Source: an optimization exercise on an open RTL-to-GDS flow (aim: small area and a short achievable clock period). Production flows keep margins and buffers that such runs may drop.
At most, simulation tests tie the RTL to the original design; equivalence was not proved.
Not every run is shown, and edits may drop behaviour that the tests do not exercise.
No functional check of the RTL was part of runs 2 to 4.

$ cat flow/design.v
`timescale 1ns / 1ps
module MUX(
	input a,
	input b,
	input sel,
	output result
	);
	assign result = (sel)? b : a;
endmodule
module MUX_4(
	input [4:0] a,
	input [4:0] b,
	input sel,
	output [4:0] result
	);
	assign result = (sel)? b : a;
endmodule
module MUX_3(				 
	input a,
	input b,
	input c,
	input [1:0] sel,
	output result
);
	assign result = (sel == 2'b10) ? c :
						 (sel == 2'b01) ? b : a; 
endmodule
module MUX_33(				 
	input a,
	input b,
	input c,
	input [1:0] sel,
	output result
);
	assign result = (sel == 2'b10|sel == 2'b11) ? c :
						 (sel == 2'b01) ? b : a; 
endmodule 
`timescale 1ns / 1ps
module FF(
	input a,
	input clk,
	input rst,
	output reg b
    );
	 always @(posedge clk, posedge rst) begin
		if(rst)begin
			b<= 1'b0;
		end
		else begin
			b<=a;
		end
	end
endmodule
module FFIFID(
	input a,
	input clk,
	input rst,
	input IFID_Write,
	input IF_flush,
	output reg b
);
	always @(posedge clk or posedge rst) begin
		if(rst)begin
			b<= 1'b0;
		end
		else begin 
			if(IFID_Write==1) begin
				b<=a;
			end
			else if(IF_flush) begin
				b<=1'b0;
			end
		end
	end
endmodule 
`timescale 1ns / 1ps
module PC_reg(
	input clk,rst, PCwrite,
	input [31:0] PC_in,
	output reg [31:0] PC_out
);
	always@(posedge clk, posedge rst) begin
		if(rst) begin 
			PC_out <= 32'b0;
		end
		else if(PCwrite)begin
			PC_out <= PC_in;
		end
	end
endmodule
`timescale 1ns / 1ps
module ALU(
	input rst,
	input [31:0] in_data_32_1,
	input [31:0] in_data_32_2,
	input [3:0] opcode,
	output reg [31:0] out_data_32,
	output zero
    );
	assign zero = (out_data_32 == 0)? 1'b1 : 1'b0;
	always @(*) begin
			case(opcode)
				4'b0000 : out_data_32 <= (in_data_32_1) & (in_data_32_2); 
				4'b0001 : out_data_32 <= (in_data_32_1) | (in_data_32_2); 
				4'b0010 : out_data_32 <= in_data_32_1 + in_data_32_2;
				4'b0110 : out_data_32 <= in_data_32_1 - in_data_32_2;
				4'b0111 : out_data_32 <= (in_data_32_1 < in_data_32_2)? 1 : 0;
				default : out_data_32 <= 32'b0;
			endcase
	end
endmodule 
`timescale 1ns / 1ps
module control_unit(
	input [5:0] opcode,
	input [31:0] inst,
	output reg [1:0] control_wb,
	output reg [2:0] control_mem,
	output reg [3:0] control_ex,
	output reg IF_flush, branch,
	output reg [1:0]jump, 
	output reg jal
);
	always@(*) begin
			if(opcode == 6'h0)begin 
					control_wb <= 2'b10;
					control_mem <= 3'b000;
					control_ex <= 4'b0101;
					IF_flush <= 1'b0;
					branch <= 1'b0;
					jump <= 2'b00;
					jal <= 1'b0;
			end
			else if (opcode == 6'b100011) begin	
					control_wb <= 2'b11;
					control_mem <= 3'b010;
					control_ex <= 4'b1000;
					IF_flush <= 1'b0;
					branch <= 1'b0;
					jump <= 2'b00;
					jal <= 1'b0;
			end
			else if (opcode == 6'h2b) begin		
					control_wb <= 2'b00;
					control_mem <= 3'b001;
					control_ex <= 4'b1000;
					IF_flush <= 1'b0;
					branch <= 1'b0;
					jump <= 2'b00;
					jal <= 1'b0;
			end
			else if (opcode == 6'b000100) begin		
					control_wb <= 2'b00;
					control_mem <= 3'b100;
					control_ex <= 4'b0010;
					IF_flush <= 1'b1;
					branch <= 1'b1;
					jump <= 2'b00;
					jal <= 1'b0;
			end
			else if(opcode == 6'b000011) begin		
					control_wb <= 2'b11;
					control_mem <= 3'b001;
					control_ex <= 4'b0000;
					IF_flush <= 1'b1; 
					branch <= 1'b0;
					jump <= 2'b10;
					jal <= 1'b1;
			end
			else if(opcode == 6'b001100) begin	
					control_wb <= 2'b11;
					control_mem <= 3'b000;
					control_ex <= 4'b0000;
					IF_flush <= 1'b0; 
					branch <= 1'b0;
					jump <= 2'b01;
					jal <= 1'b0;
			end
			else begin
				control_wb <= 2'b00;
				control_mem <= 3'b000;
				control_ex <= 4'b0000;
				IF_flush <= 1'b0;
				branch <= 1'b0;
				jump <= 2'b00;
				jal <= 1'b0;
			end
	end
endmodule
module ALU_Ctrl(
	input [5:0] func,
	input [1:0] ALUOP,
	output reg [3:0] ALU_Ctrl_sig
);
	always@(*) begin
		if(ALUOP == 2'b00) begin
			ALU_Ctrl_sig <= 4'b0010;
		end
		else begin
			if(ALUOP[1] == 1) begin
				if(func[3:0] == 4'b0000) ALU_Ctrl_sig <= 4'b0010;
				else if(func[3:0] == 4'b0010) ALU_Ctrl_sig <= 4'b0110;
				else if(func[3:0] == 4'b0100) ALU_Ctrl_sig <= 4'b0000;
				else if(func[3:0] == 4'b0101) ALU_Ctrl_sig <= 4'b0001;
				else if(func[3:0] == 4'b1010) ALU_Ctrl_sig <= 4'b0111;
				else 	ALU_Ctrl_sig <= 4'b0;
			end
			else begin
				ALU_Ctrl_sig <= 4'b0110;
			end
		end
	end
endmodule
module forwarding_unit(								
	input [4:0] EXE_rs, EXE_rt, MEM_dst, WB_dst,
	input  E_M_RegWrite, M_W_RegWrite,
	output [1:0] forwardA, forwardB
);
	assign forwardA = (E_M_RegWrite && (MEM_dst) && (MEM_dst == EXE_rs))? 2'b10 :
							(M_W_RegWrite && (WB_dst) && ((MEM_dst != EXE_rs) || !(E_M_RegWrite)) && (WB_dst == EXE_rs))? 2'b01 : 2'b00;
	assign forwardB = (E_M_RegWrite && (MEM_dst) && (MEM_dst == EXE_rt))? 2'b10 :
							(M_W_RegWrite && (WB_dst) && ((MEM_dst != EXE_rt)|| (!(E_M_RegWrite))) && (WB_dst == EXE_rt))? 2'b01 : 2'b00;						
endmodule 
module hazard_detection(
	input clk,rst,
	input [4:0] ID_rs, ID_rt, EXE_rt,
	input EXE_MemRead,
	input IF_flush,
	output reg PCwrite, IFID_write ,control_mux_sel
);
	wire hazard ;
	always @ (*) begin
		if(rst) begin
			PCwrite <= 0;
			IFID_write <= 0;
			control_mux_sel <= 0;
		end
		else begin
			PCwrite <= 1'b1;
			IFID_write <= !(hazard);
			control_mux_sel <= hazard;
		end
	end
	assign hazard = ((EXE_MemRead != 0) && ((ID_rs == EXE_rt) || (ID_rt == EXE_rt)))| IF_flush;
endmodule 
`timescale 1ns / 1ps
module data_memory(
	input clk,
	input rst,
	input [4:0] addr,
	input MemRead,			 
	input MemWrite,		 
	input [31:0] Write_Data, 
	output [31:0] Read_Data
    );
	integer i;
	reg [31:0] data_mem[31:0]; 
	always @(posedge clk, posedge rst) begin
		case(rst) 		 
			1'b1 : begin
				for(i = 0; i<32; i = i+1) begin
					data_mem[i] <= 32'h0;
				end
					data_mem[12] <= 32'b0000000000_0000000000_0000000111_10;
			end
			default  begin  
				if(!MemRead && MemWrite) begin  
					data_mem[addr[4:0]] <= Write_Data;  
				end
			end
		endcase
	end	
	assign Read_Data = (rst) ? 32'b0 : data_mem[addr[4:0]] ;
endmodule
module reg_IFID(
	input clk, rst,
	input [31:0] IFID_PC,
	input [31:0] IFID_inst,
	input IFID_write,
	input IF_flush,
	output [31:0] IFIDPC_out ,
	output [31:0] IFIDinst_out
	);
	FFIFID FF_PC [31:0](.clk(clk),.a(IFID_PC),.rst(rst),.IFID_Write(IFID_write),.IF_flush(IF_flush),.b(IFIDPC_out));	
	FFIFID FF_inst [31:0](.clk(clk),.rst(rst),.a(IFID_inst),.IFID_Write(IFID_write),.IF_flush(IF_flush),.b(IFIDinst_out));
endmodule	
module reg_IDEXE(
	input clk, rst,
	input [1:0] control_wb_in,
	input [2:0] control_mem_in,
	input [3:0] control_ex_in,
	input [31:0] Read_data1_in, Read_data2_in,Sign_extended_in,
	input [4:0] rs_in,		
	input [4:0] dest_1_in, dest_2_in,
	input lw,IF_flush,jal,
	input [31:0] pc_in,
	output [1:0] control_wb_out,
	output [2:0] control_mem_out,
	output [3:0] control_ex_out,
	output [31:0] Read_data1_out,Read_data2_out,Sign_extended_out,
	output [4:0] rs_out, dest_1_out, dest_2_out,
	output lw_a,IF_flush_a,jal_a,
	output [31:0] pc_out
);
	FF Flush(.a(IF_flush),.clk(clk),.rst(rst),.b(IF_flush_a));
	FF PC [31:0](.a(pc_in),.clk(clk),.rst(rst),.b(pc_out));
	FF lw_ff (.a(lw),.clk(clk),.rst(rst),.b(lw_a));
	FF Ctrl_wb [1:0] (.a(control_wb_in),.clk(clk),.rst(rst),.b(control_wb_out));
	FF Ctrl_mem [2:0] (.a(control_mem_in),.clk(clk),.rst(rst),.b(control_mem_out));
	FF Ctrl_ex [3:0] (.a(control_ex_in),.clk(clk),.rst(rst),.b(control_ex_out));
	FF Read_data1 [31:0](.a(Read_data1_in),.clk(clk),.rst(rst),.b(Read_data1_out));
	FF Read_data2 [31:0](.a(Read_data2_in),.clk(clk),.rst(rst),.b(Read_data2_out));
	FF Sign_extend_result [31:0](.a(Sign_extended_in),.clk(clk),.rst(rst),.b(Sign_extended_out));
	FF rs_reg [4:0] (.a(rs_in),.clk(clk),.rst(rst),.b(rs_out));
	FF dest_1 [4:0](.a(dest_1_in),.clk(clk),.rst(rst),.b(dest_1_out));
	FF dest_2 [4:0](.a(dest_2_in),.clk(clk),.rst(rst),.b(dest_2_out));
	FF jal_f(.a(jal),.clk(clk),.rst(rst),.b(jal_a)); 
endmodule 
module reg_EXEMEM(
	input clk, rst,
	input jal,
	input [1:0] control_wb_in,
	input [2:0] control_mem_in,
	input [4:0] dst_reg_in,
	input [31:0] read_data2_in, pc_in,ALUresult_in,
	output jal_a,
	output [1:0] control_wb_out,
	output [2:0] control_mem_out,
	output [4:0] dst_reg_out,
	output [31:0] ALUresult_out, read_data2_out, pc_out
);
	FF pc_IO [31:0](.a(pc_in),.clk(clk),.rst(rst),.b(pc_out));
	FF control_wb [1:0](.a(control_wb_in),.clk(clk),.rst(rst),.b(control_wb_out));
	FF control_mem [2:0](.a(control_mem_in),.clk(clk),.rst(rst),.b(control_mem_out));
	FF ALUresult [31:0](.a(ALUresult_in),.clk(clk),.rst(rst),.b(ALUresult_out));
	FF read_data2 [31:0](.a(read_data2_in),.clk(clk),.rst(rst),.b(read_data2_out));
	FF dst_reg [4:0](.a(dst_reg_in),.clk(clk),.rst(rst),.b(dst_reg_out));
	FF jal_ff(.a(jal),.clk(clk),.rst(rst),.b(jal_a));
endmodule 
module reg_MEMWB(
	input clk, rst,
	input jal,
	input [1:0] wb_control_in,
	input [4:0] dst_reg_in,
	input [31:0] read_data_in,address_in,pc_in,
	output jal_a,
	output [1:0] wb_control_out,
	output [4:0] dst_reg_out,
	output [31:0] read_data_out,address_out,pc_out
);
	FF pc_IO [31:0](.a(pc_in),.clk(clk),.rst(rst),.b(pc_out));
	FF wb_control [1:0](.a(wb_control_in),.clk(clk),.rst(rst),.b(wb_control_out));
	FF read_data [31:0](.a(read_data_in),.clk(clk),.rst(rst),.b(read_data_out));
	FF address [31:0](.a(address_in),.clk(clk),.rst(rst),.b(address_out));
	FF dst_reg [4:0](.a(dst_reg_in),.clk(clk),.rst(rst),.b(dst_reg_out));
	FF jal_ff(.a(jal),.clk(clk),.rst(rst),.b(jal_a));
endmodule
module IF(
	input clk, rst,
	input [1:0] jump,
	input PCwrite, same, branch, 
	input [31:0] BeqPc, jr_pc, jal_pc,
	input [31:0] imem_data,
	output [31:0] imem_addr,
	output [31:0] next_PC,  
	output [31:0] inst
   );
	wire PCSrc;
	wire [31:0] PC_out, PC_in, pc_temp;
	assign next_PC = PC_out +4;
	assign PCSrc = branch & same;
	MUX_3 JumpMUX[31:0](.a(PC_in),.b(jr_pc),.c(jal_pc), .sel(jump),.result(pc_temp));
	MUX PCsrcMUX[31:0](.a(next_PC),.b(BeqPc),.sel(PCSrc),.result(PC_in));
	PC_reg PC (.clk(clk),.rst(rst),.PCwrite(PCwrite),.PC_in(pc_temp),.PC_out(PC_out));
	assign imem_addr = PC_out;
	assign inst = imem_data;
endmodule
module ID(
	input clk,rst,
	input [31:0] inst, 			 
	input Reg_Write,				 
	input EXE_MemRead,			 
	input [4:0] EXE_rt,			 
	input [4:0] Write_reg,
	input [4:0] MEM_dst, WB_dst,	
	input [31:0] Write_data,
	input [31:0] pc_inn,
	output [31:0] Read_data1, Read_data2,
	output [31:0] Sign_extend_res,
	output [4:0] rs_reg, desti_1, desti_2,
	output [1:0]control_WB,		 
	output [2:0]control_MEM,	 
	output [3:0]control_EX,		 
	output same, 			
	output IFID_write, PCwrite,		
	output IF_flush, branch, lw_f,
	output [31:0] BeqPc, jr_pc, jal_pc,
	output [1:0] jump,
	output jal,
	output [31:0] pc_outt
);
	integer i ;	
	wire control_sel;
	wire [1:0] control_wb_in;  
	wire [2:0] control_mem_in;
	wire [3:0] control_ex_in;
	wire [5:0] op_code ;
	wire [31:0] shifted ;
	reg [31:0] register [31:0]; 
	assign op_code = inst[31:26] ; 								 
	assign pc_outt = pc_inn;
	assign desti_1 = inst[20:16];									 
	assign desti_2 = inst[15:11];									 
	assign rs_reg = inst[25:21];
	assign shifted = (Sign_extend_res <<2);					
	assign Sign_extend_res = (inst[15] == 1) ? {16'hFFFF, inst[15:0]} : {16'h0000, inst[15:0]} ; 
	assign same = (Read_data1 == Read_data2)? 1 : 0;
	assign BeqPc = pc_inn + shifted;
	assign Read_data1 = (rst)? 32'b0 : register[inst[25:21]];		
	assign Read_data2 = (rst)? 32'b0 : register[inst[20:16]];
	assign lw_f = control_sel;
	assign jr_pc = register[31];
	assign jal_pc =  { pc_inn[31:28],(inst[25:0] << 2)};
	always @(negedge clk or posedge rst) begin
		if(rst)  begin
			for(i = 0; i<32; i = i+1) begin
				register[i] <= 32'h0;
			end
			register[2] <= 32'b0000000000_0000000000_0000000010_00;
			register[4] <= 32'b0000000000_0000000000_0000000010_01;
			register[5] <= 32'b0000000000_0000000000_0000000010_00;
			register[6] <= 32'b0000000000_0000000000_0000000001_11;
			register[7] <= 32'b0000000000_0000000000_0000000001_10;
		end
		else begin
			if(Reg_Write) begin
				register[Write_reg] <= Write_data;
			end
		end
	end
	control_unit control_Unit(
	.opcode(op_code),
	.control_wb(control_wb_in),
	.control_mem(control_mem_in),
	.control_ex(control_ex_in),
	.IF_flush(IF_flush),
	.branch(branch),
	.jump(jump),
	.jal(jal),
	.inst(inst)
);
	MUX control_WB_mux [1:0](
		.a(control_wb_in),
		.b(2'b0),
		.sel(control_sel),
		.result(control_WB)
	);
	MUX control_MEM_mux [2:0](
		.a(control_mem_in),
		.b(3'b0),
		.sel(control_sel),
		.result(control_MEM)
	);
	MUX control_EX_mux [3:0](
		.a(control_ex_in),
		.b(4'b0),
		.sel(control_sel),
		.result(control_EX)
	);
	hazard_detection hazard_detection_unit(		
		.clk(clk),
		.ID_rs(rs_reg), 
		.ID_rt(desti_1), 
		.EXE_rt(EXE_rt),
		.EXE_MemRead(EXE_MemRead),
		.rst(rst),
		.PCwrite(PCwrite),
		.IFID_write(IFID_write),
		.control_mux_sel(control_sel),
		.IF_flush(IF_flush)
	);
endmodule
module EXE(
	input clk, rst,
	input [3:0] control_ex,
	input [4:0] desti_1, desti_2,
	input [4:0] EXE_rs, EXE_rd, MEM_dst, WB_dst,
	input E_M_RegWrite, M_W_RegWrite,F,IF_flush,	
	input [31:0] Sign_extend_res,
	input [31:0] WB_writedata, ALU_Result_MEM,
	input [31:0] read_data1, read_data2,
	output [31:0] ALU_result,
	output [4:0] dest_reg_out,
	output [31:0] read_data2_prev
);	
	wire ALUSrc;
	wire RegDst;
	wire [1:0] ALUOp = control_ex[2:1];
	wire [1:0] forwardA, forwardB;
	wire zero;
	wire [3:0] alu_control_signal;
	wire [31:0] alu_inn1, alu_inn2, alu_inn2_temp;
	wire [31:0] ALU_result1;
	assign ALUSrc = control_ex[3];
	assign RegDst = control_ex[0];
	assign read_data2_prev = alu_inn2_temp;
	assign ALU_result = (F|IF_flush)? 32'b0 : ALU_result1;
	MUX_3 ALU_inn1 [31:0](.a(read_data1),.b(WB_writedata),.c(ALU_Result_MEM),.sel(forwardA),.result(alu_inn1));
	MUX_3 ALU_inn2T [31:0](.a(read_data2),.b(WB_writedata),.c(ALU_Result_MEM),.sel(forwardB),.result(alu_inn2_temp));
	MUX ALU_inn2 [31:0](.a(alu_inn2_temp), .b(Sign_extend_res),.sel(ALUSrc),.result(alu_inn2)	);
	ALU_Ctrl ALU_Ctrl(.func(Sign_extend_res[5:0]),.ALUOP(ALUOp), .ALU_Ctrl_sig(alu_control_signal));
	ALU ALU(.rst(rst),.in_data_32_1(alu_inn1),.in_data_32_2(alu_inn2),.opcode(alu_control_signal),.out_data_32(ALU_result1),.zero(zero));
	MUX MUX_dest [4:0](.a(desti_1),.b(desti_2),.sel(RegDst),.result(dest_reg_out));	
	forwarding_unit forwarding_unit(
	.EXE_rs(EXE_rs), 
	.EXE_rt(EXE_rd), 
	.MEM_dst(MEM_dst), 
	.WB_dst(WB_dst),
	.E_M_RegWrite(E_M_RegWrite), 
	.M_W_RegWrite(M_W_RegWrite),
	.forwardA(forwardA),
	.forwardB(forwardB)
	);
endmodule
module MEM(
	input clk, rst,
	input [2:0] control_sig,
	input [31:0] address, write_data,
	output [31:0] read_data, address_outt
);
	wire Branch ;
	wire MemRead ;
	wire MemWrite ;
	assign Branch = control_sig[2];
	assign MemRead = control_sig[1];
	assign MemWrite = control_sig[0];
	assign address_outt = address;
	data_memory data_memory_mem(
	.clk(clk),	
	.rst(rst),
	.addr(address[4:0]),      
	.MemRead(MemRead),			 
	.MemWrite(MemWrite),		 
	.Write_Data(write_data), 
	.Read_Data(read_data)
	);
endmodule
module WB(
	input clk,rst,jal, 
	input [1:0] control_wb,
	input [4:0] dst_reg_in,
	input [31:0] pc, read_address, pc_address,
	output RegWrite,
	output [4:0] dst_reg_out,
	output [31:0] write_data
);
	MUX_4 RegWriteMux (.a(dst_reg_in),.b(5'b11111),.sel(jal),.result(dst_reg_out));
	FF regWrite_ff(.a(control_wb[1]),.b(RegWrite),.clk,.rst);
	MUX_33 MemtoRegMux [31:0](.a(pc_address),.b(read_address),.c(pc),.sel({jal , MemtoReg}),.result(write_data));
	assign MemtoReg = control_wb[0];
endmodule	
`timescale 1ns / 1ps
module MIPS(
	input cclk,
	input reset,
	input [31:0] imem_data,
	output [31:0] imem_addr,
	output [31:0] result
    );
	wire w2, w41, w42, w43, w44, w45, w46, w47, w48, w55, w56, w57, w61,w62,w63,w64;
	wire [1:0] w32, w33, w34, w35, w60;
	wire [2:0] w36, w37, w38;
	wire [3:0] w39, w40;
	wire [4:0] w7,w8,w9,w10, w49, w50, w19, w20, w21, w22, w23, w24,w25;
	wire [31:0] w1, w3, w4, w5, w6, w11, w12, w13, w14, w15, w16, w17, w18, w26, w27, w28, w29, w30, w31, w65, w66,w67,w68,w51,w52, w53, w54, w58, w59;
	wire clk;
	assign clk = cclk;
	IF IF(
	.clk(clk),
	.rst(reset),
	.BeqPc(w1),
	.same(w41), 
	.branch(w42),
	.PCwrite(w43),
	.inst(w53), 
	.next_PC(w3),
	.jr_pc(w58),
	.jal_pc(w59),
	.jump(w60),
	.imem_data(imem_data),
	.imem_addr(imem_addr)
   );
	ID ID(
	.clk(clk),
	.rst(reset),
	.inst(w54),
	.Write_reg(w9),
	.Write_data(w11),
	.Reg_Write(w2),
	.EXE_MemRead(w37[1]),	
	.EXE_rt (w21),
	.same(w41),
	.Read_data1(w12),
	.Read_data2(w14),
	.Sign_extend_res(w17),
	.rs_reg(w49), 
	.desti_1(w19), 
	.desti_2(w20),
	.control_WB(w32),
	.control_MEM(w36),
	.control_EX(w39),
	.IFID_write(w44), 
	.PCwrite(w43),		
	.IF_flush(w45),
	.branch(w42),
	.pc_inn(w4),
	.BeqPc(w1),
	.lw_f(w55),
	.jr_pc(w58),
	.jal_pc(w59),
	.jump(w60),
	.jal(w61),
	.pc_outt(w65),
	.MEM_dst(w24), 
	.WB_dst(w9)
);
	EXE EXE(
	.clk(clk), 
	.rst(reset),
	.control_ex(w40),
	.read_data1(w13),
	.read_data2(w15), 	
	.Sign_extend_res(w18),
	.desti_1(w21), 
	.desti_2(w22),
	.ALU_result(w26),
	.dest_reg_out(w23),
	.EXE_rs(w50), 
	.EXE_rd(w21), 
	.MEM_dst(w24), 
	.WB_dst(w9),
	.E_M_RegWrite(w34[1]), 
	.M_W_RegWrite(w35[1]),
	.WB_writedata(w11), 
	.ALU_Result_MEM(w27),
	.read_data2_prev(w51),    
	.F(w56),
	.IF_flush(w46)
);	
assign result = w26;
	MEM MEM(
	.clk(clk), 
	.rst(reset),
	.control_sig(w38),
	.address(w27),
	.write_data(w52),
	.read_data(w28),
	.address_outt(w30)
);
	WB WB(
	.clk(clk),
	.rst(reset),
	.control_wb(w35),
	.read_address(w29), 
	.pc_address(w31),
	.dst_reg_in(w8),
	.dst_reg_out(w9),
	.RegWrite(w2),
	.write_data(w11),
	.jal(w64),
	.pc(w68)
);
	reg_IFID reg_IFID(
	.clk(clk), 
	.rst(reset),
	.IFID_PC(w3),
	.IFID_inst(w53),
	.IFID_write(w44),			
	.IF_flush(w45),
	.IFIDPC_out(w4) ,
	.IFIDinst_out(w54)
	);
	reg_IDEXE reg_IDEXE(
	.clk(clk), 
	.rst(reset),
	.control_wb_in(w32),
	.control_mem_in(w36),
	.control_ex_in(w39),
	.Read_data1_in(w12),
	.Read_data2_in(w14),
	.Sign_extended_in(w17),
	.rs_in(w49),		
	.dest_1_in(w19), 
	.dest_2_in(w20),
	.control_wb_out(w33),
	.control_mem_out(w37),
	.control_ex_out(w40),
	.Read_data1_out(w13),
	.Read_data2_out(w15),
	.Sign_extended_out(w18),
	.rs_out(w50), 
	.dest_1_out(w21), 
	.dest_2_out(w22),
	.lw(w55),
	.lw_a(w56),
	.jal(w61),
	.jal_a(w62),
	.pc_in(w65),
	.pc_out(w66),
	.IF_flush(w45),
	.IF_flush_a(w46)
);
	reg_EXEMEM reg_EXEMEM(
	.clk(clk),
	.rst(reset),
	.control_wb_in(w33),
	.control_mem_in(w37),
	.ALUresult_in(w26),
	.read_data2_in(w51),
	.dst_reg_in(w23), 
	.control_wb_out(w34),
	.control_mem_out(w38),
	.ALUresult_out(w27),
	.read_data2_out(w52),
	.dst_reg_out(w24),
	.jal(w62),
	.jal_a(w63),
	.pc_in(w66),
	.pc_out(w67)
);
	reg_MEMWB reg_MEMWB(
	.clk(clk),
	.rst(reset),
	.wb_control_in(w34),
	.read_data_in(w28),
	.address_in(w30),
	.dst_reg_in(w24),
	.wb_control_out(w35),
	.read_data_out(w29),
	.address_out(w31),
	.dst_reg_out(w8),
	.jal(w63),
	.jal_a(w64),
	.pc_in(w67),
	.pc_out(w68)
);
endmodule 
$ cat flow/run.sh
#!/bin/bash
# synth_recipe.tcl (not shown) runs the flow's synth.tcl, then flattens the netlist and writes it again
# the make line also repeats each setting of config.mk as NAME=value (left out here)
make -C /OpenROAD-flow-scripts/flow DESIGN_CONFIG=/design/flow/config.mk WORK_HOME=/design/flow/orfs CLKGATE_MAP_FILE= SYNTH_SCRIPT=/design/flow/synth_recipe.tcl finish
$ cat flow/config.mk
export PLATFORM = sky130hd
export DESIGN_NAME = MIPS
export DESIGN_NICKNAME = MIPS
export VERILOG_FILES = /design/flow/design.v
export SDC_FILE = /design/flow/constraint.sdc
export NUM_CORES = 8
export LEC_CHECK = 0
export CAP_MARGIN = 20
export CORE_MARGIN = 2
export CORE_UTILIZATION = 40
export SLEW_MARGIN = 20
$ cat flow/constraint.sdc
create_clock -name core_clock -period 12.0 [get_ports {cclk}]
set_input_delay 2.4000 -clock core_clock [delete_from_list [all_inputs] [get_ports {cclk}]]
set_output_delay 2.4000 -clock core_clock [all_outputs]
set_load 0.01 [all_outputs]
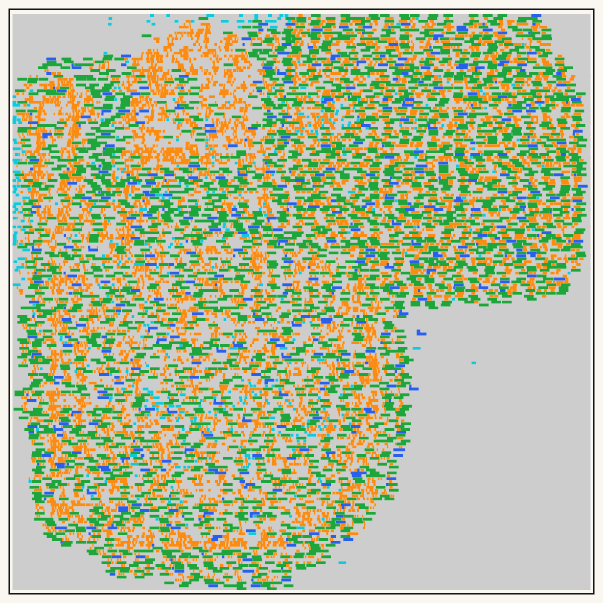
*Cell classes on the final placement, run 1*
Fill, decap, tap and diode cells in grey.
Key: remaining logic cells = orange [cells 7878, share of their area 41%]; remaining buffers and delay cells = cyan [cells 448, share of their area 3.0%]; clock drivers and dummy loads = blue [cells 524, share of their area 7.3%]; registers = green [cells 2487, share of their area 49%]

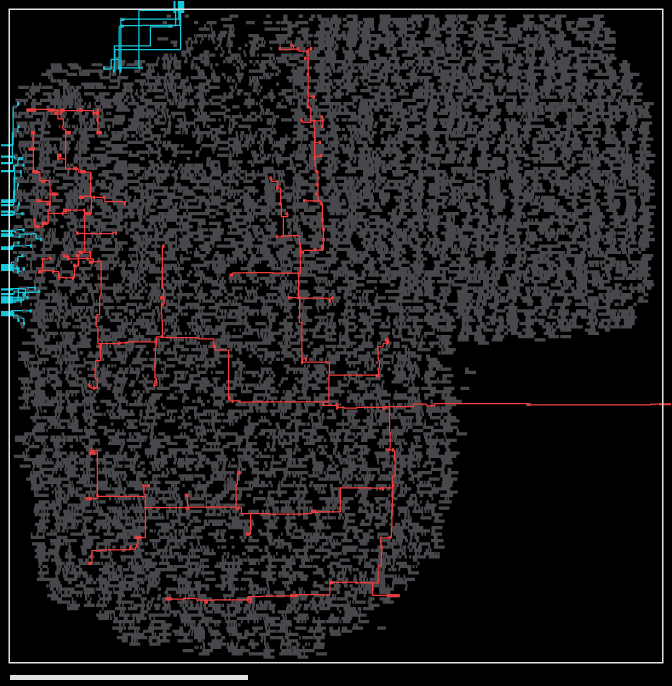
*Nets reached from selected ports, run 1*
Bar = 200 um.
Key: `reset` = red [bits 1, direction input, edge east, end cells 152, buffers 3, wire 3130 um]; `imem_data` = cyan [bits 32, direction input, edge 27 west, 5 north, end cells 32, buffers 32, wire 1000 um]

==> out/results.tsv, run 1 <==
metric	value	unit
status	finished clean	
IO Port Bufs	97	
Vias	106000	
CTS tree	built	
Sink Count	2487	
top cells by area, synth	dfrtp_1 (31%), dfrtn_1 (21%), mux2_2 (10%)	
full die area	0.300	mm2
die width	548	um
fillcell total	27200	
vias per cell	6.89	
post-cts hold buffer count	0	
Area Growth Syn to Fin	12.8	%
placed cell count	14700	
Final Critical Period	11750	ps
Cell Rows	199	
synth cell count leaders	dfrtp_1 (1459), nand2_1 (1385), o21ai_0 (1158), mux2_2 (1049), dfrtn_1 (1015)	
CTS Buf Count	285	
1st-iter DRT viols	18500	
Startpoint Class	flop	
Syn. warnings	12	
Post-CTS Resized	0	
highest routed layer	met5	
Starting Density	0.402	
Worst Path Max Fanout	43	
I/O pin total	98	
most frequent cell after synthesis	dfrtp_1	
Relative slew margins	0.0669	
Avg Synthesized Cell Area	10.3	um2
Peak Freq	0.0851	GHz
HPWL Detailed	344000	um
met2 wire len	232000	um
post-synth top area share	0.309	
clock root cell	clkbuf_16	
Residual DRC	0	
Worst Skew	86.2	ps
crit path DAT	9350	ps
Final Setup Violations	0	
wire per inst	37.5	um
fraction of registers with async set/reset	1.00	
CP Class	flop to output port	
DR pass1 iterations	11	
number of flops mapped to enable cells by yosys	0	
largest net degree at the start of global routing	171	
endpoints failing hold	0	
antenna viol nets, final	0	
Metal-1 WL	211000	um
CP Data Required Time	9600	ps
final period utilization	0.979	
Die Y	548	um
Worst-Skew Late Latency	930	ps
H-Tree Depth	5	
post-synthesis sequential area ratio	0.526	
number of antenna violations at the first check in global routing	74	
met3 WL	84000	um
post-synthesis cell count	11400	
Most used DFF post-synth	dfrtp_1	
cell accounting for the most synthesized area	dfrtp_1	
MaxCap Viol Count	0	
total track usage	0.374	
core box area	0.294	mm2
post-CTS setup buffer count	0	
final slew viol count	0	
Max Buffers Root-to-Sink	4	
Worst Tran Pin Value	1390	ps
Critical Path End Type	output port	
Syn Std Cell Area	0.118	mm2
RePlAce Congestion	1.03	
share of layout cells above drive strength 1	0.191	
synth unique cells	83	
final core occ	0.454	
RSZ-0062 raised after global routing	no	
Hold WS	329	ps
final net count	11300	
first-pass GRT wire length	796000	um
HP Class	flop to flop	
Syn Nets	11600	
vias in the first global route	99900	
Worst-path clk slew	60	ps
Overflow after GRT	0	
synthesis-stage register bit count	2487	
final wirelength	576000	um
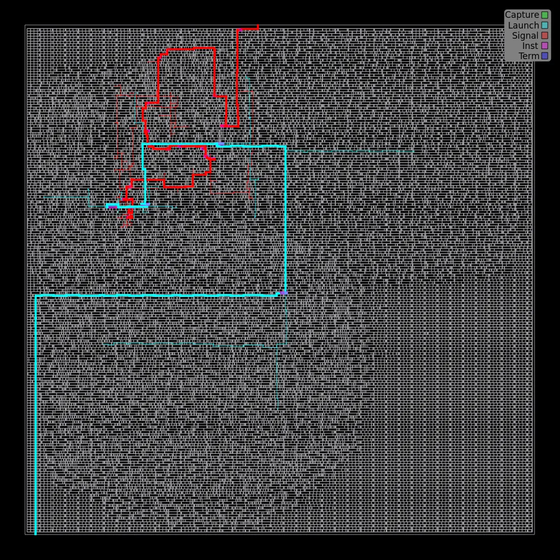
*The worst timing path, run 1*
Non-Filler Instances: 15300
setup TNS: 0 ps

run 1: metrics by stage:
stage,setup WS [ps],area (um2)
after global routing,18.3,133000
after CTS,490,133000
after detailed placement,1330,124000
after floorplan,-4840,118000
final,251,133000
after global placement,1350,124000
run 1: path summary, 6_finish.rpt:
path	startpoint	end	slack, ps	cells after the start
setup reg to reg	ID.register[4][22]	IF.PC.PC_out[0]	810	13
hold / removal	reg_EXEMEM.pc_IO[29].b	reg_MEMWB.pc_IO[29].b	330	0
max in group asynchronous	reset	ID.register[5][25]	2860	3
hold reg to reg	reg_EXEMEM.pc_IO[29].b	reg_MEMWB.pc_IO[29].b	330	0
setup / recovery	reg_MEMWB.jal_ff.b	result[28]	250	21
min in group asynchronous	reset	reg_IDEXE.Read_data2[29].b	1870	2
run 1: final cells by class:
cell class / count / area [um2] / share of cell area
well taps: 3919 / 4900 / 0.0368
repair buffers: 448 / 3840 / 0.0288
diodes: 83 / 208 / 0.00156
inverters: 151 / 593 / 0.00445
flip-flops and latches: 2487 / 62300 / 0.467
clock inverters: 117 / 1240 / 0.00931
multi-input cells: 7727 / 52200 / 0.391
clock buffers: 407 / 8170 / 0.0612
run 1: cells by family after synthesis:
kind of cell | Yosys count | share of synthesized area
buf+inv | 1235 | 0.0425
mux | 1160 | 0.109
flops | 2487 | 0.526
xor+xnor | 120 | 0.00888
fa+ha+maj | 143 | 0.0153
simple gates | 3376 | 0.134
compound gates | 2928 | 0.164
run 1: critical path, stage by stage (launching register included):
cell and delay [ps]:
dfrtp_4 710, nor3_1 720, nor3b_1 740, nand2_1 200, nand4_1 170, nor3_2 60
buf_4 330, mux2i_1 230, o21ai_0 110, mux2_2 320, ha_1 270, fa_1 500
a211oi_1 380, o21ai_0 230, a311o_1 440, a211oi_1 590, or3_1 240, a31oi_1 250
a221o_1 450, a2111o_1 430, o22ai_1 400, clkdlybuf4s50_1 650
run 1: metal layers:
metal,up-vias,GRT usage
li1,41000,-
met1,52700,0.477
met2,9259,0.519
met3,2705,0.150
met4,32,0.250
met5,-,0.00142
run 1: cells in the final DEF (no fill, tap or decap), types with 31 or more instances in the layout:
cell type	Yosys	final
a21oi_2	0	33
clkdlybuf4s50_1	0	96
a221oi_1	213	213
a22oi_1	579	579
dfrtp_1	1459	1425
a21oi_1	273	240
nor2_4	0	53
nor3_1	127	117
o221ai_1	31	31
a22o_1	230	230
nand2_1	1385	1342
dfrtp_2	0	33
inv_1	150	158
nand4_1	276	276
nand3_1	585	580
mux2_2	1049	1049
ha_1	140	138
nor2_2	3	49
clkinv_2	0	47
a221o_1	33	33
o21ai_0	1158	1158
nor2_1	451	352
a21o_1	43	43
nor4_1	48	48
clkbuf_8	0	45
xnor2_1	47	47
a2111oi_0	81	81
clkbuf_16	0	291
diode_2	0	83
dfrtn_1	1015	1015
o21a_1	41	41
and3_1	268	266
mux2i_1	110	110
buf_4	52	328
o31a_1	33	33
clkbuf_1	752	71
xor2_1	73	72
nand2_2	0	31
run 1: state kept, by name, indices dropped and copies added, names as in the netlist, 3 cells and up:
| name | cells |
|---|---|
| reg_IDEXE.Sign_extend_result.b | 16 |
| reg_IDEXE.PC.b | 32 |
| reg_IFID.FF_PC.b | 32 |
| ID.register | 1024 |
| reg_EXEMEM.pc_IO.b | 32 |
| reg_IDEXE.Ctrl_ex.b | 3 |
| reg_IFID.FF_inst.b | 32 |
| MEM.data_memory_mem.data_mem | 1024 |
| reg_MEMWB.read_data.b | 32 |
| reg_EXEMEM.dst.b | 5 |
| reg_EXEMEM.read_data2.b | 32 |
| reg_IDEXE.dest_1.b | 5 |
| reg_IDEXE.Read_data1.b | 32 |
| reg_EXEMEM.ALUresult.b | 32 |
| reg_MEMWB.pc_IO.b | 32 |
| reg_MEMWB.address.b | 32 |
| IF.PC.PC_out | 32 |
| reg_MEMWB.dst.b | 5 |
| reg_IDEXE.rs.b | 5 |
| reg_IDEXE.Read_data2.b | 32 |
--- run 2 (changed files replaced; the others as in run 1) ---
==> flow/design.v <==
module MIPS(
	input cclk,
	input reset,
	input [31:0] imem_data,
	output [31:0] imem_addr,
	output [31:0] result
    );
	reg  [31:0] pc;
	reg  [31:0] ifid_pc4;           
	reg  [31:0] ifid_inst;          
	reg  [31:0] ex_res;             
	reg  [31:0] ex_sdata;           
	reg  [4:0]  ex_dst;             
	reg  [4:0]  ex_rt;              
	reg         ex_rw, ex_m2r, ex_mr, ex_mw, ex_jal;
	reg  [31:0] mem_wd;             
	reg  [4:0]  mem_dst;            
	reg         mem_rw;             
	reg         wb_rw;              
	reg  [31:0] rf   [0:31];
	reg  [31:0] rf_v;
	reg  [31:0] dm   [0:31];
	reg  [31:0] dm_v;
	wire [5:0]  op  = ifid_inst[31:26];
	wire [4:0]  rs  = ifid_inst[25:21];
	wire [4:0]  rt  = ifid_inst[20:16];
	wire [4:0]  rd  = ifid_inst[15:11];
	wire [15:0] imm = ifid_inst[15:0];
	wire [31:0] sext = {{16{imm[15]}}, imm};
	wire is_R   = (op == 6'b000000);
	wire is_lw  = (op == 6'b100011);
	wire is_sw  = (op == 6'b101011);
	wire is_beq = (op == 6'b000100);
	wire is_jal = (op == 6'b000011);
	wire is_jr  = (op == 6'b001100);
	function [31:0] rf_init(input [4:0] a);
		case (a)
			5'd2: rf_init = 32'd8;
			5'd4: rf_init = 32'd9;
			5'd5: rf_init = 32'd8;
			5'd6: rf_init = 32'd7;
			5'd7: rf_init = 32'd6;
			default: rf_init = 32'd0;
		endcase
	endfunction
	wire [31:0] rfA = rf_v[rs] ? rf[rs] : rf_init(rs);
	wire [31:0] rfB = rf_v[rt] ? rf[rt] : rf_init(rt);
	wire [31:0] r31 = rf_v[31] ? rf[31] : 32'd0;
	wire if_flush = is_beq | is_jal;
	wire loaduse  = ex_mr & ((rs == ex_rt) | (rt == ex_rt));
	wire hz       = loaduse | if_flush;
	wire fA_ex  = ex_rw  & (ex_dst  != 5'd0) & (ex_dst  == rs);
	wire fA_mem = mem_rw & (mem_dst != 5'd0) & (mem_dst == rs);
	wire fB_ex  = ex_rw  & (ex_dst  != 5'd0) & (ex_dst  == rt);
	wire fB_mem = mem_rw & (mem_dst != 5'd0) & (mem_dst == rt);
	wire [31:0] opA  = fA_ex ? ex_res : fA_mem ? mem_wd : rfA;
	wire [31:0] opBt = fB_ex ? ex_res : fB_mem ? mem_wd : rfB;
	wire [31:0] opB  = (is_lw | is_sw) ? sext : opBt;
	wire [3:0] fn = imm[3:0];
	wire do_sub = is_R & (fn == 4'b0010);
	wire do_slt = is_R & (fn == 4'b1010);
	wire do_or  = is_R & (fn == 4'b0101);
	wire do_add = ~is_R | (fn == 4'b0000);
	wire do_and = is_R & ~((fn == 4'b0000) | (fn == 4'b0010) | (fn == 4'b0101) | (fn == 4'b1010));
	wire [32:0] sum  = {1'b0, opA} + {1'b0, opB};
	wire [32:0] diff = {1'b0, opA} + {1'b0, ~opB} + 33'd1;
	wire [31:0] alu  = do_add ? sum[31:0] :
	                   do_sub ? diff[31:0] :
	                   do_slt ? {31'd0, ~diff[32]} :
	                   do_or  ? (opA | opB) :
	                            (opA & opB);
	wire        same   = (rfA == rfB);
	wire [31:0] pc4    = pc + 32'd4;
	wire [31:0] beq_pc = ifid_pc4 + {sext[29:0], 2'b00};
	wire [31:0] jal_pc = {2'b00, ifid_pc4[31:28], ifid_inst[23:0], 2'b00};
	wire [31:0] pc_nx  = is_jal ? jal_pc :
	                     is_jr  ? r31 :
	                     (is_beq & same) ? beq_pc : pc4;
	always @(posedge cclk or posedge reset) begin
		if (reset) pc <= 32'd0;
		else pc <= pc_nx;
	end
	always @(posedge cclk or posedge reset) begin
		if (reset) ifid_inst <= 32'd0;
		else if (if_flush) ifid_inst <= 32'd0;
		else if (!loaduse) ifid_inst <= imem_data;
	end
	always @(posedge cclk) begin
		if (!hz) ifid_pc4 <= pc4;
	end
	always @(posedge cclk or posedge reset) begin
		if (reset) begin
			ex_res <= 32'd0;
			ex_rw  <= 1'b0;
			ex_m2r <= 1'b0;
			ex_mr  <= 1'b0;
			ex_mw  <= 1'b0;
			ex_jal <= 1'b0;
		end else begin
			ex_res <= hz ? 32'd0 : alu;
			ex_rw  <= ~hz & (is_R | is_lw | is_jr);
			ex_m2r <= ~hz & (is_lw | is_jr);
			ex_mr  <= ~hz & is_lw;
			ex_mw  <= ~hz & is_sw;
			ex_jal <= is_jal;
		end
	end
	always @(posedge cclk) begin
		ex_sdata <= is_jal ? ifid_pc4 : opBt;
		ex_dst   <= (~hz & is_R) ? rd : rt;
		ex_rt    <= rt;
	end
	wire [4:0]  maddr = ex_res[4:0];
	wire [31:0] mrd   = dm_v[maddr] ? dm[maddr] : ((maddr == 5'd12) ? 32'd30 : 32'd0);
	integer k;
	always @(posedge cclk or posedge reset) begin
		if (reset) dm_v <= 32'd0;
		else if (ex_mw) dm_v[maddr] <= 1'b1;
	end
	always @(posedge cclk) begin
		if (ex_mw) dm[maddr] <= ex_sdata;
	end
	always @(posedge cclk) begin
		mem_wd  <= ex_jal ? ex_sdata : ex_m2r ? mrd : ex_res;
		mem_dst <= ex_jal ? 5'd31 : ex_dst;
	end
	always @(posedge cclk or posedge reset) begin
		if (reset) begin
			mem_rw <= 1'b0;
			wb_rw  <= 1'b0;
		end else begin
			mem_rw <= ex_rw;
			wb_rw  <= mem_rw;
		end
	end
	always @(posedge cclk or posedge reset) begin
		if (reset) rf_v <= 32'd0;
		else if (wb_rw) rf_v[mem_dst] <= 1'b1;
	end
	always @(posedge cclk) begin
		if (wb_rw) rf[mem_dst] <= mem_wd;
	end
	assign imem_addr = pc;
	assign result    = ex_res;
endmodule
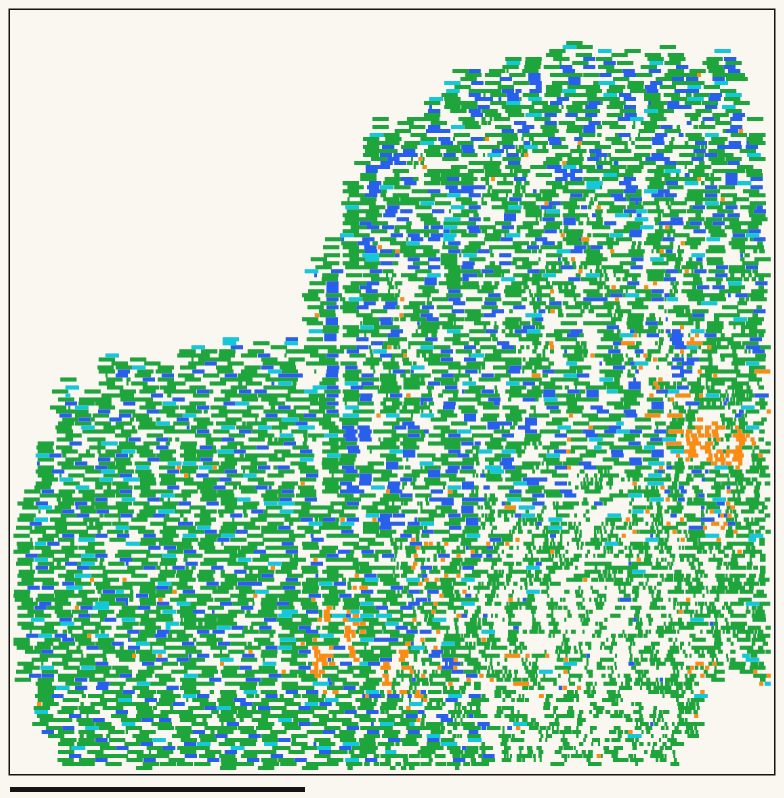
*Sizing map, run 2*
Bar = 200 um.
Key: x2 = blue [cells 912, share 13%]; x3 and x4 = orange [cells 328, share 4.8%]; x1 and smaller = green [cells 5239, share 77%]; x6 and larger = cyan [cells 301, share 4.4%]

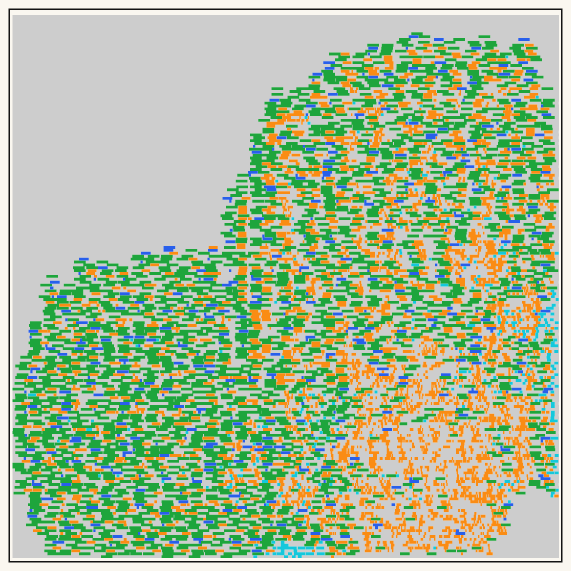
*Cell classes on the final placement, run 2*
Fill, decap, tap and diode cells in grey.
Key: remaining buffers and delay cells = cyan [cells 336, share of their area 2.5%]; registers = green [cells 2326, share of their area 59%]; clock drivers and dummy loads = blue [cells 450, share of their area 7.0%]; remaining logic cells = orange [cells 3668, share of their area 31%]

==> out/results.tsv, run 2 <==
metric	value	unit
setup slack, reg-to-reg	3520	ps
vias per cell	6.47	
setup TNS	0	ps
core box area	0.263	mm2
Sink Count	2326	
IO Port Bufs	97	
antenna viol nets, final	0	
Worst-Skew Late Latency	910	ps
Top Registers	dm (1024), rf (1024)	
CP startpoint	ifid_inst[18]	
final worst slack	3520	ps
Die Y	519	um
met3 WL	41000	um
share of layout cells above drive strength 1	0.227	
DR pass1 iterations	6	
endpoints failing hold	0	
CTS Buf Count	238	
H-Tree Depth	4	
synth cell count leaders	edfxtp_1 (2080), mux4_2 (743), nand2_1 (403), nor2_1 (321)	
largest net degree at the start of global routing	112	
CP Class	flop to flop	
Startpoint Class	flop	
1st-iter DRT viols	10500	
top cells by area, synth	edfxtp_1 (59%), mux4_2 (16%), dfrtp_1 (3.9%)	
synthesis-stage register bit count	2326	
Syn Std Cell Area	0.106	mm2
Hold WS	380	ps
CTS tree	built	
wire per inst	36.0	um
first-pass GRT wire length	512000	um
number of antenna violations at the first check in global routing	33	
total track usage	0.270	
Critical R2R Launch	ifid_inst[18]	
highest routed layer	met5	
post-synthesis sequential area ratio	0.644	
Post-CTS Resized	0	
Area Growth Syn to Fin	13.1	%
Final Setup Violations	0	
Syn. warnings	1	
fin area	0.120	mm2
most common cell after layout, fill and taps aside	edfxtp_1	
Starting Density	0.403	
HPWL Detailed	228000	um
Worst Tran Pin Value	1200	ps
MaxCap Viol Count	0	
Max Buffers Root-to-Sink	3	
cell accounting for the most synthesized area	edfxtp_1	
I/O pin total	98	
status	finished clean	
commonest non-fill, non-tap cells in the layout	edfxtp_1 (2080), mux4_2 (743), nand2_1 (402), nor2_1 (252), clkbuf_16 (243)	
Vias	66700	
Final Critical Period	8480	ps
number of flops mapped to enable cells by yosys	2080	
post-synth top area share	0.589	
Worst Hold Depth	0	
RSZ-0062 raised after global routing	no	
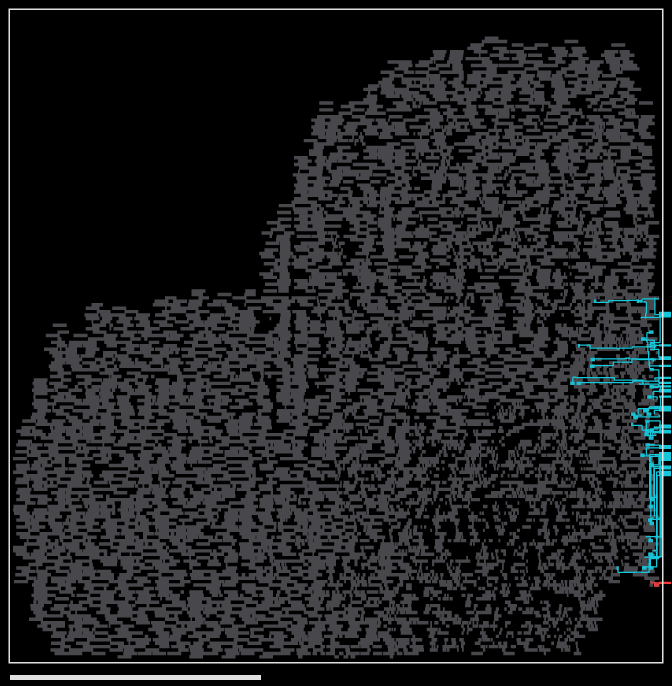
*Nets reached from selected ports, run 2*
Bar = 200 um.
Key: `reset` = red [bits 1, direction input, edge east, end cells 1, buffers 1, wire 12.0 um]; `imem_data` = cyan [bits 32, direction input, edge east, end cells 32, buffers 32, wire 1590 um]

-- run 2: area by class of cell --
class | count | area (um2)
fillers | 22700 | 143000
flip-flops and latches | 2326 | 68300
multi-input cells | 3541 | 35800
clock buffers | 292 | 6310
well taps | 3515 | 4400
repair buffers | 336 | 2890
clock inverters | 158 | 1710
inverters | 127 | 484
diodes | 19 | 47.5
-- run 2: layer usage --
metal	GRT usage	up-vias
met1	0.368	35300
li1	-	26400
met2	0.407	4293
met4	0.130	16
met5	0	-
met3	0.0638	801
-- run 2: worst min path at each step --
stage	from	endpoint
floorplan	ex_rw	mem_rw
global placement	mem_rw	wb_rw
detailed placement	mem_rw	wb_rw
CTS	mem_rw	wb_rw
global route	mem_rw	wb_rw
finish	mem_rw	wb_rw
-- run 2: critical path, cell delays in order, from the launching register on --
cell and delay, ps:
dfrtp_4 870, buf_4 590, and4b_1 740, a22o_1 250
nor3_1 70, nand3b_1 90, buf_4 350, mux2_2 380
o21ai_0 500, mux2i_1 160, nor2_1 220, a21oi_1 90
nor2_1 130, a21oi_1 100, fa_1 480, o21bai_1 180
a21oi_1 170, o21ai_0 410, a2111oi_0 230, o311ai_0 580
nand2_1 280, o32a_1 460, a31oi_1 280, a221o_1 260
mux2i_1 210, a31oi_1 100
-- run 2: cell families after synthesis --
family | count (synthesis) | synth area share
AO/OA/AOI/OAI | 1135 | 0.0721
flip-flops | 2326 | 0.644
XOR/XNOR | 102 | 0.00843
multiplexers | 993 | 0.182
adder cells (fa/ha/maj) | 140 | 0.0167
buffers and inverters | 551 | 0.0249
AND/OR/NAND/NOR | 1171 | 0.0522
-- run 2: stage by stage --
stage | util
2_1_floorplan | -
5_1_grt | 0.456
6_report | 0.456
4_1_cts | 0.456
3_3_place_gp | 0.425
3_5_place_dp | 0.425
### The worst timing path, run 2

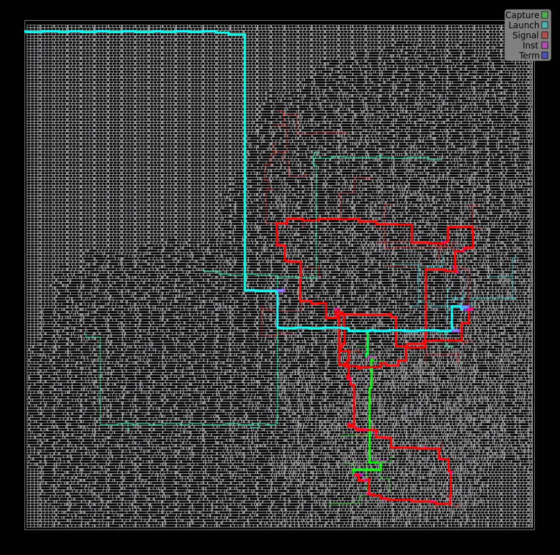

--- run 3 (changed files replaced; the others as in run 2) ---
==> flow/design.v <==
module MIPS(
	input cclk,
	input reset,
	input [31:0] imem_data,
	output [31:0] imem_addr,
	output [31:0] result
    );
	reg  [31:0] pc;
	reg  [31:0] ifid_pc4;           
	reg  [31:0] ifid_inst;          
	reg  [31:0] preA, preB;         
	reg         fa_ex, fa_mem;      
	reg         fb_ex, fb_mem;      
	reg  [31:0] res_q;              
	reg  [31:0] ex_alu;             
	reg  [31:0] ex_sdata;           
	reg  [4:0]  ex_dst;             
	reg  [4:0]  ex_rt;              
	reg         ex_rw, ex_m2r, ex_mr, ex_mw, ex_jal, ex_bub;
	reg  [31:0] mem_wd;             
	reg  [4:0]  mem_dst;            
	reg         mem_rw;             
	reg         wb_rw;              
	reg  [31:0] rf   [0:31];
	reg  [31:0] rf_v;
	reg  [31:0] dm   [0:31];
	reg  [31:0] dm_v;
	wire [5:0]  op  = ifid_inst[31:26];
	wire [4:0]  rs  = ifid_inst[25:21];
	wire [4:0]  rt  = ifid_inst[20:16];
	wire [4:0]  rd  = ifid_inst[15:11];
	wire [15:0] imm = ifid_inst[15:0];
	wire [31:0] sext = {{16{imm[15]}}, imm};
	wire is_R   = (op == 6'b000000);
	wire is_lw  = (op == 6'b100011);
	wire is_sw  = (op == 6'b101011);
	wire is_beq = (op == 6'b000100);
	wire is_jal = (op == 6'b000011);
	wire is_jr  = (op == 6'b001100);
	wire if_flush = is_beq | is_jal;
	wire loaduse  = ex_mr & ((rs == ex_rt) | (rt == ex_rt));
	wire hz       = loaduse | if_flush;
	wire [31:0] opA  = fa_ex ? ex_alu : fa_mem ? mem_wd : preA;
	wire [31:0] opBt = fb_ex ? ex_alu : fb_mem ? mem_wd : preB;
	wire        alusrc = is_lw | is_sw;
	wire [31:0] opB  = alusrc ? sext : opBt;
	wire [3:0] fn = imm[3:0];
	wire f_add = (fn == 4'b0000);
	wire f_sub = (fn == 4'b0010);
	wire f_or  = (fn == 4'b0101);
	wire f_slt = (fn == 4'b1010);
	wire do_sub   = is_R & (f_sub | f_slt);
	wire sel_sum  = ~is_R | f_add | f_sub;
	wire sel_slt  = is_R & f_slt;
	wire sel_or   = is_R & f_or;
	wire sel_and  = is_R & ~(f_add | f_sub | f_or | f_slt);
	wire [31:0] bx   = opB ^ {32{do_sub}};
	wire [33:0] s2   = {1'b0, opA, 1'b1} + {1'b0, bx, do_sub};
	wire [31:0] sum  = s2[32:1];
	wire        cout = s2[33];
	wire [31:0] alu  = ({32{sel_sum}} & sum) |
	                   ({32{sel_slt}} & {31'd0, ~cout}) |
	                   ({32{sel_or}}  & (opA | opB)) |
	                   ({32{sel_and}} & (opA & opB));
	wire [31:0] r31    = rf_v[31] ? rf[31] : 32'd0;
	wire        same   = (preA == preB);
	wire [31:0] pc4    = pc + 32'd4;
	wire [31:0] beq_pc = ifid_pc4 + {sext[29:0], 2'b00};
	wire [31:0] jal_pc = {2'b00, ifid_pc4[31:28], ifid_inst[23:0], 2'b00};
	wire [31:0] pc_nx  = is_jal ? jal_pc :
	                     is_jr  ? r31 :
	                     (is_beq & same) ? beq_pc : pc4;
	wire        ex_rw_n  = ~hz & (is_R | is_lw | is_jr);
	wire [4:0]  ex_dst_n = (~hz & is_R) ? rd : rt;
	wire [31:0] inst_n = if_flush ? 32'd0 : loaduse ? ifid_inst : imem_data;
	wire [4:0]  rs_n   = inst_n[25:21];
	wire [4:0]  rt_n   = inst_n[20:16];
	function [31:0] rf_init(input [4:0] a);
		case (a)
			5'd2: rf_init = 32'd8;
			5'd4: rf_init = 32'd9;
			5'd5: rf_init = 32'd8;
			5'd6: rf_init = 32'd7;
			5'd7: rf_init = 32'd6;
			default: rf_init = 32'd0;
		endcase
	endfunction
	wire [31:0] rdA = rf_v[rs_n] ? rf[rs_n] : rf_init(rs_n);
	wire [31:0] rdB = rf_v[rt_n] ? rf[rt_n] : rf_init(rt_n);
	wire [31:0] preA_n = (wb_rw & (mem_dst == rs_n)) ? mem_wd : rdA;
	wire [31:0] preB_n = (wb_rw & (mem_dst == rt_n)) ? mem_wd : rdB;
	wire [4:0]  mdst_n   = ex_jal ? 5'd31 : ex_dst;
	wire        fa_ex_n  = ex_rw_n & (ex_dst_n != 5'd0) & (ex_dst_n == rs_n);
	wire        fb_ex_n  = ex_rw_n & (ex_dst_n != 5'd0) & (ex_dst_n == rt_n);
	wire        fa_mem_n = ~fa_ex_n & ex_rw & (mdst_n != 5'd0) & (mdst_n == rs_n);
	wire        fb_mem_n = ~fb_ex_n & ex_rw & (mdst_n != 5'd0) & (mdst_n == rt_n);
	always @(posedge cclk or posedge reset) begin
		if (reset) pc <= 32'd0;
		else pc <= pc_nx;
	end
	always @(posedge cclk or posedge reset) begin
		if (reset) begin
			ifid_inst <= 32'd0;
			preA   <= 32'd0;
			preB   <= 32'd0;
			fa_ex  <= 1'b0;
			fa_mem <= 1'b0;
			fb_ex  <= 1'b0;
			fb_mem <= 1'b0;
		end else begin
			ifid_inst <= inst_n;
			preA   <= preA_n;
			preB   <= preB_n;
			fa_ex  <= fa_ex_n;
			fa_mem <= fa_mem_n;
			fb_ex  <= fb_ex_n;
			fb_mem <= fb_mem_n;
		end
	end
	always @(posedge cclk) begin
		if (!hz) ifid_pc4 <= pc4;
	end
	always @(posedge cclk or posedge reset) begin
		if (reset) begin
			res_q  <= 32'd0;
			ex_rw  <= 1'b0;
			ex_m2r <= 1'b0;
			ex_mr  <= 1'b0;
			ex_mw  <= 1'b0;
			ex_jal <= 1'b0;
		end else begin
			res_q  <= hz ? 32'd0 : alu;
			ex_rw  <= ex_rw_n;
			ex_m2r <= ~hz & (is_lw | is_jr);
			ex_mr  <= ~hz & is_lw;
			ex_mw  <= ~hz & is_sw;
			ex_jal <= is_jal;
		end
	end
	always @(posedge cclk) begin
		ex_alu   <= alu;
		ex_bub   <= hz;
		ex_sdata <= is_jal ? ifid_pc4 : opBt;
		ex_dst   <= ex_dst_n;
		ex_rt    <= rt;
	end
	wire [4:0]  maddr = ex_alu[4:0];
	wire [31:0] mrd   = dm_v[maddr] ? dm[maddr] : ((maddr == 5'd12) ? 32'd30 : 32'd0);
	always @(posedge cclk or posedge reset) begin
		if (reset) dm_v <= 32'd0;
		else if (ex_mw) dm_v[maddr] <= 1'b1;
	end
	always @(posedge cclk) begin
		if (ex_mw) dm[maddr] <= ex_sdata;
	end
	always @(posedge cclk) begin
		mem_wd  <= ex_jal ? ex_sdata : ex_m2r ? mrd : ex_bub ? 32'd0 : ex_alu;
		mem_dst <= mdst_n;
	end
	always @(posedge cclk or posedge reset) begin
		if (reset) begin
			mem_rw <= 1'b0;
			wb_rw  <= 1'b0;
		end else begin
			mem_rw <= ex_rw;
			wb_rw  <= mem_rw;
		end
	end
	always @(posedge cclk or posedge reset) begin
		if (reset) rf_v <= 32'd0;
		else if (wb_rw) rf_v[mem_dst] <= 1'b1;
	end
	always @(posedge cclk) begin
		if (wb_rw) rf[mem_dst] <= mem_wd;
	end
	assign imem_addr = pc;
	assign result    = res_q;
endmodule
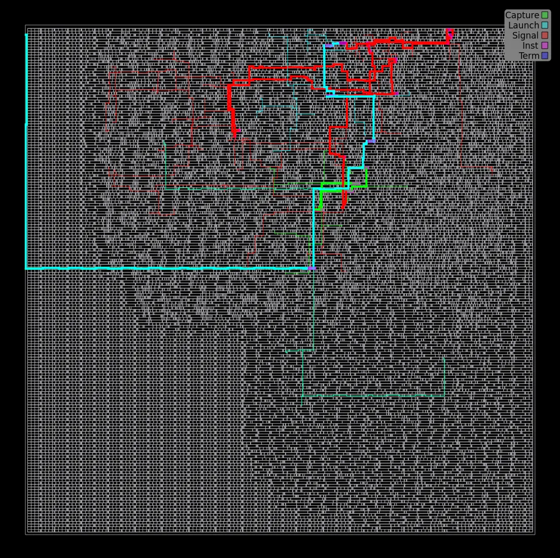
*The worst timing path, run 3*
Final Critical Period: 6640 ps
Non-Filler Instances: 11800
final core occ: 0.454
final worst slack: 5360 ps

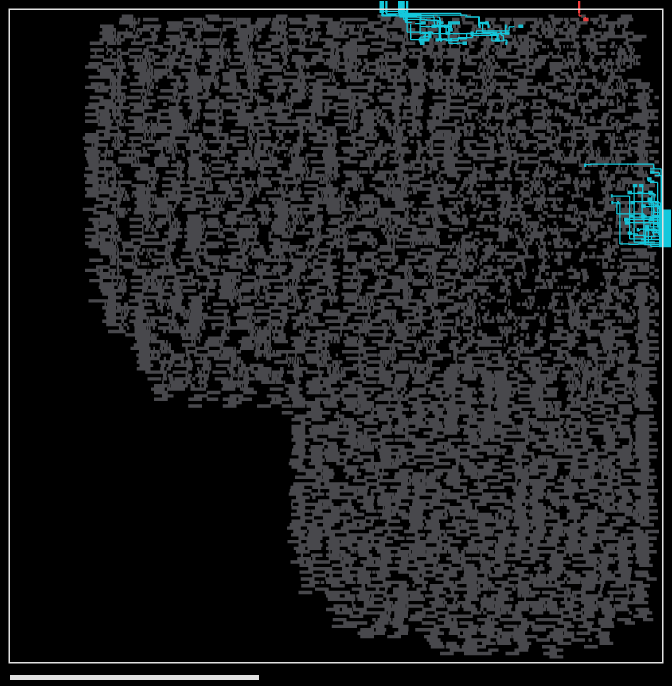
*Nets reached from selected ports, run 3*
Bar = 200 um.
Key: `reset` = red [bits 1, direction input, edge north, end cells 1, buffers 1, wire 8.40 um]; `imem_data` = cyan [bits 32, direction input, edge 22 east, 10 north, end cells 55, buffers 32, wire 1910 um]

==> out/results.tsv, run 3 <==
metric	value	unit
status	finished clean	
worst reg2reg path endpoint	preA[8]	
kind of cell adding the most delay to the critical path	buffers and inverters	
endpoints failing hold	0	
post-synthesis cell count	8070	
CP Buf/Inv Count	4	
setup TNS	0	ps
Sink Count	2427	
number of flops mapped to enable cells by yosys	2080	
Syn Nets	8176	
most frequent cell after synthesis	edfxtp_1	
Cell Rows	190	
vias per cell	6.59	
Syn. warnings	1	
wire per inst	34.2	um
post-synth top area share	0.580	
Vias	77900	
Die Y	523	um
RSZ-0062 raised after global routing	no	
slowest CP cell	or2_1	
Peak Freq	0.151	GHz
Worst Tran Pin Value	1300	ps
HPWL Detailed	230000	um
Worst Path Max Fanout	37	
first-pass GRT wire length	560000	um
Residual DRC	0	
worst hold endpoint	wb_rw	
total track usage	0.287	
cell mode on critical path	buf_4	
Max Buffers Root-to-Sink	4	
Post-CTS Resized	0	
CP Class	flop to flop	
Avg Synthesized Cell Area	13.4	um2
placed cell count	11400	
I/O pin total	98	
Worst-path clk slew	70	ps
post-CTS setup buffer count	0	
Syn Std Cell Area	0.108	mm2
Most used DFF post-synth	edfxtp_1	
die width	523	um
R2R cell count	14	
Area Growth Syn to Fin	12.9	%
min-delay src	mem_rw	
Final Setup Violations	0	
cell accounting for the most synthesized area	edfxtp_1	
crit-path cells	xor2_1 -> nor4_2 -> a32o_2 -> buf_4 -> mux2i_1 -> or2_4 -> buf_4 -> clkinv_2 -> buf_4 -> o221ai_1 -> o211ai_1 -> a22oi_2 -> or2_1 -> o21ai_0	
vias in the first global route	73300	
clock root cell	clkbuf_16	
core box area	0.268	mm2
commonest non-fill, non-tap cells in the layout	edfxtp_1 (2080), nand2_1 (1388), nand3_1 (319), mux4_2 (286), a31oi_1 (281)	
Critical R2R Launch	ifid_inst[21]	
Starting Density	0.402	
HP Class	flop to flop	
most common cell after layout, fill and taps aside	edfxtp_1	
Critical Path End Type	flop	
MaxCap Viol Count	0	
Worst Skew	103	ps
DR pass1 iterations	10	
Hold WS	363	ps
top cells by area, synth	edfxtp_1 (58%), mux4_2 (6.0%), dfrtp_1 (5.5%)	
Worst Hold Depth	0	
synthesis-stage register bit count	2427	
RePlAce Congestion	0.943	
final period utilization	0.553	
crit path DAT	7350	ps
CTS Buf Count	246	
H-Tree Depth	4	
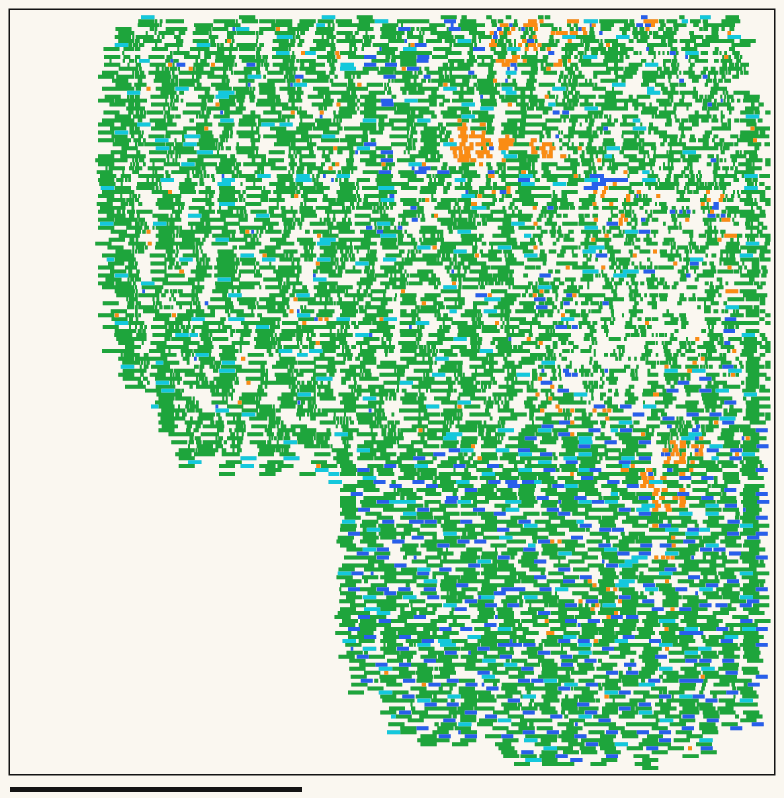
*Sizing map, run 3*
Bar = 200 um.
Key: x1 and smaller = green [cells 7173, share 87%]; x6 and larger = cyan [cells 322, share 3.9%]; x2 = blue [cells 433, share 5.2%]; x3 and x4 = orange [cells 336, share 4.1%]

==> run 3: cell types whose count changed in the layout (fill, tap and decap cells not counted), sizes merged, moves of 43 or more <==
cell / before / now
a21o: 93 / 41
a31oi: 45 / 281
dfrtp: 167 / 235
ha: 137 / 71
inv: 131 / 67
mux4: 744 / 286
nand2: 403 / 1391
nand3: 63 / 321
nor3: 60 / 140
o21ai: 188 / 266
o221ai: 17 / 214
xor2: 30 / 73
==> run 3: metal layers <==
| metal | track usage | wire length, um |
|---|---|---|
| met1 | 0.383 | 151000 |
| met2 | 0.424 | 174000 |
| met3 | 0.0921 | 57300 |
| met4 | 0.136 | 22000 |
| met5 | 0 | 100 |
==> run 3: worst reg2reg max path, cell delays in order, from the launching register on <==
cell and delay [ps]:
dfrtp_1 520, xor2_1 230, nor4_2 440, a32o_2 230, buf_4 530, mux2i_1 280
or2_4 130, buf_4 560, clkinv_2 800, buf_4 550, o221ai_1 170, o211ai_1 160
a22oi_2 580, or2_1 960, o21ai_0 280
==> run 3: cells by family after synthesis <==
group                    Yosys count  share of synthesized area
AND/OR/NAND/NOR                 2463                     0.0999
flip-flops                      2427                      0.655
AO/OA/AOI/OAI                   1702                      0.109
buffers and inverters            653                     0.0261
multiplexers                     575                     0.0870
XOR/XNOR                         178                     0.0145
adder cells (fa/ha/maj)           72                    0.00843
==> run 3: final cells by class <==
cell class / count / area (um2)
Tap cell: 3552 / 4440
Antenna cell: 13 / 32.5
Sequential cell: 2427 / 70600
Clock inverter: 138 / 1480
Multi-Input combinational cell: 4990 / 35200
Fill cell: 23300 / 146000
Timing Repair Buffer: 334 / 2830
Inverter: 66 / 293
Clock buffer: 309 / 6780
==> run 3: per-stage QoR <==
step	setup slack, ps	instance area, um2
2_1_floorplan	3150	108000
3_3_place_gp	4450	113000
3_5_place_dp	4950	113000
4_1_cts	5740	122000
5_1_grt	5470	122000
6_report	5360	122000
==> run 3: how the worst max path moves through the flow <==
| stage | from | end | slack [ps] | depth (start not counted) |
|---|---|---|---|---|
| floorplan | reset | dm_v[0] | 3150 | 1 |
| global placement | imem_data[17] | preB[29] | 4450 | 10 |
| detailed placement | imem_data[17] | preB[24] | 4950 | 11 |
| CTS | ifid_inst[21] | preA[8] | 5740 | 14 |
| global route | ifid_inst[29] | res_q[24] | 5470 | 13 |
| finish | ifid_inst[21] | preA[8] | 5360 | 14 |
### Cell classes on the final placement, run 3

Fill, decap, tap and diode cells in grey.
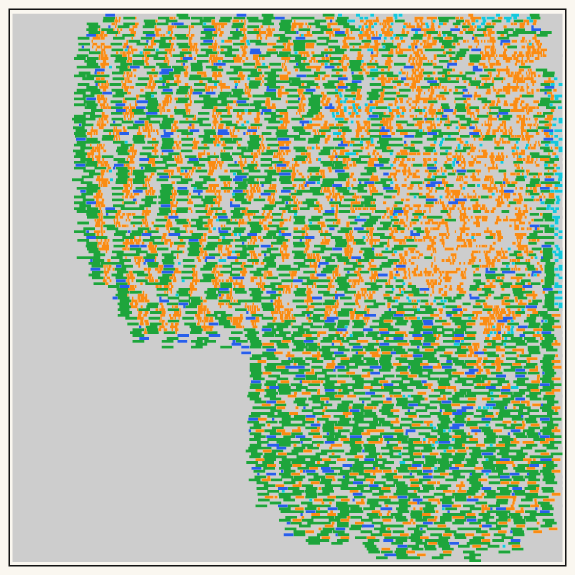

==> run 3 -> run 4 <==
--- a/flow/config.mk
+++ b/flow/config.mk
@@ -10,2 +10,3 @@
 export CORE_UTILIZATION = 40
+export SETUP_SLACK_MARGIN = 5
 export SLEW_MARGIN = 20
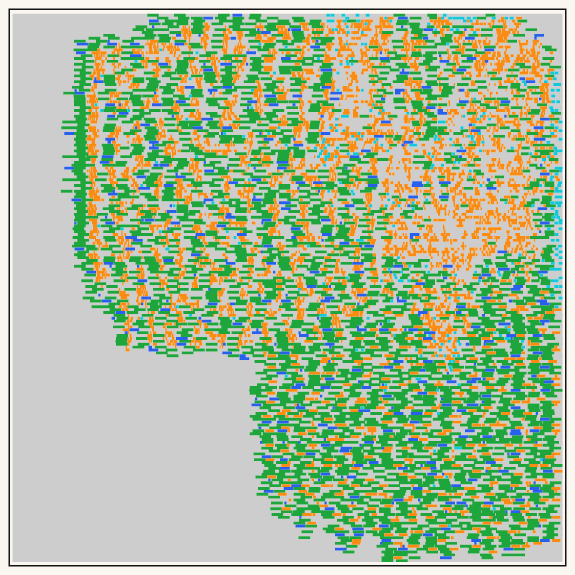
*Cell classes on the final placement, run 4*
Fill, decap, tap and diode cells in grey.
Key: remaining logic cells = orange [cells 5056, share of their area 30%]; remaining buffers and delay cells = cyan [cells 342, share of their area 2.5%]; clock drivers and dummy loads = blue [cells 452, share of their area 7.1%]; registers = green [cells 2427, share of their area 60%]

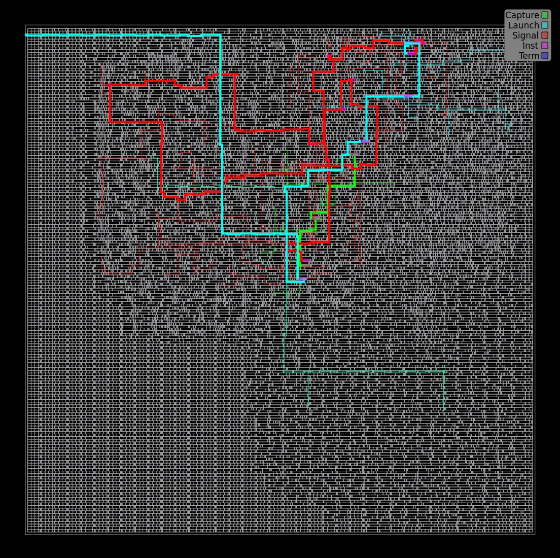
*The worst timing path, run 4*
Non-Filler Instances: 11800
Final Critical Period: 6870 ps

==> out/results.tsv, run 4 <==
metric	value	unit
CTS tree	built	
final wirelength	409000	um
Worst Path Max Fanout	46	
die width	523	um
RSZ-0062 raised after global routing	no	
setup TNS	0	ps
I/O pin total	98	
HP Class	flop to flop	
fraction of registers with async set/reset	0.0968	
synth unique cells	98	
Vias	78100	
Peak Freq	0.146	GHz
Worst-path clk slew	70	ps
H-Tree Depth	4	
Syn. warnings	1	
post-synthesis cell count	8070	
synthesis-stage register bit count	2427	
number of flops mapped to enable cells by yosys	2080	
vias in the first global route	74400	
post-synthesis sequential area ratio	0.655	
wire per inst	34.5	um
Syn Std Cell Area	0.108	mm2
Worst-Skew Late Latency	950	ps
Overflow after GRT	0	
number of antenna violations at the first check in global routing	21	
CP startpoint	ifid_inst[21]	
FF/Latch Area	0.0706	mm2
Avg Synthesized Cell Area	13.4	um2
Max Buffers Root-to-Sink	4	
post-place setup slack	4300	ps
final core occ	0.454	
endpoints failing hold	0	
Worst Skew	110	ps
final period utilization	0.573	
Syn Nets	8176	
Area Growth Syn to Fin	12.9	%
1st-iter DRT viols	13200	
HPWL Detailed	236000	um
RePlAce Congestion	0.954	
Die Y	523	um
antenna viol nets, final	0	
final worst slack	5130	ps
cell accounting for the most synthesized area	edfxtp_1	
full die area	0.274	mm2
Top Registers	dm (1024), rf (1024)	
Starting Density	0.402	
Cell Rows	190	
total track usage	0.291	
CP Class	flop to flop	
min-delay src	mem_rw	
Sink Count	2427	
Relative slew margins	0.121	
most common cell after layout, fill and taps aside	edfxtp_1	
Most used DFF post-synth	edfxtp_1	
synth cell count leaders	edfxtp_1 (2080), nand2_1 (1390), clkbuf_1 (321), nand3_1 (321), mux4_2 (286)	
fillcell total	23300	
vias per cell	6.60	
clock root cell	clkbuf_16	
Critical R2R Launch	ifid_inst[21]	
crit path DAT	7570	ps
commonest non-fill, non-tap cells in the layout	edfxtp_1 (2080), nand2_1 (1388), nand3_1 (319), mux4_2 (286), a31oi_1 (281)	
post-synth top area share	0.580	
first-pass GRT wire length	566000	um
core box area	0.268	mm2
DR pass1 iterations	12	
top cells by area, synth	edfxtp_1 (58%), mux4_2 (6.0%), dfrtp_1 (5.5%)	
MaxCap Viol Count	0	
CTS Buf Count	249	
final slew viol count	0	
Startpoint Class	flop	
CP Data Required Time	12700	ps
share of layout cells above drive strength 1	0.133	
Worst Tran Pin Value	1320	ps
area of the multi-input gates	0.0351	mm2
Critical Path End Type	flop	
most frequent cell after synthesis	edfxtp_1	
largest net degree at the start of global routing	147	
Residual DRC	0	
IO Port Bufs	97	
status	finished clean	
final net count	8182	
Final Setup Violations	0	
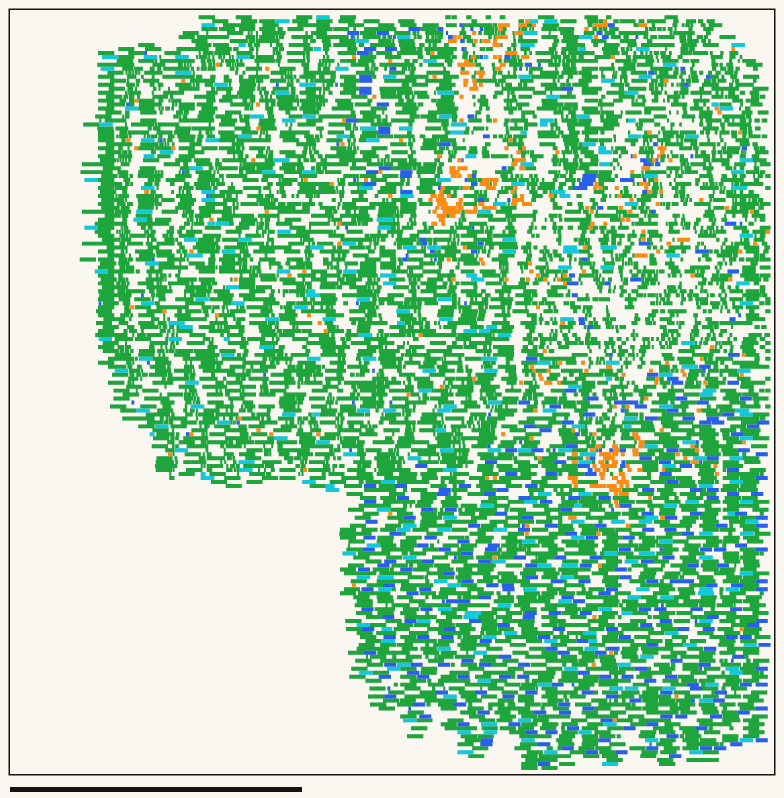
*Sizing map, run 4*
Bar = 200 um.
Key: x2 = blue [cells 426, share 5.1%]; x6 and larger = cyan [cells 319, share 3.9%]; x3 and x4 = orange [cells 356, share 4.3%]; x1 and smaller = green [cells 7176, share 87%]

## run 4: what timing repair did
action / in CTS / in global routing
buffers inserted: 0 / 0
hold buffers: 0 / 0
endpoints found under the hold margin: 0 / 0
endpoints found under the setup margin: 0 / 2
resized for setup: 0 / 1
## run 4: layout make-up
class,instances,area share
clock inverter,137,0.0121
inverter,66,0.00238
timing repair buffer,342,0.0237
antenna,9,0.000185
clock buffer,315,0.0559
multi-input combinational,4990,0.289
tap,3552,0.0365
sequential,2427,0.580
## run 4: per-stage QoR
step	hold WS, ps	area, um2	std cells
2_1_floorplan	331	108000	8070
3_3_place_gp	335	113000	11400
3_5_place_dp	346	113000	11400
4_1_cts	349	122000	11800
5_1_grt	355	122000	11800
6_report	352	122000	11800
## run 4: path summary, 6_finish.rpt
path,to,cells past startpoint,slack [ps]
hold / removal,wb_rw,0,350
setup reg to reg,preA[7],14,5130
hold reg to reg,wb_rw,0,350
min in group asynchronous,pc[22],3,2110
max in group asynchronous,ex_m2r,4,8310
setup / recovery,preA[7],14,5130
## run 4: kinds of logic after synthesis
kind of cell / after synthesis / synth area share
AOI/OAI and AO/OA: 1702 / 0.109
xor gates and xnor gates: 178 / 0.0145
adders and majority gates: 72 / 0.00843
buffers and inverters: 653 / 0.0261
DFF: 2427 / 0.655
muxes: 575 / 0.0870
and+or+nand+nor: 2463 / 0.0999
## run 4: routing by layer
layer  global-route usage  wire length, um  up-vias
li1                     -                -    31300
met1                0.381           152000    39500
met2                0.435           178000     5955
met3               0.0932            55500     1257
met4                0.145            23500       16
met5                    0              111        -
## run 4: critical path: stages, from the launching register on
cell and delay (ps):
dfrtp_1 520, xor2_1 220, nor4_2 450, a32o_2 330, buf_4 530, mux2i_1 250
or2_4 820, clkinv_2 180, buf_4 370, buf_4 470, o221ai_1 220, o211ai_1 160
a22oi_2 500, or2_1 990, o21ai_0 340
### Nets reached from selected ports, run 4

Bar = 200 um.
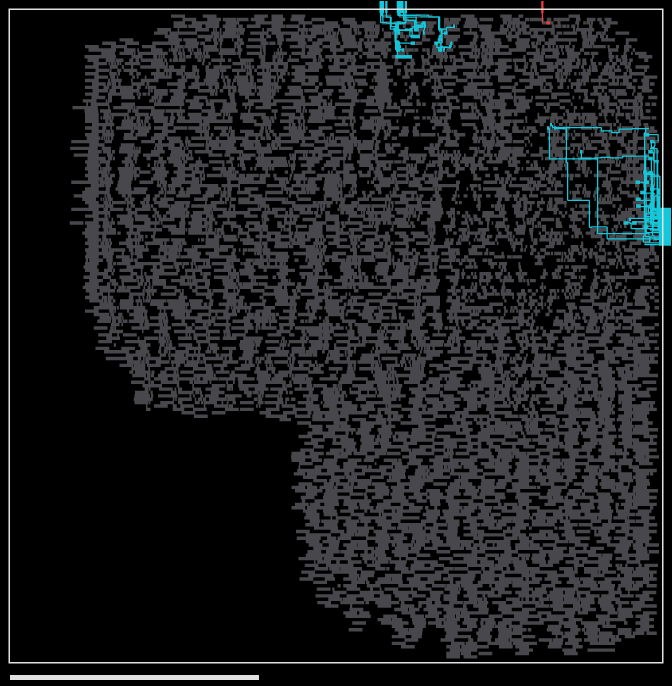

==> run 4 -> run 5 <==
--- a/flow/design.v
+++ b/flow/design.v
@@ -13,4 +13,5 @@
 	reg         fb_ex, fb_mem;      
+	reg         d_R, d_lw, d_sw, d_beq, d_jal, d_jr;    
+	reg         lu_q;               
 	reg  [31:0] res_q;              
-	reg  [31:0] ex_alu;             
 	reg  [31:0] ex_sdata;           
@@ -18,3 +19,3 @@
 	reg  [4:0]  ex_rt;              
-	reg         ex_rw, ex_m2r, ex_mr, ex_mw, ex_jal, ex_bub;
+	reg         ex_rw, ex_m2r, ex_mr, ex_mw, ex_jal;
 	reg  [31:0] mem_wd;             
@@ -23,6 +24,6 @@
 	reg         wb_rw;              
-	reg  [31:0] rf   [0:31];
-	reg  [31:0] rf_v;
-	reg  [31:0] dm   [0:31];
-	reg  [31:0] dm_v;
+	reg  [31:0] rf_v;               
+	reg  [31:0] dm_v;               
+	wire [1023:0] rf_all;           
+	wire [1023:0] dm_all;           
 	wire [5:0]  op  = ifid_inst[31:26];
@@ -33,13 +34,13 @@
 	wire [31:0] sext = {{16{imm[15]}}, imm};
-	wire is_R   = (op == 6'b000000);
-	wire is_lw  = (op == 6'b100011);
-	wire is_sw  = (op == 6'b101011);
-	wire is_beq = (op == 6'b000100);
-	wire is_jal = (op == 6'b000011);
-	wire is_jr  = (op == 6'b001100);
+	wire is_R   = d_R;
+	wire is_lw  = d_lw;
+	wire is_sw  = d_sw;
+	wire is_beq = d_beq;
+	wire is_jal = d_jal;
+	wire is_jr  = d_jr;
 	wire if_flush = is_beq | is_jal;
-	wire loaduse  = ex_mr & ((rs == ex_rt) | (rt == ex_rt));
+	wire loaduse  = lu_q;
 	wire hz       = loaduse | if_flush;
-	wire [31:0] opA  = fa_ex ? ex_alu : fa_mem ? mem_wd : preA;
-	wire [31:0] opBt = fb_ex ? ex_alu : fb_mem ? mem_wd : preB;
+	wire [31:0] opA  = fa_ex ? res_q : fa_mem ? mem_wd : preA;
+	wire [31:0] opBt = fb_ex ? res_q : fb_mem ? mem_wd : preB;
 	wire        alusrc = is_lw | is_sw;
@@ -64,3 +65,3 @@
 	                   ({32{sel_and}} & (opA & opB));
-	wire [31:0] r31    = rf_v[31] ? rf[31] : 32'd0;
+	wire [31:0] r31    = {32{rf_v[31]}} & rf_all[32*31 +: 32];
 	wire        same   = (preA == preB);
@@ -77,2 +78,4 @@
 	wire [4:0]  rt_n   = inst_n[20:16];
+	wire [5:0]  op_n   = inst_n[31:26];
+	wire        lu_n   = ~hz & is_lw & ((rs_n == rt) | (rt_n == rt));
 	function [31:0] rf_init(input [4:0] a);
@@ -87,4 +90,16 @@
 	endfunction
-	wire [31:0] rdA = rf_v[rs_n] ? rf[rs_n] : rf_init(rs_n);
-	wire [31:0] rdB = rf_v[rt_n] ? rf[rt_n] : rf_init(rt_n);
+	function [31:0] rf_read(input [4:0] a, input [31:0] v, input [1023:0] w);
+		reg [31:0] dec, r;
+		integer i;
+		begin
+			dec = 32'd1 << a;
+			r = 32'd0;
+			for (i = 0; i < 32; i = i + 1)
+				r = r | ({32{dec[i] & v[i]}} & w[32*i +: 32]) |
+				        ({32{dec[i] & ~v[i]}} & rf_init(i[4:0]));
+			rf_read = r;
+		end
+	endfunction
+	wire [31:0] rdA = rf_read(rs_n, rf_v, rf_all);
+	wire [31:0] rdB = rf_read(rt_n, rf_v, rf_all);
 	wire [31:0] preA_n = (wb_rw & (mem_dst == rs_n)) ? mem_wd : rdA;
@@ -103,2 +118,9 @@
 			ifid_inst <= 32'd0;
+			d_R    <= 1'b1;
+			d_lw   <= 1'b0;
+			d_sw   <= 1'b0;
+			d_beq  <= 1'b0;
+			d_jal  <= 1'b0;
+			d_jr   <= 1'b0;
+			lu_q   <= 1'b0;
 			preA   <= 32'd0;
@@ -111,2 +133,9 @@
 			ifid_inst <= inst_n;
+			d_R    <= (op_n == 6'b000000);
+			d_lw   <= (op_n == 6'b100011);
+			d_sw   <= (op_n == 6'b101011);
+			d_beq  <= (op_n == 6'b000100);
+			d_jal  <= (op_n == 6'b000011);
+			d_jr   <= (op_n == 6'b001100);
+			lu_q   <= lu_n;
 			preA   <= preA_n;
@@ -140,4 +169,2 @@
 	always @(posedge cclk) begin
-		ex_alu   <= alu;
-		ex_bub   <= hz;
 		ex_sdata <= is_jal ? ifid_pc4 : opBt;
@@ -146,4 +173,16 @@
 	end
-	wire [4:0]  maddr = ex_alu[4:0];
-	wire [31:0] mrd   = dm_v[maddr] ? dm[maddr] : ((maddr == 5'd12) ? 32'd30 : 32'd0);
+	wire [4:0]  maddr = res_q[4:0];
+	function [31:0] dm_read(input [4:0] a, input [31:0] v, input [1023:0] w);
+		reg [31:0] dec, r;
+		integer i;
+		begin
+			dec = 32'd1 << a;
+			r = 32'd0;
+			for (i = 0; i < 32; i = i + 1)
+				r = r | ({32{dec[i] & v[i]}} & w[32*i +: 32]) |
+				        ({32{dec[i] & ~v[i]}} & ((i == 12) ? 32'd30 : 32'd0));
+			dm_read = r;
+		end
+	endfunction
+	wire [31:0] mrd   = dm_read(maddr, dm_v, dm_all);
 	always @(posedge cclk or posedge reset) begin
@@ -152,7 +191,14 @@
 	end
+	genvar g;
+	generate
+		for (g = 0; g < 32; g = g + 1) begin : DM
+			reg [31:0] w;
+			always @(posedge cclk) begin
+				if (ex_mw && maddr == g) w <= ex_sdata;
+			end
+			assign dm_all[32*g +: 32] = w;
+		end
+	endgenerate
 	always @(posedge cclk) begin
-		if (ex_mw) dm[maddr] <= ex_sdata;
-	end
-	always @(posedge cclk) begin
-		mem_wd  <= ex_jal ? ex_sdata : ex_m2r ? mrd : ex_bub ? 32'd0 : ex_alu;
+		mem_wd  <= ex_jal ? ex_sdata : ex_m2r ? mrd : res_q;
 		mem_dst <= mdst_n;
@@ -172,5 +218,11 @@
 	end
-	always @(posedge cclk) begin
-		if (wb_rw) rf[mem_dst] <= mem_wd;
-	end
+	generate
+		for (g = 0; g < 32; g = g + 1) begin : RF
+			reg [31:0] w;
+			always @(posedge cclk) begin
+				if (wb_rw && mem_dst == g) w <= mem_wd;
+			end
+			assign rf_all[32*g +: 32] = w;
+		end
+	endgenerate
 	assign imem_addr = pc;
--- a/flow/config.mk
+++ b/flow/config.mk
@@ -10,3 +10,2 @@
 export CORE_UTILIZATION = 40
-export SETUP_SLACK_MARGIN = 5
 export SLEW_MARGIN = 20
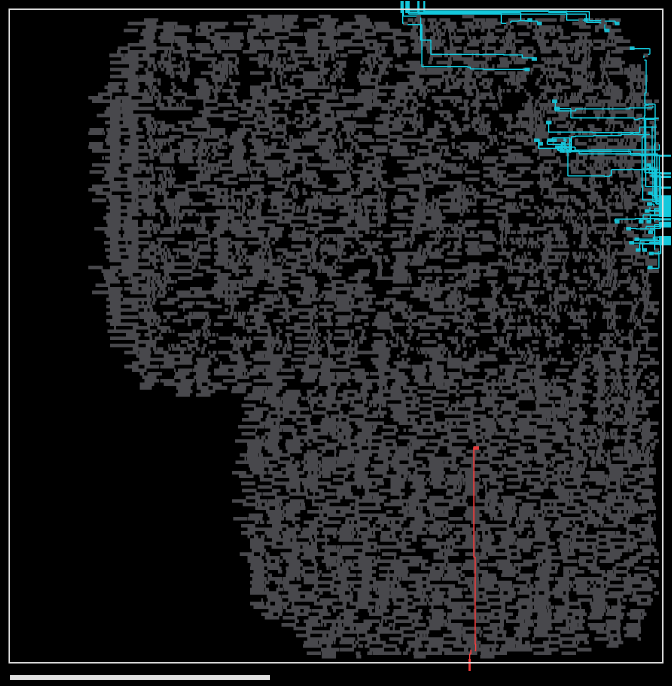
*Nets reached from selected ports, run 5*
Bar = 200 um.
Key: `reset` = red [bits 1, direction input, edge south, end cells 1, buffers 1, wire 168 um]; `imem_data` = cyan [bits 32, direction input, edge 25 east, 7 north, end cells 41, buffers 32, wire 2710 um]

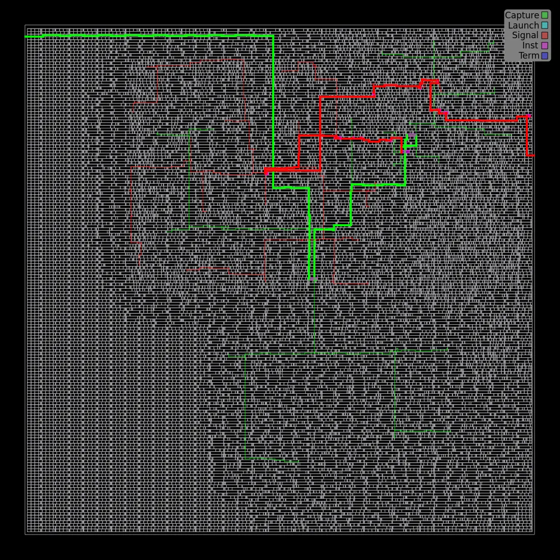
*The worst timing path, run 5*
final core occ: 0.456
Non-Filler Instances: 10300
final worst slack: 6300 ps
Final Critical Period: 5700 ps

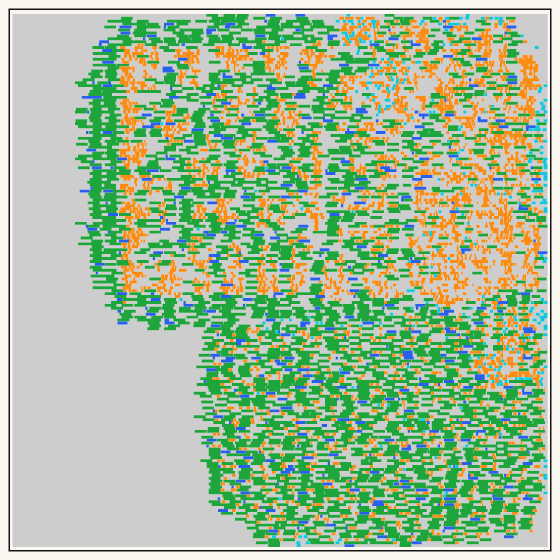
*Cell classes on the final placement, run 5*
Fill, decap, tap and diode cells in grey.
Key: remaining logic cells = orange [cells 3893, share of their area 25%]; clock drivers and dummy loads = blue [cells 443, share of their area 7.3%]; registers = green [cells 2395, share of their area 65%]; remaining buffers and delay cells = cyan [cells 323, share of their area 2.5%]

==> out/results.tsv, run 5 <==
metric	value	unit
commonest non-fill, non-tap cells in the layout	edfxtp_1 (2080), a22oi_1 (825), a221oi_1 (303), nand2_1 (269), nor2_1 (260)	
Die Y	501	um
Residual DRC	0	
Worst Hold Depth	0	
most frequent cell after synthesis	edfxtp_1	
CTS tree	built	
fraction of registers with async set/reset	0.101	
fillcell total	21300	
Most used DFF post-synth	edfxtp_1	
setup TNS	0	ps
setup slack, reg-to-reg	6960	ps
post-synth top area share	0.631	
Max Buffers Root-to-Sink	3	
HP Class	flop to flop	
core box area	0.246	mm2
post-cts hold buffer count	0	
placed cell count	9831	
Critical Path Max Stage Delay	840	ps
vias in the first global route	69300	
Vias	74900	
HPWL Detailed	239000	um
worst hold endpoint	wb_rw	
share of layout cells above drive strength 1	0.121	
fin area	0.112	mm2
Worst Path Max Fanout	22	
busiest grt layer	met2	
first-pass GRT wire length	591000	um
Area Growth Syn to Fin	13.3	%
DR pass1 iterations	13	
most common cell after layout, fill and taps aside	edfxtp_1	
met2 Use GR	0.480	
Worst path depth	12	
Cell Rows	182	
synthesis-stage register bit count	2395	
number of flops mapped to enable cells by yosys	2080	
placed cell area	0.104	mm2
I/O pin total	98	
CP Data Required Time	12810	ps
Critical Path End Type	flop	
full die area	0.251	mm2
worst reg2reg path endpoint	res_q[31]	
clock root cell	clkbuf_16	
Starting Density	0.402	
post-CTS setup buffer count	0	
cell accounting for the most synthesized area	edfxtp_1	
final wirelength	442000	um
Relative slew margins	0.178	
Peak Freq	0.175	GHz
Critical R2R Launch	fb_mem	
cell mode on critical path	nor3_1	
RSZ-0062 raised after global routing	no	
R2R cell count	17	
largest net degree at the start of global routing	134	
met1 Track Usage GR	0.445	
min-delay src	mem_rw	
status	finished clean	
kind of cell adding the most delay to the critical path	simple AND/OR/NAND/NOR gates	
die width	501	um
Startpoint Class	input port	
slowest CP cell	and3_2	
CP Class	input port to flop	
Syn. warnings	1	
Sink Count	2395	
H-Tree Depth	4	
Syn Std Cell Area	0.0989	mm2
Worst-path clk slew	60	ps
Overflow after GRT	0	
vias per cell	7.27	
CP Buf/Inv Count	3	
met3 Track Usage GR	0.150	
MaxCap Viol Count	0	
Worst Skew	73.2	ps
Syn Nets	6919	
RePlAce Congestion	0.967	
FF/Latch Area	0.0700	mm2
synth unique cells	96	
Worst-Skew Late Latency	910	ps
number of antenna violations at the first check in global routing	37	
IO Port Bufs	97	
Top Registers	DM.w (1024), RF.w (1024)	
top cells by area, synth	edfxtp_1 (63%), a22oi_1 (6.3%), dfrtp_1 (6.1%)	
Post-CTS Resized	0	
total track usage	0.342	
area of the multi-input gates	0.0271	mm2
antenna viol nets, final	0	
wire per inst	42.9	um
endpoints failing hold	0	
final slew viol count	0	
final period utilization	0.475	
final net count	6959	
crit-path cells	clkdlybuf4s50_1 -> mux2_2 -> nand2_2 -> clkinv_1 -> nor3_1 -> and3_2 -> buf_4 -> a22o_1 -> a221oi_1 -> nand3_1 -> nor3_1 -> a31oi_1	
CTS Buf Count	233	
Worst Tran Pin Value	1230	ps
post-synthesis cell count	6806	
Avg Synthesized Cell Area	14.5	um2
Final Setup Violations	0	
crit path DAT	6510	ps
synth cell count leaders	edfxtp_1 (2080), a22oi_1 (825), clkbuf_1 (333), nor2_1 (321), a221oi_1 (303)	
## run 5: cell count changes after synthesis, moves of 221 or more
cell / previous run / this run
a31oi_1: 281 / 50
mux4_2: 286 / 0
a22o_1: 31 / 252
a221oi_1: 49 / 303
nand2_1: 1390 / 269
a22oi_1: 186 / 825
## run 5: area by class of cell
type                            instances  area share
Inverter                               73     0.00251
Tap cell                             3220      0.0359
Antenna cell                           30    0.000670
Sequential cell                      2395       0.625
Timing Repair Buffer                  323      0.0239
Multi-Input combinational cell       3820       0.242
Clock inverter                        122      0.0123
Clock buffer                          321      0.0579
## run 5: worst max-delay path by stage
| stage | startpoint | to | slack (ps) |
|---|---|---|---|
| 4_1_cts | imem_data[22] | preA[0] | 6740 |
| 5_1_grt | imem_data[22] | preA[0] | 6450 |
| 3_3_place_gp | imem_data[16] | preB[26] | 5860 |
| 6_report | imem_data[22] | preA[0] | 6300 |
| 3_5_place_dp | imem_data[22] | preA[0] | 5790 |
| 2_1_floorplan | reset | d_beq | 2990 |
## run 5: per-stage QoR
| step | hold slack (ps) | setup slack (ps) | utilization |
|---|---|---|---|
| after floorplan | 331 | 2990 | - |
| after global placement | 335 | 5860 | 0.423 |
| after detailed placement | 346 | 5790 | 0.423 |
| after CTS | 360 | 6740 | 0.455 |
| after global routing | 367 | 6450 | 0.456 |
| final | 358 | 6300 | 0.456 |
## run 5: kinds of logic after synthesis
group | after synthesis | share of synthesized area
muxes | 123 | 0.0126
adders and majority gates | 79 | 0.0101
and+or+nand+nor | 1296 | 0.0659
AOI/OAI and AO/OA | 2139 | 0.163
buffers and inverters | 591 | 0.0253
DFF | 2395 | 0.707
xor gates and xnor gates | 183 | 0.0162
## run 5: layer usage
metal  part of all wire  routed length (um)  up-vias
li1                   -                   -    27900
met1               0.36              158000    37800
met2               0.41              180000     7434
met3               0.17               74300     1748
met4              0.066               29300       38
met5             0.0012                 521        -
### Sizing map, run 5

Bar = 200 um.
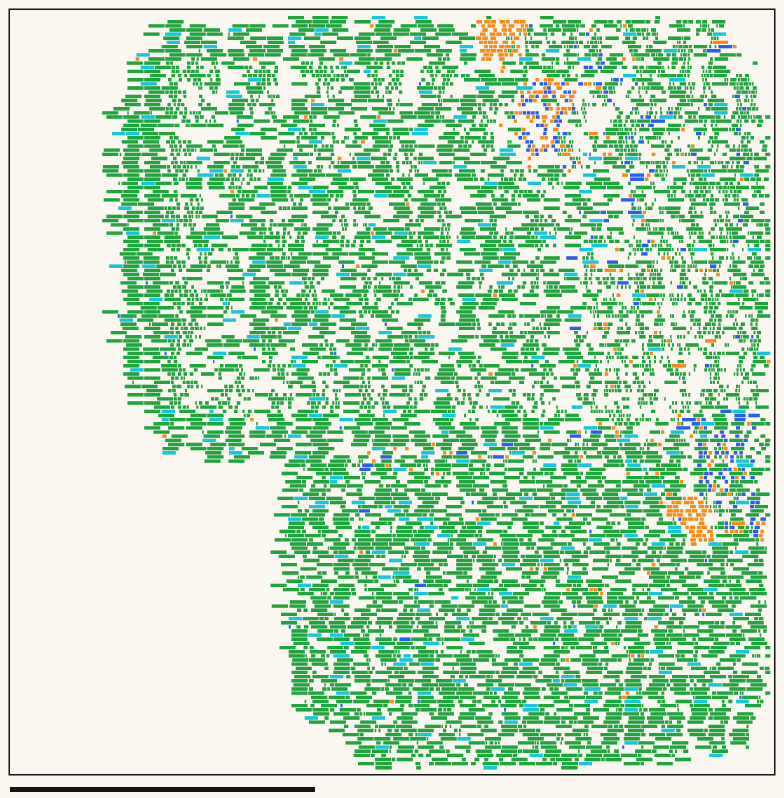

--- run 6 (changed files replaced; the others as in run 5) ---
removed: flow/run.sh
==> flow/design.v <==
module MIPS(
	input cclk,
	input reset,
	input [31:0] imem_data,
	output [31:0] imem_addr,
	output [31:0] result
    );
	reg  [31:0] pc;
	reg  [31:0] ifid_pc4;           
	reg  [31:0] ifid_inst;          
	reg  [31:0] preA, preB;         
	reg         a_ex, a_mem, a_rf;
	reg         b_ex, b_mem, b_rf, b_imm;
	reg         s_ex, s_mem, s_rf;
	reg         d_R, d_lw, d_sw, d_beq, d_jal, d_jr;    
	reg         k_add, k_sub, k_slt, k_or, k_and;       
	reg         lu_q;               
	reg  [31:0] res_q;              
	reg  [31:0] ex_sdata;           
	reg  [4:0]  ex_dst;             
	reg  [4:0]  ex_rt;              
	reg         ex_rw, ex_m2r, ex_mr, ex_mw, ex_jal;
	reg  [31:0] mem_wd;             
	reg  [4:0]  mem_dst;            
	reg         mem_rw;             
	reg         wb_rw;              
	reg  [31:0] pre31;              
	reg  [31:0] rf_v;               
	reg  [31:0] dm_v;               
	wire [1023:0] rf_all;           
	wire [1023:0] dm_all;           
	wire [4:0]  rs  = ifid_inst[25:21];
	wire [4:0]  rt  = ifid_inst[20:16];
	wire [4:0]  rd  = ifid_inst[15:11];
	wire [15:0] imm = ifid_inst[15:0];
	wire [31:0] sext = {{16{imm[15]}}, imm};
	wire if_flush = d_beq | d_jal;
	wire hz       = lu_q | if_flush;
	wire [31:0] opA  = ({32{a_ex}} & res_q) | ({32{a_mem}} & mem_wd) | ({32{a_rf}} & preA);
	wire [31:0] opB  = ({32{b_ex}} & res_q) | ({32{b_mem}} & mem_wd) | ({32{b_rf}} & preB) |
	                   ({32{b_imm}} & sext);
	wire [31:0] opS  = ({32{s_ex}} & res_q) | ({32{s_mem}} & mem_wd) | ({32{s_rf}} & preB);
	wire [31:0] sum  = opA + opB;
	wire [32:0] dif  = {1'b0, opA} - {1'b0, opB};
	wire        ltu  = dif[32];
	wire [31:0] res_n = ({32{k_add & ~hz}} & sum) |
	                    ({32{k_sub & ~hz}} & dif[31:0]) |
	                    ({32{k_slt & ~hz}} & {31'd0, ltu}) |
	                    ({32{k_or  & ~hz}} & (opA | opB)) |
	                    ({32{k_and & ~hz}} & (opA & opB));
	wire [31:0] r31    = pre31;
	wire        same   = (preA == preB);
	wire [31:0] pc4    = pc + 32'd4;
	wire [31:0] beq_pc = ifid_pc4 + {sext[29:0], 2'b00};
	wire [31:0] jal_pc = {2'b00, ifid_pc4[31:28], ifid_inst[23:0], 2'b00};
	wire [31:0] pc_nx  = d_jal ? jal_pc :
	                     d_jr  ? r31 :
	                     (d_beq & same) ? beq_pc : pc4;
	wire        ex_rw_n  = ~hz & (d_R | d_lw | d_jr);
	wire [4:0]  ex_dst_n = (~hz & d_R) ? rd : rt;
	wire [4:0]  maddr = res_q[4:0];
	function [31:0] dm_read(input [4:0] a, input [31:0] v, input [1023:0] w);
		reg [31:0] dec, r;
		integer i;
		begin
			dec = 32'd1 << a;
			r = 32'd0;
			for (i = 0; i < 32; i = i + 1)
				r = r | ({32{dec[i] & v[i]}} & w[32*i +: 32]) |
				        ({32{dec[i] & ~v[i]}} & ((i == 12) ? 32'd30 : 32'd0));
			dm_read = r;
		end
	endfunction
	wire [31:0] mrd    = dm_read(maddr, dm_v, dm_all);
	wire [31:0] wd_n   = ex_jal ? ex_sdata : ex_m2r ? mrd : res_q;
	wire [4:0]  mdst_n = ex_jal ? 5'd31 : ex_dst;
	wire [31:0] wen    = {32{mem_rw}} & (32'd1 << mdst_n);
	wire        go     = ~hz;                     
	wire        keep   = lu_q & ~if_flush;        
	wire [31:0] inst_n = if_flush ? 32'd0 : lu_q ? ifid_inst : imem_data;
	wire [4:0]  irs    = imem_data[25:21];
	wire [4:0]  irt    = imem_data[20:16];
	wire [5:0]  iop    = imem_data[31:26];
	wire [5:0]  ifn    = imem_data[5:0];
	function [31:0] rf_init(input [4:0] a);
		case (a)
			5'd2: rf_init = 32'd8;
			5'd4: rf_init = 32'd9;
			5'd5: rf_init = 32'd8;
			5'd6: rf_init = 32'd7;
			5'd7: rf_init = 32'd6;
			default: rf_init = 32'd0;
		endcase
	endfunction
	function [31:0] rf_read(input [4:0] a, input g, input [31:0] v, input [1023:0] w);
		reg [31:0] dec, r;
		integer i;
		begin
			dec = {32{g}} & (32'd1 << a);
			r = 32'd0;
			for (i = 0; i < 32; i = i + 1)
				r = r | ({32{dec[i] & v[i]}} & w[32*i +: 32]) |
				        ({32{dec[i] & ~v[i]}} & rf_init(i[4:0]));
			rf_read = r;
		end
	endfunction
	wire [31:0] r0     = {32{rf_v[0]}} & rf_all[31:0];
	wire [31:0] holdA  = (wb_rw & (mem_dst == rs)) ? mem_wd : preA;
	wire [31:0] holdB  = (wb_rw & (mem_dst == rt)) ? mem_wd : preB;
	wire [31:0] preA_n = rf_read(irs, go, rf_v, rf_all) |
	                     ({32{keep}} & holdA) | ({32{if_flush}} & r0);
	wire [31:0] preB_n = rf_read(irt, go, rf_v, rf_all) |
	                     ({32{keep}} & holdB) | ({32{if_flush}} & r0);
	wire        ex_nz    = (ex_dst_n != 5'd0);
	wire        mem_nz   = ex_rw & (mdst_n != 5'd0);
	wire        fa_ex_i  = ex_rw_n & ex_nz & (ex_dst_n == irs);
	wire        fb_ex_i  = ex_rw_n & ex_nz & (ex_dst_n == irt);
	wire        fa_mem_i = mem_nz & (mdst_n == irs);
	wire        fb_mem_i = mem_nz & (mdst_n == irt);
	wire        fa_mem_k = mem_nz & (mdst_n == rs);
	wire        fb_mem_k = mem_nz & (mdst_n == rt);
	wire        fa_ex_n  = go & fa_ex_i;
	wire        fb_ex_n  = go & fb_ex_i;
	wire        fa_mem_n = (go & ~fa_ex_i & fa_mem_i) | (keep & fa_mem_k);
	wire        fb_mem_n = (go & ~fb_ex_i & fb_mem_i) | (keep & fb_mem_k);
	wire        n_R    = go ? (iop == 6'b000000) : keep ? d_R   : 1'b1;
	wire        n_lw   = go ? (iop == 6'b100011) : keep & d_lw;
	wire        n_sw   = go ? (iop == 6'b101011) : keep & d_sw;
	wire        n_beq  = go ? (iop == 6'b000100) : keep & d_beq;
	wire        n_jal  = go ? (iop == 6'b000011) : keep & d_jal;
	wire        n_jr   = go ? (iop == 6'b001100) : keep & d_jr;
	wire [3:0]  nfn    = go ? ifn[3:0] : keep ? imm[3:0] : 4'd0;
	wire        nf_add = (nfn == 4'b0000);
	wire        nf_sub = (nfn == 4'b0010);
	wire        nf_or  = (nfn == 4'b0101);
	wire        nf_slt = (nfn == 4'b1010);
	wire        n_imm  = n_lw | n_sw;
	wire        lu_n   = go & d_lw & ((irs == rt) | (irt == rt));
	always @(posedge cclk or posedge reset) begin
		if (reset) pc <= 32'd0;
		else pc <= pc_nx;
	end
	always @(posedge cclk or posedge reset) begin
		if (reset) ifid_inst[15:11] <= 5'd0;
		else ifid_inst[15:11] <= inst_n[15:11];
	end
	always @(posedge cclk) begin
		ifid_inst[31:16] <= inst_n[31:16];
		ifid_inst[10:0]  <= inst_n[10:0];
	end
	always @(posedge cclk or posedge reset) begin
		if (reset) begin
			d_R    <= 1'b1;
			d_lw   <= 1'b0;
			d_sw   <= 1'b0;
			d_beq  <= 1'b0;
			d_jal  <= 1'b0;
			d_jr   <= 1'b0;
			k_add  <= 1'b1;
			k_sub  <= 1'b0;
			k_slt  <= 1'b0;
			k_or   <= 1'b0;
			k_and  <= 1'b0;
			lu_q   <= 1'b0;
			a_ex   <= 1'b0;
			a_mem  <= 1'b0;
			a_rf   <= 1'b0;
			b_ex   <= 1'b0;
			b_mem  <= 1'b0;
			b_rf   <= 1'b0;
			b_imm  <= 1'b0;
			s_ex   <= 1'b0;
			s_mem  <= 1'b0;
			s_rf   <= 1'b0;
		end else begin
			d_R    <= n_R;
			d_lw   <= n_lw;
			d_sw   <= n_sw;
			d_beq  <= n_beq;
			d_jal  <= n_jal;
			d_jr   <= n_jr;
			k_add  <= ~n_R | nf_add;
			k_sub  <= n_R & nf_sub;
			k_slt  <= n_R & nf_slt;
			k_or   <= n_R & nf_or;
			k_and  <= n_R & ~(nf_add | nf_sub | nf_or | nf_slt);
			lu_q   <= lu_n;
			a_ex   <= fa_ex_n;
			a_mem  <= fa_mem_n;
			a_rf   <= ~fa_ex_n & ~fa_mem_n;
			b_ex   <= ~n_imm & fb_ex_n;
			b_mem  <= ~n_imm & fb_mem_n;
			b_rf   <= ~n_imm & ~fb_ex_n & ~fb_mem_n;
			b_imm  <= n_imm;
			s_ex   <= fb_ex_n;
			s_mem  <= fb_mem_n;
			s_rf   <= ~fb_ex_n & ~fb_mem_n;
		end
	end
	always @(posedge cclk) begin
		preA     <= preA_n;
		preB     <= preB_n;
		ifid_pc4 <= pc4;
	end
	always @(posedge cclk or posedge reset) begin
		if (reset) begin
			res_q  <= 32'd0;
			ex_rw  <= 1'b0;
			ex_m2r <= 1'b0;
			ex_mr  <= 1'b0;
			ex_mw  <= 1'b0;
			ex_jal <= 1'b0;
		end else begin
			res_q  <= res_n;
			ex_rw  <= ex_rw_n;
			ex_m2r <= ~hz & (d_lw | d_jr);
			ex_mr  <= ~hz & d_lw;
			ex_mw  <= ~hz & d_sw;
			ex_jal <= d_jal;
		end
	end
	always @(posedge cclk) begin
		ex_sdata <= d_jal ? ifid_pc4 : opS;
		ex_dst   <= ex_dst_n;
		ex_rt    <= rt;
	end
	always @(posedge cclk or posedge reset) begin
		if (reset) dm_v <= 32'd0;
		else if (ex_mw) dm_v[maddr] <= 1'b1;
	end
	genvar g;
	generate
		for (g = 0; g < 32; g = g + 1) begin : DM
			reg [31:0] w;
			always @(posedge cclk) begin
				if (ex_mw && maddr == g) w <= ex_sdata;
			end
			assign dm_all[32*g +: 32] = w;
		end
	endgenerate
	always @(posedge cclk) begin
		mem_wd  <= wd_n;
		mem_dst <= mdst_n;
	end
	always @(posedge cclk or posedge reset) begin
		if (reset) begin
			mem_rw <= 1'b0;
			wb_rw  <= 1'b0;
		end else begin
			mem_rw <= ex_rw;
			wb_rw  <= mem_rw;
		end
	end
	always @(posedge cclk) begin
		pre31 <= {32{rf_v[31]}} & rf_all[32*31 +: 32];
	end
	always @(posedge cclk or posedge reset) begin
		if (reset) rf_v <= 32'd0;
		else rf_v <= rf_v | wen;
	end
	generate
		for (g = 0; g < 32; g = g + 1) begin : RF
			reg [31:0] w;
			always @(posedge cclk) begin
				if (wen[g]) w <= wd_n;
			end
			assign rf_all[32*g +: 32] = w;
		end
	endgenerate
	assign imem_addr = pc;
	assign result    = res_q;
endmodule
==> flow/flow/run.sh <==
#!/bin/bash
# Own flow: the standard layout (standard.sh, with its unchanged synthesis),
# with two changes to how the layout is made:
#  - the resizer's setup repair aims at a slack margin below the clock period,
#    so that it works on paths well inside the period instead of stopping at it;
#  - the port buffers are plain buffers (buf_2) rather than the delay cell
#    buffer_ports picks by default.
# Each step's full output is in synth.log / layout.log here and in ORFS's own
# per-step logs under orfs/logs.
set -euo pipefail
MARGIN=8
bash standard.sh synth > synth.log 2>&1
bash standard.sh SETUP_SLACK_MARGIN=$MARGIN "BUFFER_PORTS_ARGS=-buffer_cell sky130_fd_sc_hd__buf_2" finish > layout.log 2>&1
==> flow/standard.sh <==
#!/bin/bash
# synth_recipe.tcl (not shown) runs the flow's synth.tcl, then flattens the netlist and writes it again
# the make line also repeats each setting of config.mk as NAME=value (left out here)
make -C /OpenROAD-flow-scripts/flow DESIGN_CONFIG=/design/flow/config.mk WORK_HOME=/design/flow/orfs CLKGATE_MAP_FILE= SYNTH_SCRIPT=/design/flow/synth_recipe.tcl "${@:-finish}"
==> flow/config.mk <==
export PLATFORM = sky130hd
export DESIGN_NAME = MIPS
export DESIGN_NICKNAME = MIPS
export VERILOG_FILES = /design/flow/design.v
export SDC_FILE = /design/flow/constraint.sdc
export NUM_CORES = 8
export LEC_CHECK = 0
export CAP_MARGIN = 20
export CELL_PAD_IN_SITES_DETAIL_PLACEMENT = 1
export CORE_MARGIN = 2
export CORE_UTILIZATION = 35
export CTS_CLUSTER_DIAMETER = 60
export CTS_CLUSTER_SIZE = 20
export PLACE_DENSITY = 0.45
export SLEW_MARGIN = 20
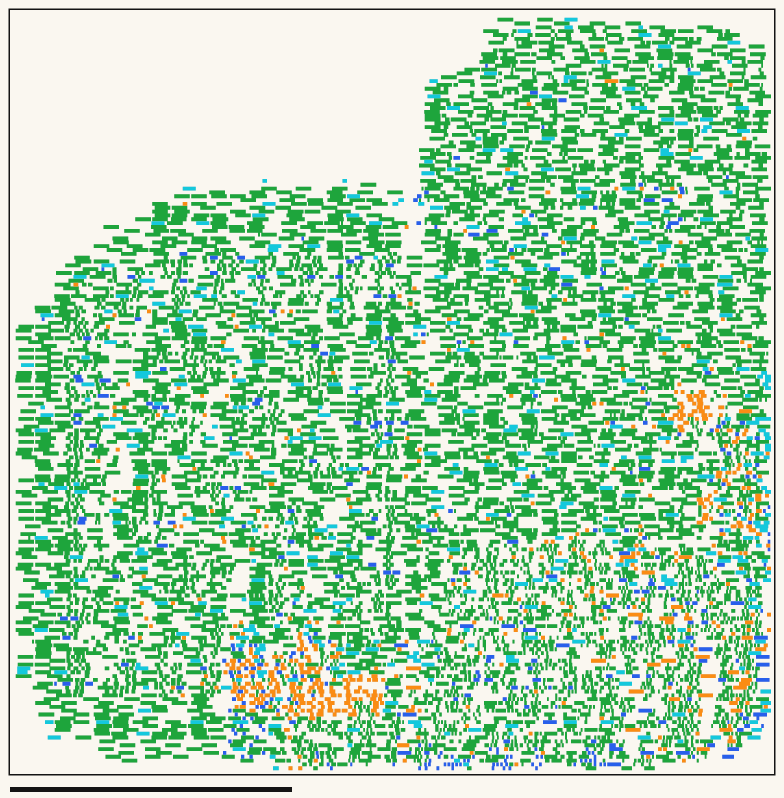
*Sizing map, run 6*
Bar = 200 um.
Key: x6 and larger = cyan [cells 441, share 6.0%]; x2 = blue [cells 377, share 5.1%]; x1 and smaller = green [cells 6015, share 82%]; x3 and x4 = orange [cells 545, share 7.4%]

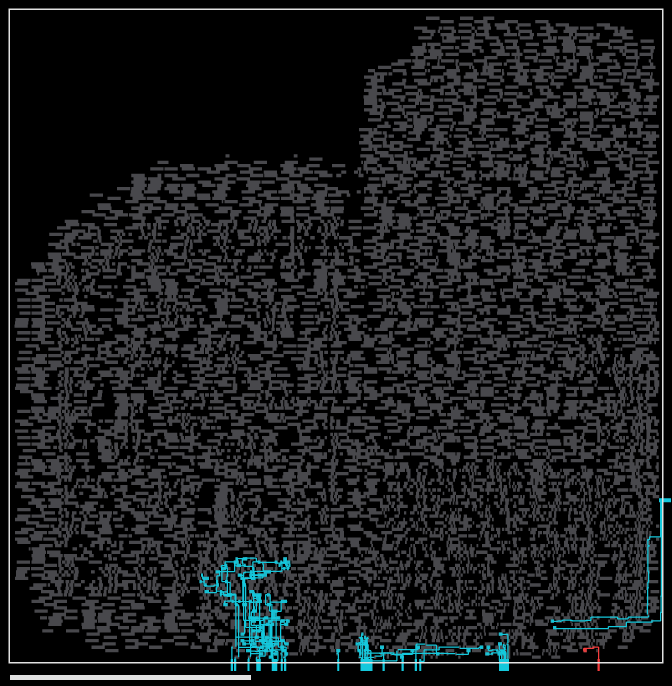
*Nets reached from selected ports, run 6*
Bar = 200 um.
Key: `imem_data` = cyan [bits 32, direction input, edge 30 south, 2 east, end cells 123, buffers 32, wire 2610 um]; `reset` = red [bits 1, direction input, edge south, end cells 1, buffers 1, wire 27.4 um]

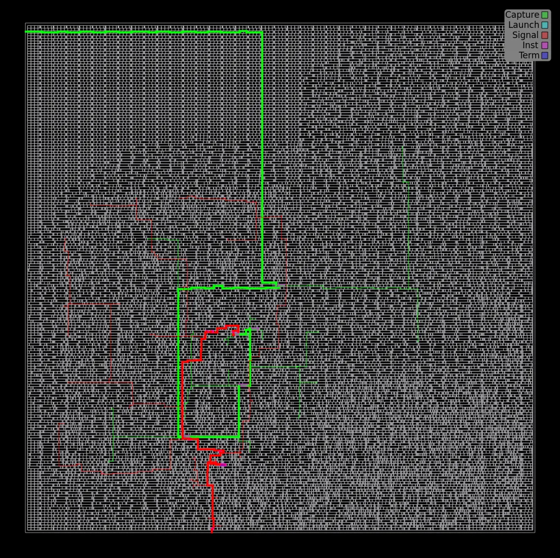
*The worst timing path, run 6*
Final Critical Period: 4140 ps
Non-Filler Instances: 11200

==> out/results.tsv, run 6 <==
metric	value	unit
Critical Path End Type	flop	
vias in the first global route	75800	
H-Tree Depth	4	
area of the multi-input gates	0.0303	mm2
post-synthesis cell count	7006	
number of flops mapped to enable cells by yosys	2048	
total track usage	0.351	
IO Port Bufs	97	
core box area	0.288	mm2
RePlAce Congestion	0.938	
Worst-Skew Late Latency	930	ps
share of layout cells above drive strength 1	0.185	
post-cts hold buffer count	0	
fillcell total	28800	
Peak Freq	0.242	GHz
post-synthesis sequential area ratio	0.693	
synth cell count leaders	edfxtp_1 (2048), a22oi_1 (535), clkbuf_1 (421), a221oi_1 (403), a22o_1 (371)	
CTS tree	built	
synth unique cells	108	
most frequent cell after synthesis	edfxtp_1	
DR pass1 iterations	13	
die width	541	um
CTS Buf Count	208	
HP Class	flop to flop	
top cells by area, synth	edfxtp_1 (61%), dfxtp_1 (4.4%), a22oi_1 (4.0%)	
Residual DRC	0	
Syn. warnings	1	
crit path DAT	5000	ps
CP Class	input port to flop	
Worst Tran Pin Value	1290	ps
synthesis-stage register bit count	2432	
vias per cell	7.04	
Cell Rows	197	
number of antenna violations at the first check in global routing	49	
Sink Count	2432	
wire per inst	47.5	um
Overflow after GRT	0	
fraction of registers with async set/reset	0.0662	
full die area	0.293	mm2
Relative slew margins	0.139	
HPWL Detailed	303000	um
status	finished clean	
Die Y	541	um
Max Buffers Root-to-Sink	4	
RSZ-0062 raised after global routing	yes	
Syn Nets	7177	
Worst Skew	59.4	ps
CP Data Required Time	12860	ps
placed cell area	0.108	mm2
Hold WS	418	ps
first-pass GRT wire length	700000	um
Top Registers	DM.w (1024), RF.w (1024)	
MaxCap Viol Count	0	
final wirelength	532000	um
fin area	0.118	mm2
[run 6: cell types whose count changed in the layout (fill, tap and decap cells not counted), moves of 101 or more]
cell	change
o21ai_0	-107
a22o_1	+119
a222oi_1	+166
a22oi_1	-304
dfrtp_1	-101
dfxtp_1	+152
buf_4	+111
[run 6: critical path: stages]
cell and delay, ps:
clkbuf_4 230, nor4_4 470, and3_2 720, buf_6 530
a22o_1 210, a221oi_1 60, nand4_1 180, nor3_1 70
nand4_1 90
[run 6: path summary, 6_finish.rpt]
kind	from	cells after the start	end	slack [ps]
setup / recovery	imem_data[22]	9	preA[10]	7860
hold / removal	ex_rw	0	mem_rw	420
setup reg to reg	mem_wd[1]	14	res_q[17]	7900
hold reg to reg	ex_rw	0	mem_rw	420
max in group asynchronous	reset	4	d_jal	8860
min in group asynchronous	reset	2	k_sub	1380
[run 6: kinds of logic (layout without fill, tap and decap cells)]
| logic type | after synthesis | after routing | share of synthesized area |
|---|---|---|---|
| AO/OA/AOI/OAI | 2185 | 2185 | 0.173 |
| XOR/XNOR | 134 | 134 | 0.0116 |
| adder cells (fa/ha/maj) | 137 | 137 | 0.0172 |
| buffers and inverters | 693 | 1060 | 0.0276 |
| flip-flops | 2432 | 2432 | 0.693 |
| multiplexers | 92 | 92 | 0.00913 |
| other | 0 | 39 | 0 |
| AND/OR/NAND/NOR | 1333 | 1338 | 0.0692 |
[run 6: repair_timing]
action	in CTS	in global routing
gates cloned	4	3
resized for setup	202	125
setup buffers	99	43
pin swaps	40	48
setup endpoints to repair	1272	481
[run 6: final cells by class]
type | count | share of cell area
sequential | 2432 | 0.596
antenna | 39 | 0.000830
tap | 3781 | 0.0402
clock inverter | 152 | 0.0155
timing repair buffer | 527 | 0.0386
multi-input combinational | 3886 | 0.257
clock buffer | 232 | 0.0464
inverter | 149 | 0.00481
[run 6: layer usage]
metal / up-vias / track usage / part of all wire
li1: 29400 / - / -
met1: 41300 / 0.443 / 0.37
met2: 6264 / 0.532 / 0.44
met3: 1791 / 0.107 / 0.13
met4: 14 / 0.205 / 0.071
met5: - / 0 / 0.00019
[run 6: through the flow]
step           std cells   util  worst slack (ps)
2_1_floorplan       7006      -              7560
3_3_place_gp       10600  0.374              6710
3_5_place_dp       10600  0.374              6560
4_1_cts            11100  0.405              7920
5_1_grt            11200  0.409              7880
6_report           11200  0.409              7860
==> run 6 -> run 7 <==
--- a/flow/flow/run.sh
+++ b/flow/flow/run.sh
@@ -5,3 +5,3 @@
 #    so that it works on paths well inside the period instead of stopping at it;
-#  - the port buffers are plain buffers (buf_2) rather than the delay cell
+#  - the port buffers are plain buffers (buf_4) rather than the delay cell
 #    buffer_ports picks by default.
@@ -12,2 +12,2 @@
 bash standard.sh synth > synth.log 2>&1
-bash standard.sh SETUP_SLACK_MARGIN=$MARGIN "BUFFER_PORTS_ARGS=-buffer_cell sky130_fd_sc_hd__buf_2" finish > layout.log 2>&1
+bash standard.sh SETUP_SLACK_MARGIN=$MARGIN "BUFFER_PORTS_ARGS=-buffer_cell sky130_fd_sc_hd__buf_4" finish > layout.log 2>&1
--- a/flow/config.mk
+++ b/flow/config.mk
@@ -11,4 +11,4 @@
 export CORE_UTILIZATION = 35
-export CTS_CLUSTER_DIAMETER = 60
-export CTS_CLUSTER_SIZE = 20
+export CTS_CLUSTER_DIAMETER = 85
+export CTS_CLUSTER_SIZE = 30
 export PLACE_DENSITY = 0.45
==> out/results.tsv, run 7 <==
metric	value	unit
status	finished clean	
fraction of registers with async set/reset	0.0662	
Die Y	541	um
number of antenna violations at the first check in global routing	41	
synth unique cells	108	
Worst Path Max Fanout	12	
vias per cell	7.07	
Critical Path End Type	flop	
post-synthesis sequential area ratio	0.693	
Final Setup Violations	0	
full die area	0.293	mm2
Startpoint Class	input port	
Peak Freq	0.245	GHz
RePlAce Congestion	0.928	
vias in the first global route	75000	
Area Growth Syn to Fin	13.7	%
Max Buffers Root-to-Sink	4	
H-Tree Depth	3	
min-delay src	ex_rw	
Residual DRC	0	
post-place setup slack	6350	ps
crit path DAT	4980	ps
final net count	7283	
die width	541	um
Worst Skew	80.6	ps
Worst-path clk slew	110	ps
1st-iter DRT viols	13600	
setup TNS	0	ps
number of flops mapped to enable cells by yosys	2048	
synthesis-stage register bit count	2432	
Most used DFF post-synth	edfxtp_1	
DR pass1 iterations	14	
Worst Tran Pin Value	1240	ps
share of layout cells above drive strength 1	0.168	
Sink Count	2432	
top cells by area, synth	edfxtp_1 (61%), dfxtp_1 (4.4%), a22oi_1 (4.0%)	
Syn Nets	7177	
final period utilization	0.340	
synth cell count leaders	edfxtp_1 (2048), a22oi_1 (535), clkbuf_1 (421), a221oi_1 (403), a22o_1 (371)	
post-synthesis cell count	7006	
MaxCap Viol Count	0	
CP Data Required Time	12900	ps
core box area	0.288	mm2
final wirelength	531000	um
first-pass GRT wire length	697000	um
final slew viol count	0	
Avg Synthesized Cell Area	14.4	um2
IO Port Bufs	97	
fillcell total	28900	
most frequent cell after synthesis	edfxtp_1	
CP Class	input port to flop	
most common cell after layout, fill and taps aside	edfxtp_1	
clock root cell	clkbuf_16	
Final Critical Period	4070	ps
Starting Density	0.351	
Overflow after GRT	0	
Relative slew margins	0.172	
Syn. warnings	1	
Cell Rows	197	
wire per inst	48.1	um
Worst Hold Depth	0	
antenna viol nets, final	0	
CTS tree	built	
commonest non-fill, non-tap cells in the layout	edfxtp_1 (2048), a22oi_1 (518), buf_4 (409), a22o_1 (371), a221oi_1 (349)	
worst reg2reg path endpoint	res_q[27]	
Vias	78000	
cell accounting for the most synthesized area	edfxtp_1	
largest net degree at the start of global routing	160	
HP Class	flop to flop	
post-synth top area share	0.609	
I/O pin total	98	
Top Registers	DM.w (1024), RF.w (1024)	
total track usage	0.351	
worst hold endpoint	mem_rw	
run 7: cell counts after synthesis:
Identical to the previous run, type by type.
run 7: cell families after synthesis:
family / synth area share
flip-flops: 0.693
AO/OA/AOI/OAI: 0.173
XOR/XNOR: 0.0116
adder cells (fa/ha/maj): 0.0172
buffers and inverters: 0.0276
AND/OR/NAND/NOR: 0.0692
multiplexers: 0.00913
run 7: worst max-delay path by stage:
stage / slack (ps) / start / endpoint
2_1_floorplan: 7560 / reset / a_ex
3_3_place_gp: 6460 / imem_data[22] / preA[16]
3_5_place_dp: 6350 / imem_data[22] / preA[3]
4_1_cts: 7920 / res_q[20] / result[20]
5_1_grt: 7910 / res_q[4] / res_q[27]
6_report: 7930 / imem_data[19] / preB[12]
run 7: repair_timing:
action                     CTS  global route
hold buffers                 0             0
gates resized for setup    188            98
cloned                       4             1
setup endpoints to repair  930           256
setup buffers              109            32
pin swaps                   38            37
run 7: metal layers:
metal,up-vias,GRT usage,routed length (um)
li1,29100,-,-
met1,41100,0.447,198000
met2,6136,0.540,234000
met3,1688,0.0969,62200
met4,14,0.190,36100
met5,-,0,106
run 7: layout make-up:
class	instances	area [um2]	area share
sequential	2432	70100	0.610
multi-input combinational	3885	30200	0.263
inverter	149	563	0.00490
clock inverter	84	1250	0.0109
clock buffer	146	3320	0.0289
timing repair buffer	519	4590	0.0400
antenna	41	103	0.000893
tap	3781	4730	0.0412
run 7: per-stage QoR:
step / util / cells / cell area (um2) / hold WS (ps)
CTS: 0.396 / 11000 / 114000 / 406
detailed placement: 0.375 / 10600 / 108000 / 383
global route: 0.399 / 11000 / 115000 / 419
finish: 0.399 / 11000 / 115000 / 401
floorplan: - / 7006 / 102000 / 349
global placement: 0.375 / 10600 / 108000 / 382
run 7: critical path: stages:
cell	delay (ps)
buf_4	150
or3_4	450
nor4_4	360
buf_12	190
buf_4	130
and3_4	210
buf_4	470
a22o_1	250
a221oi_2	50
nand4_1	140
or3_1	140
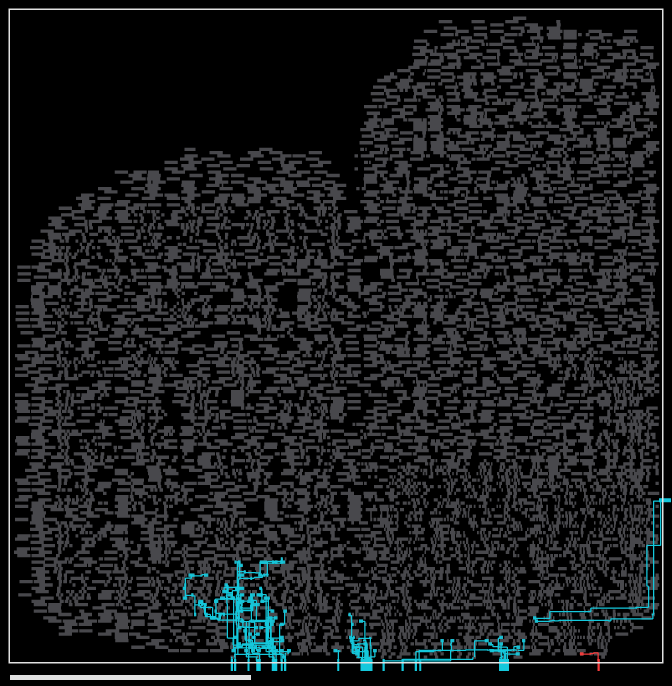
*Nets reached from selected ports, run 7*
Bar = 200 um.
Key: `imem_data` = cyan [bits 32, direction input, edge 30 south, 2 east, end cells 123, buffers 32, wire 2790 um]; `reset` = red [bits 1, direction input, edge south, end cells 1, buffers 1, wire 24.4 um]

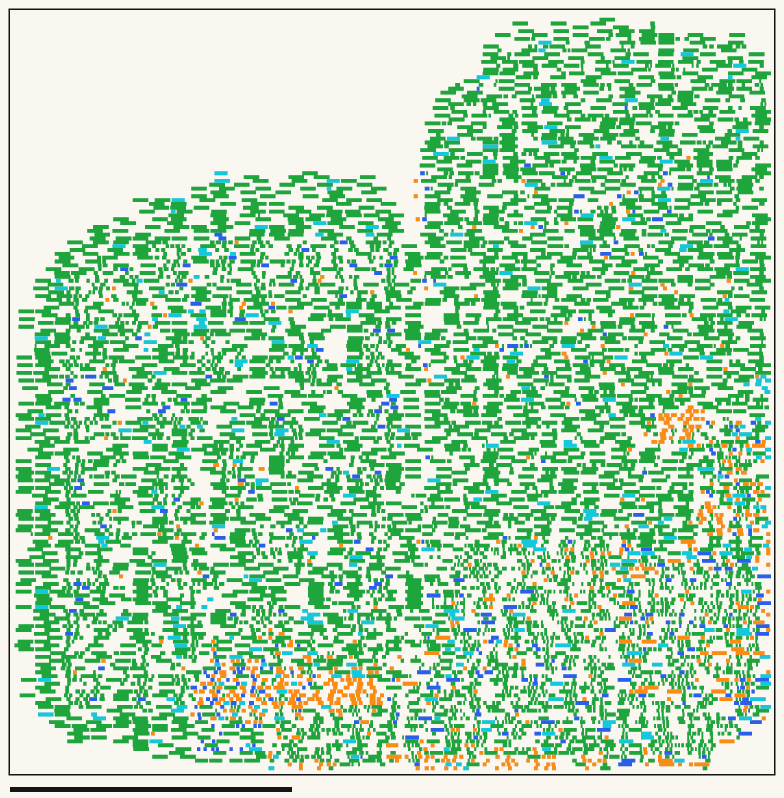
*Sizing map, run 7*
Bar = 200 um.
Key: x3 and x4 = orange [cells 593, share 8.2%]; x6 and larger = cyan [cells 310, share 4.3%]; x1 and smaller = green [cells 6001, share 83%]; x2 = blue [cells 311, share 4.3%]

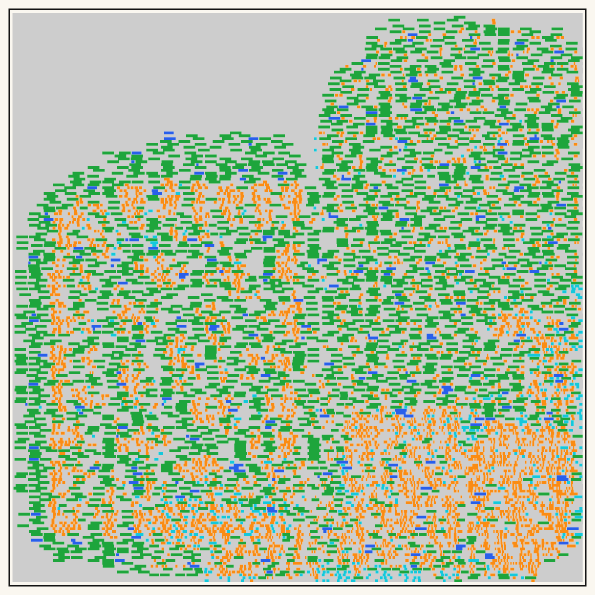
*Cell classes on the final placement, run 7*
Fill, decap, tap and diode cells in grey.
Key: registers = green [cells 2432, share of their area 64%]; remaining buffers and delay cells = cyan [cells 519, share of their area 4.2%]; clock drivers and dummy loads = blue [cells 230, share of their area 4.2%]; remaining logic cells = orange [cells 4034, share of their area 28%]

[separate check: timing with driven ports]
Ports are ideal in the flow. The routed layouts listed here were re-timed in OpenROAD.
Step 1 sets driving cells, clkbuf_16 on the clock port and buf_2 on the other inputs (assumed; they add their load-dependent delay and slew).
Step 2 moves the port delays by t, midway between the first and last clock arrival at a register: inputs arrive t later, outputs are due t later. That takes back most of the time a late clock gives input paths.
a / b / c = ideal / step 1 / step 2; a / b = the first two.
run	t (ns)	setup WS [ns]	latest minus earliest clock arrival (ns)	worst data-port slew with drivers (ns)	cell pins on the clock port's net
run 2	0.956	3.516 / 3.516 / 3.516	0.105 / 0.105	0.08	1
run 3	0.981	5.358 / 5.358 / 4.572	0.103 / 0.104	0.13	1
run 4	1.008	5.129 / 5.129 / 4.183	0.115 / 0.114	0.12	1
run 5	0.984	6.299 / 6.366 / 5.382	0.078 / 0.078	0.17	1
run 6	1.002	7.861 / 7.886 / 6.942	0.065 / 0.065	0.09	1
run 7	1.040	7.925 / 7.859 / 6.958	0.080 / 0.081	0.09	1
After both steps every run listed still meets setup and hold. The setup slack of run 7, which loses most, moves by -0.066 ns with the drivers and by -0.967 ns with both steps.
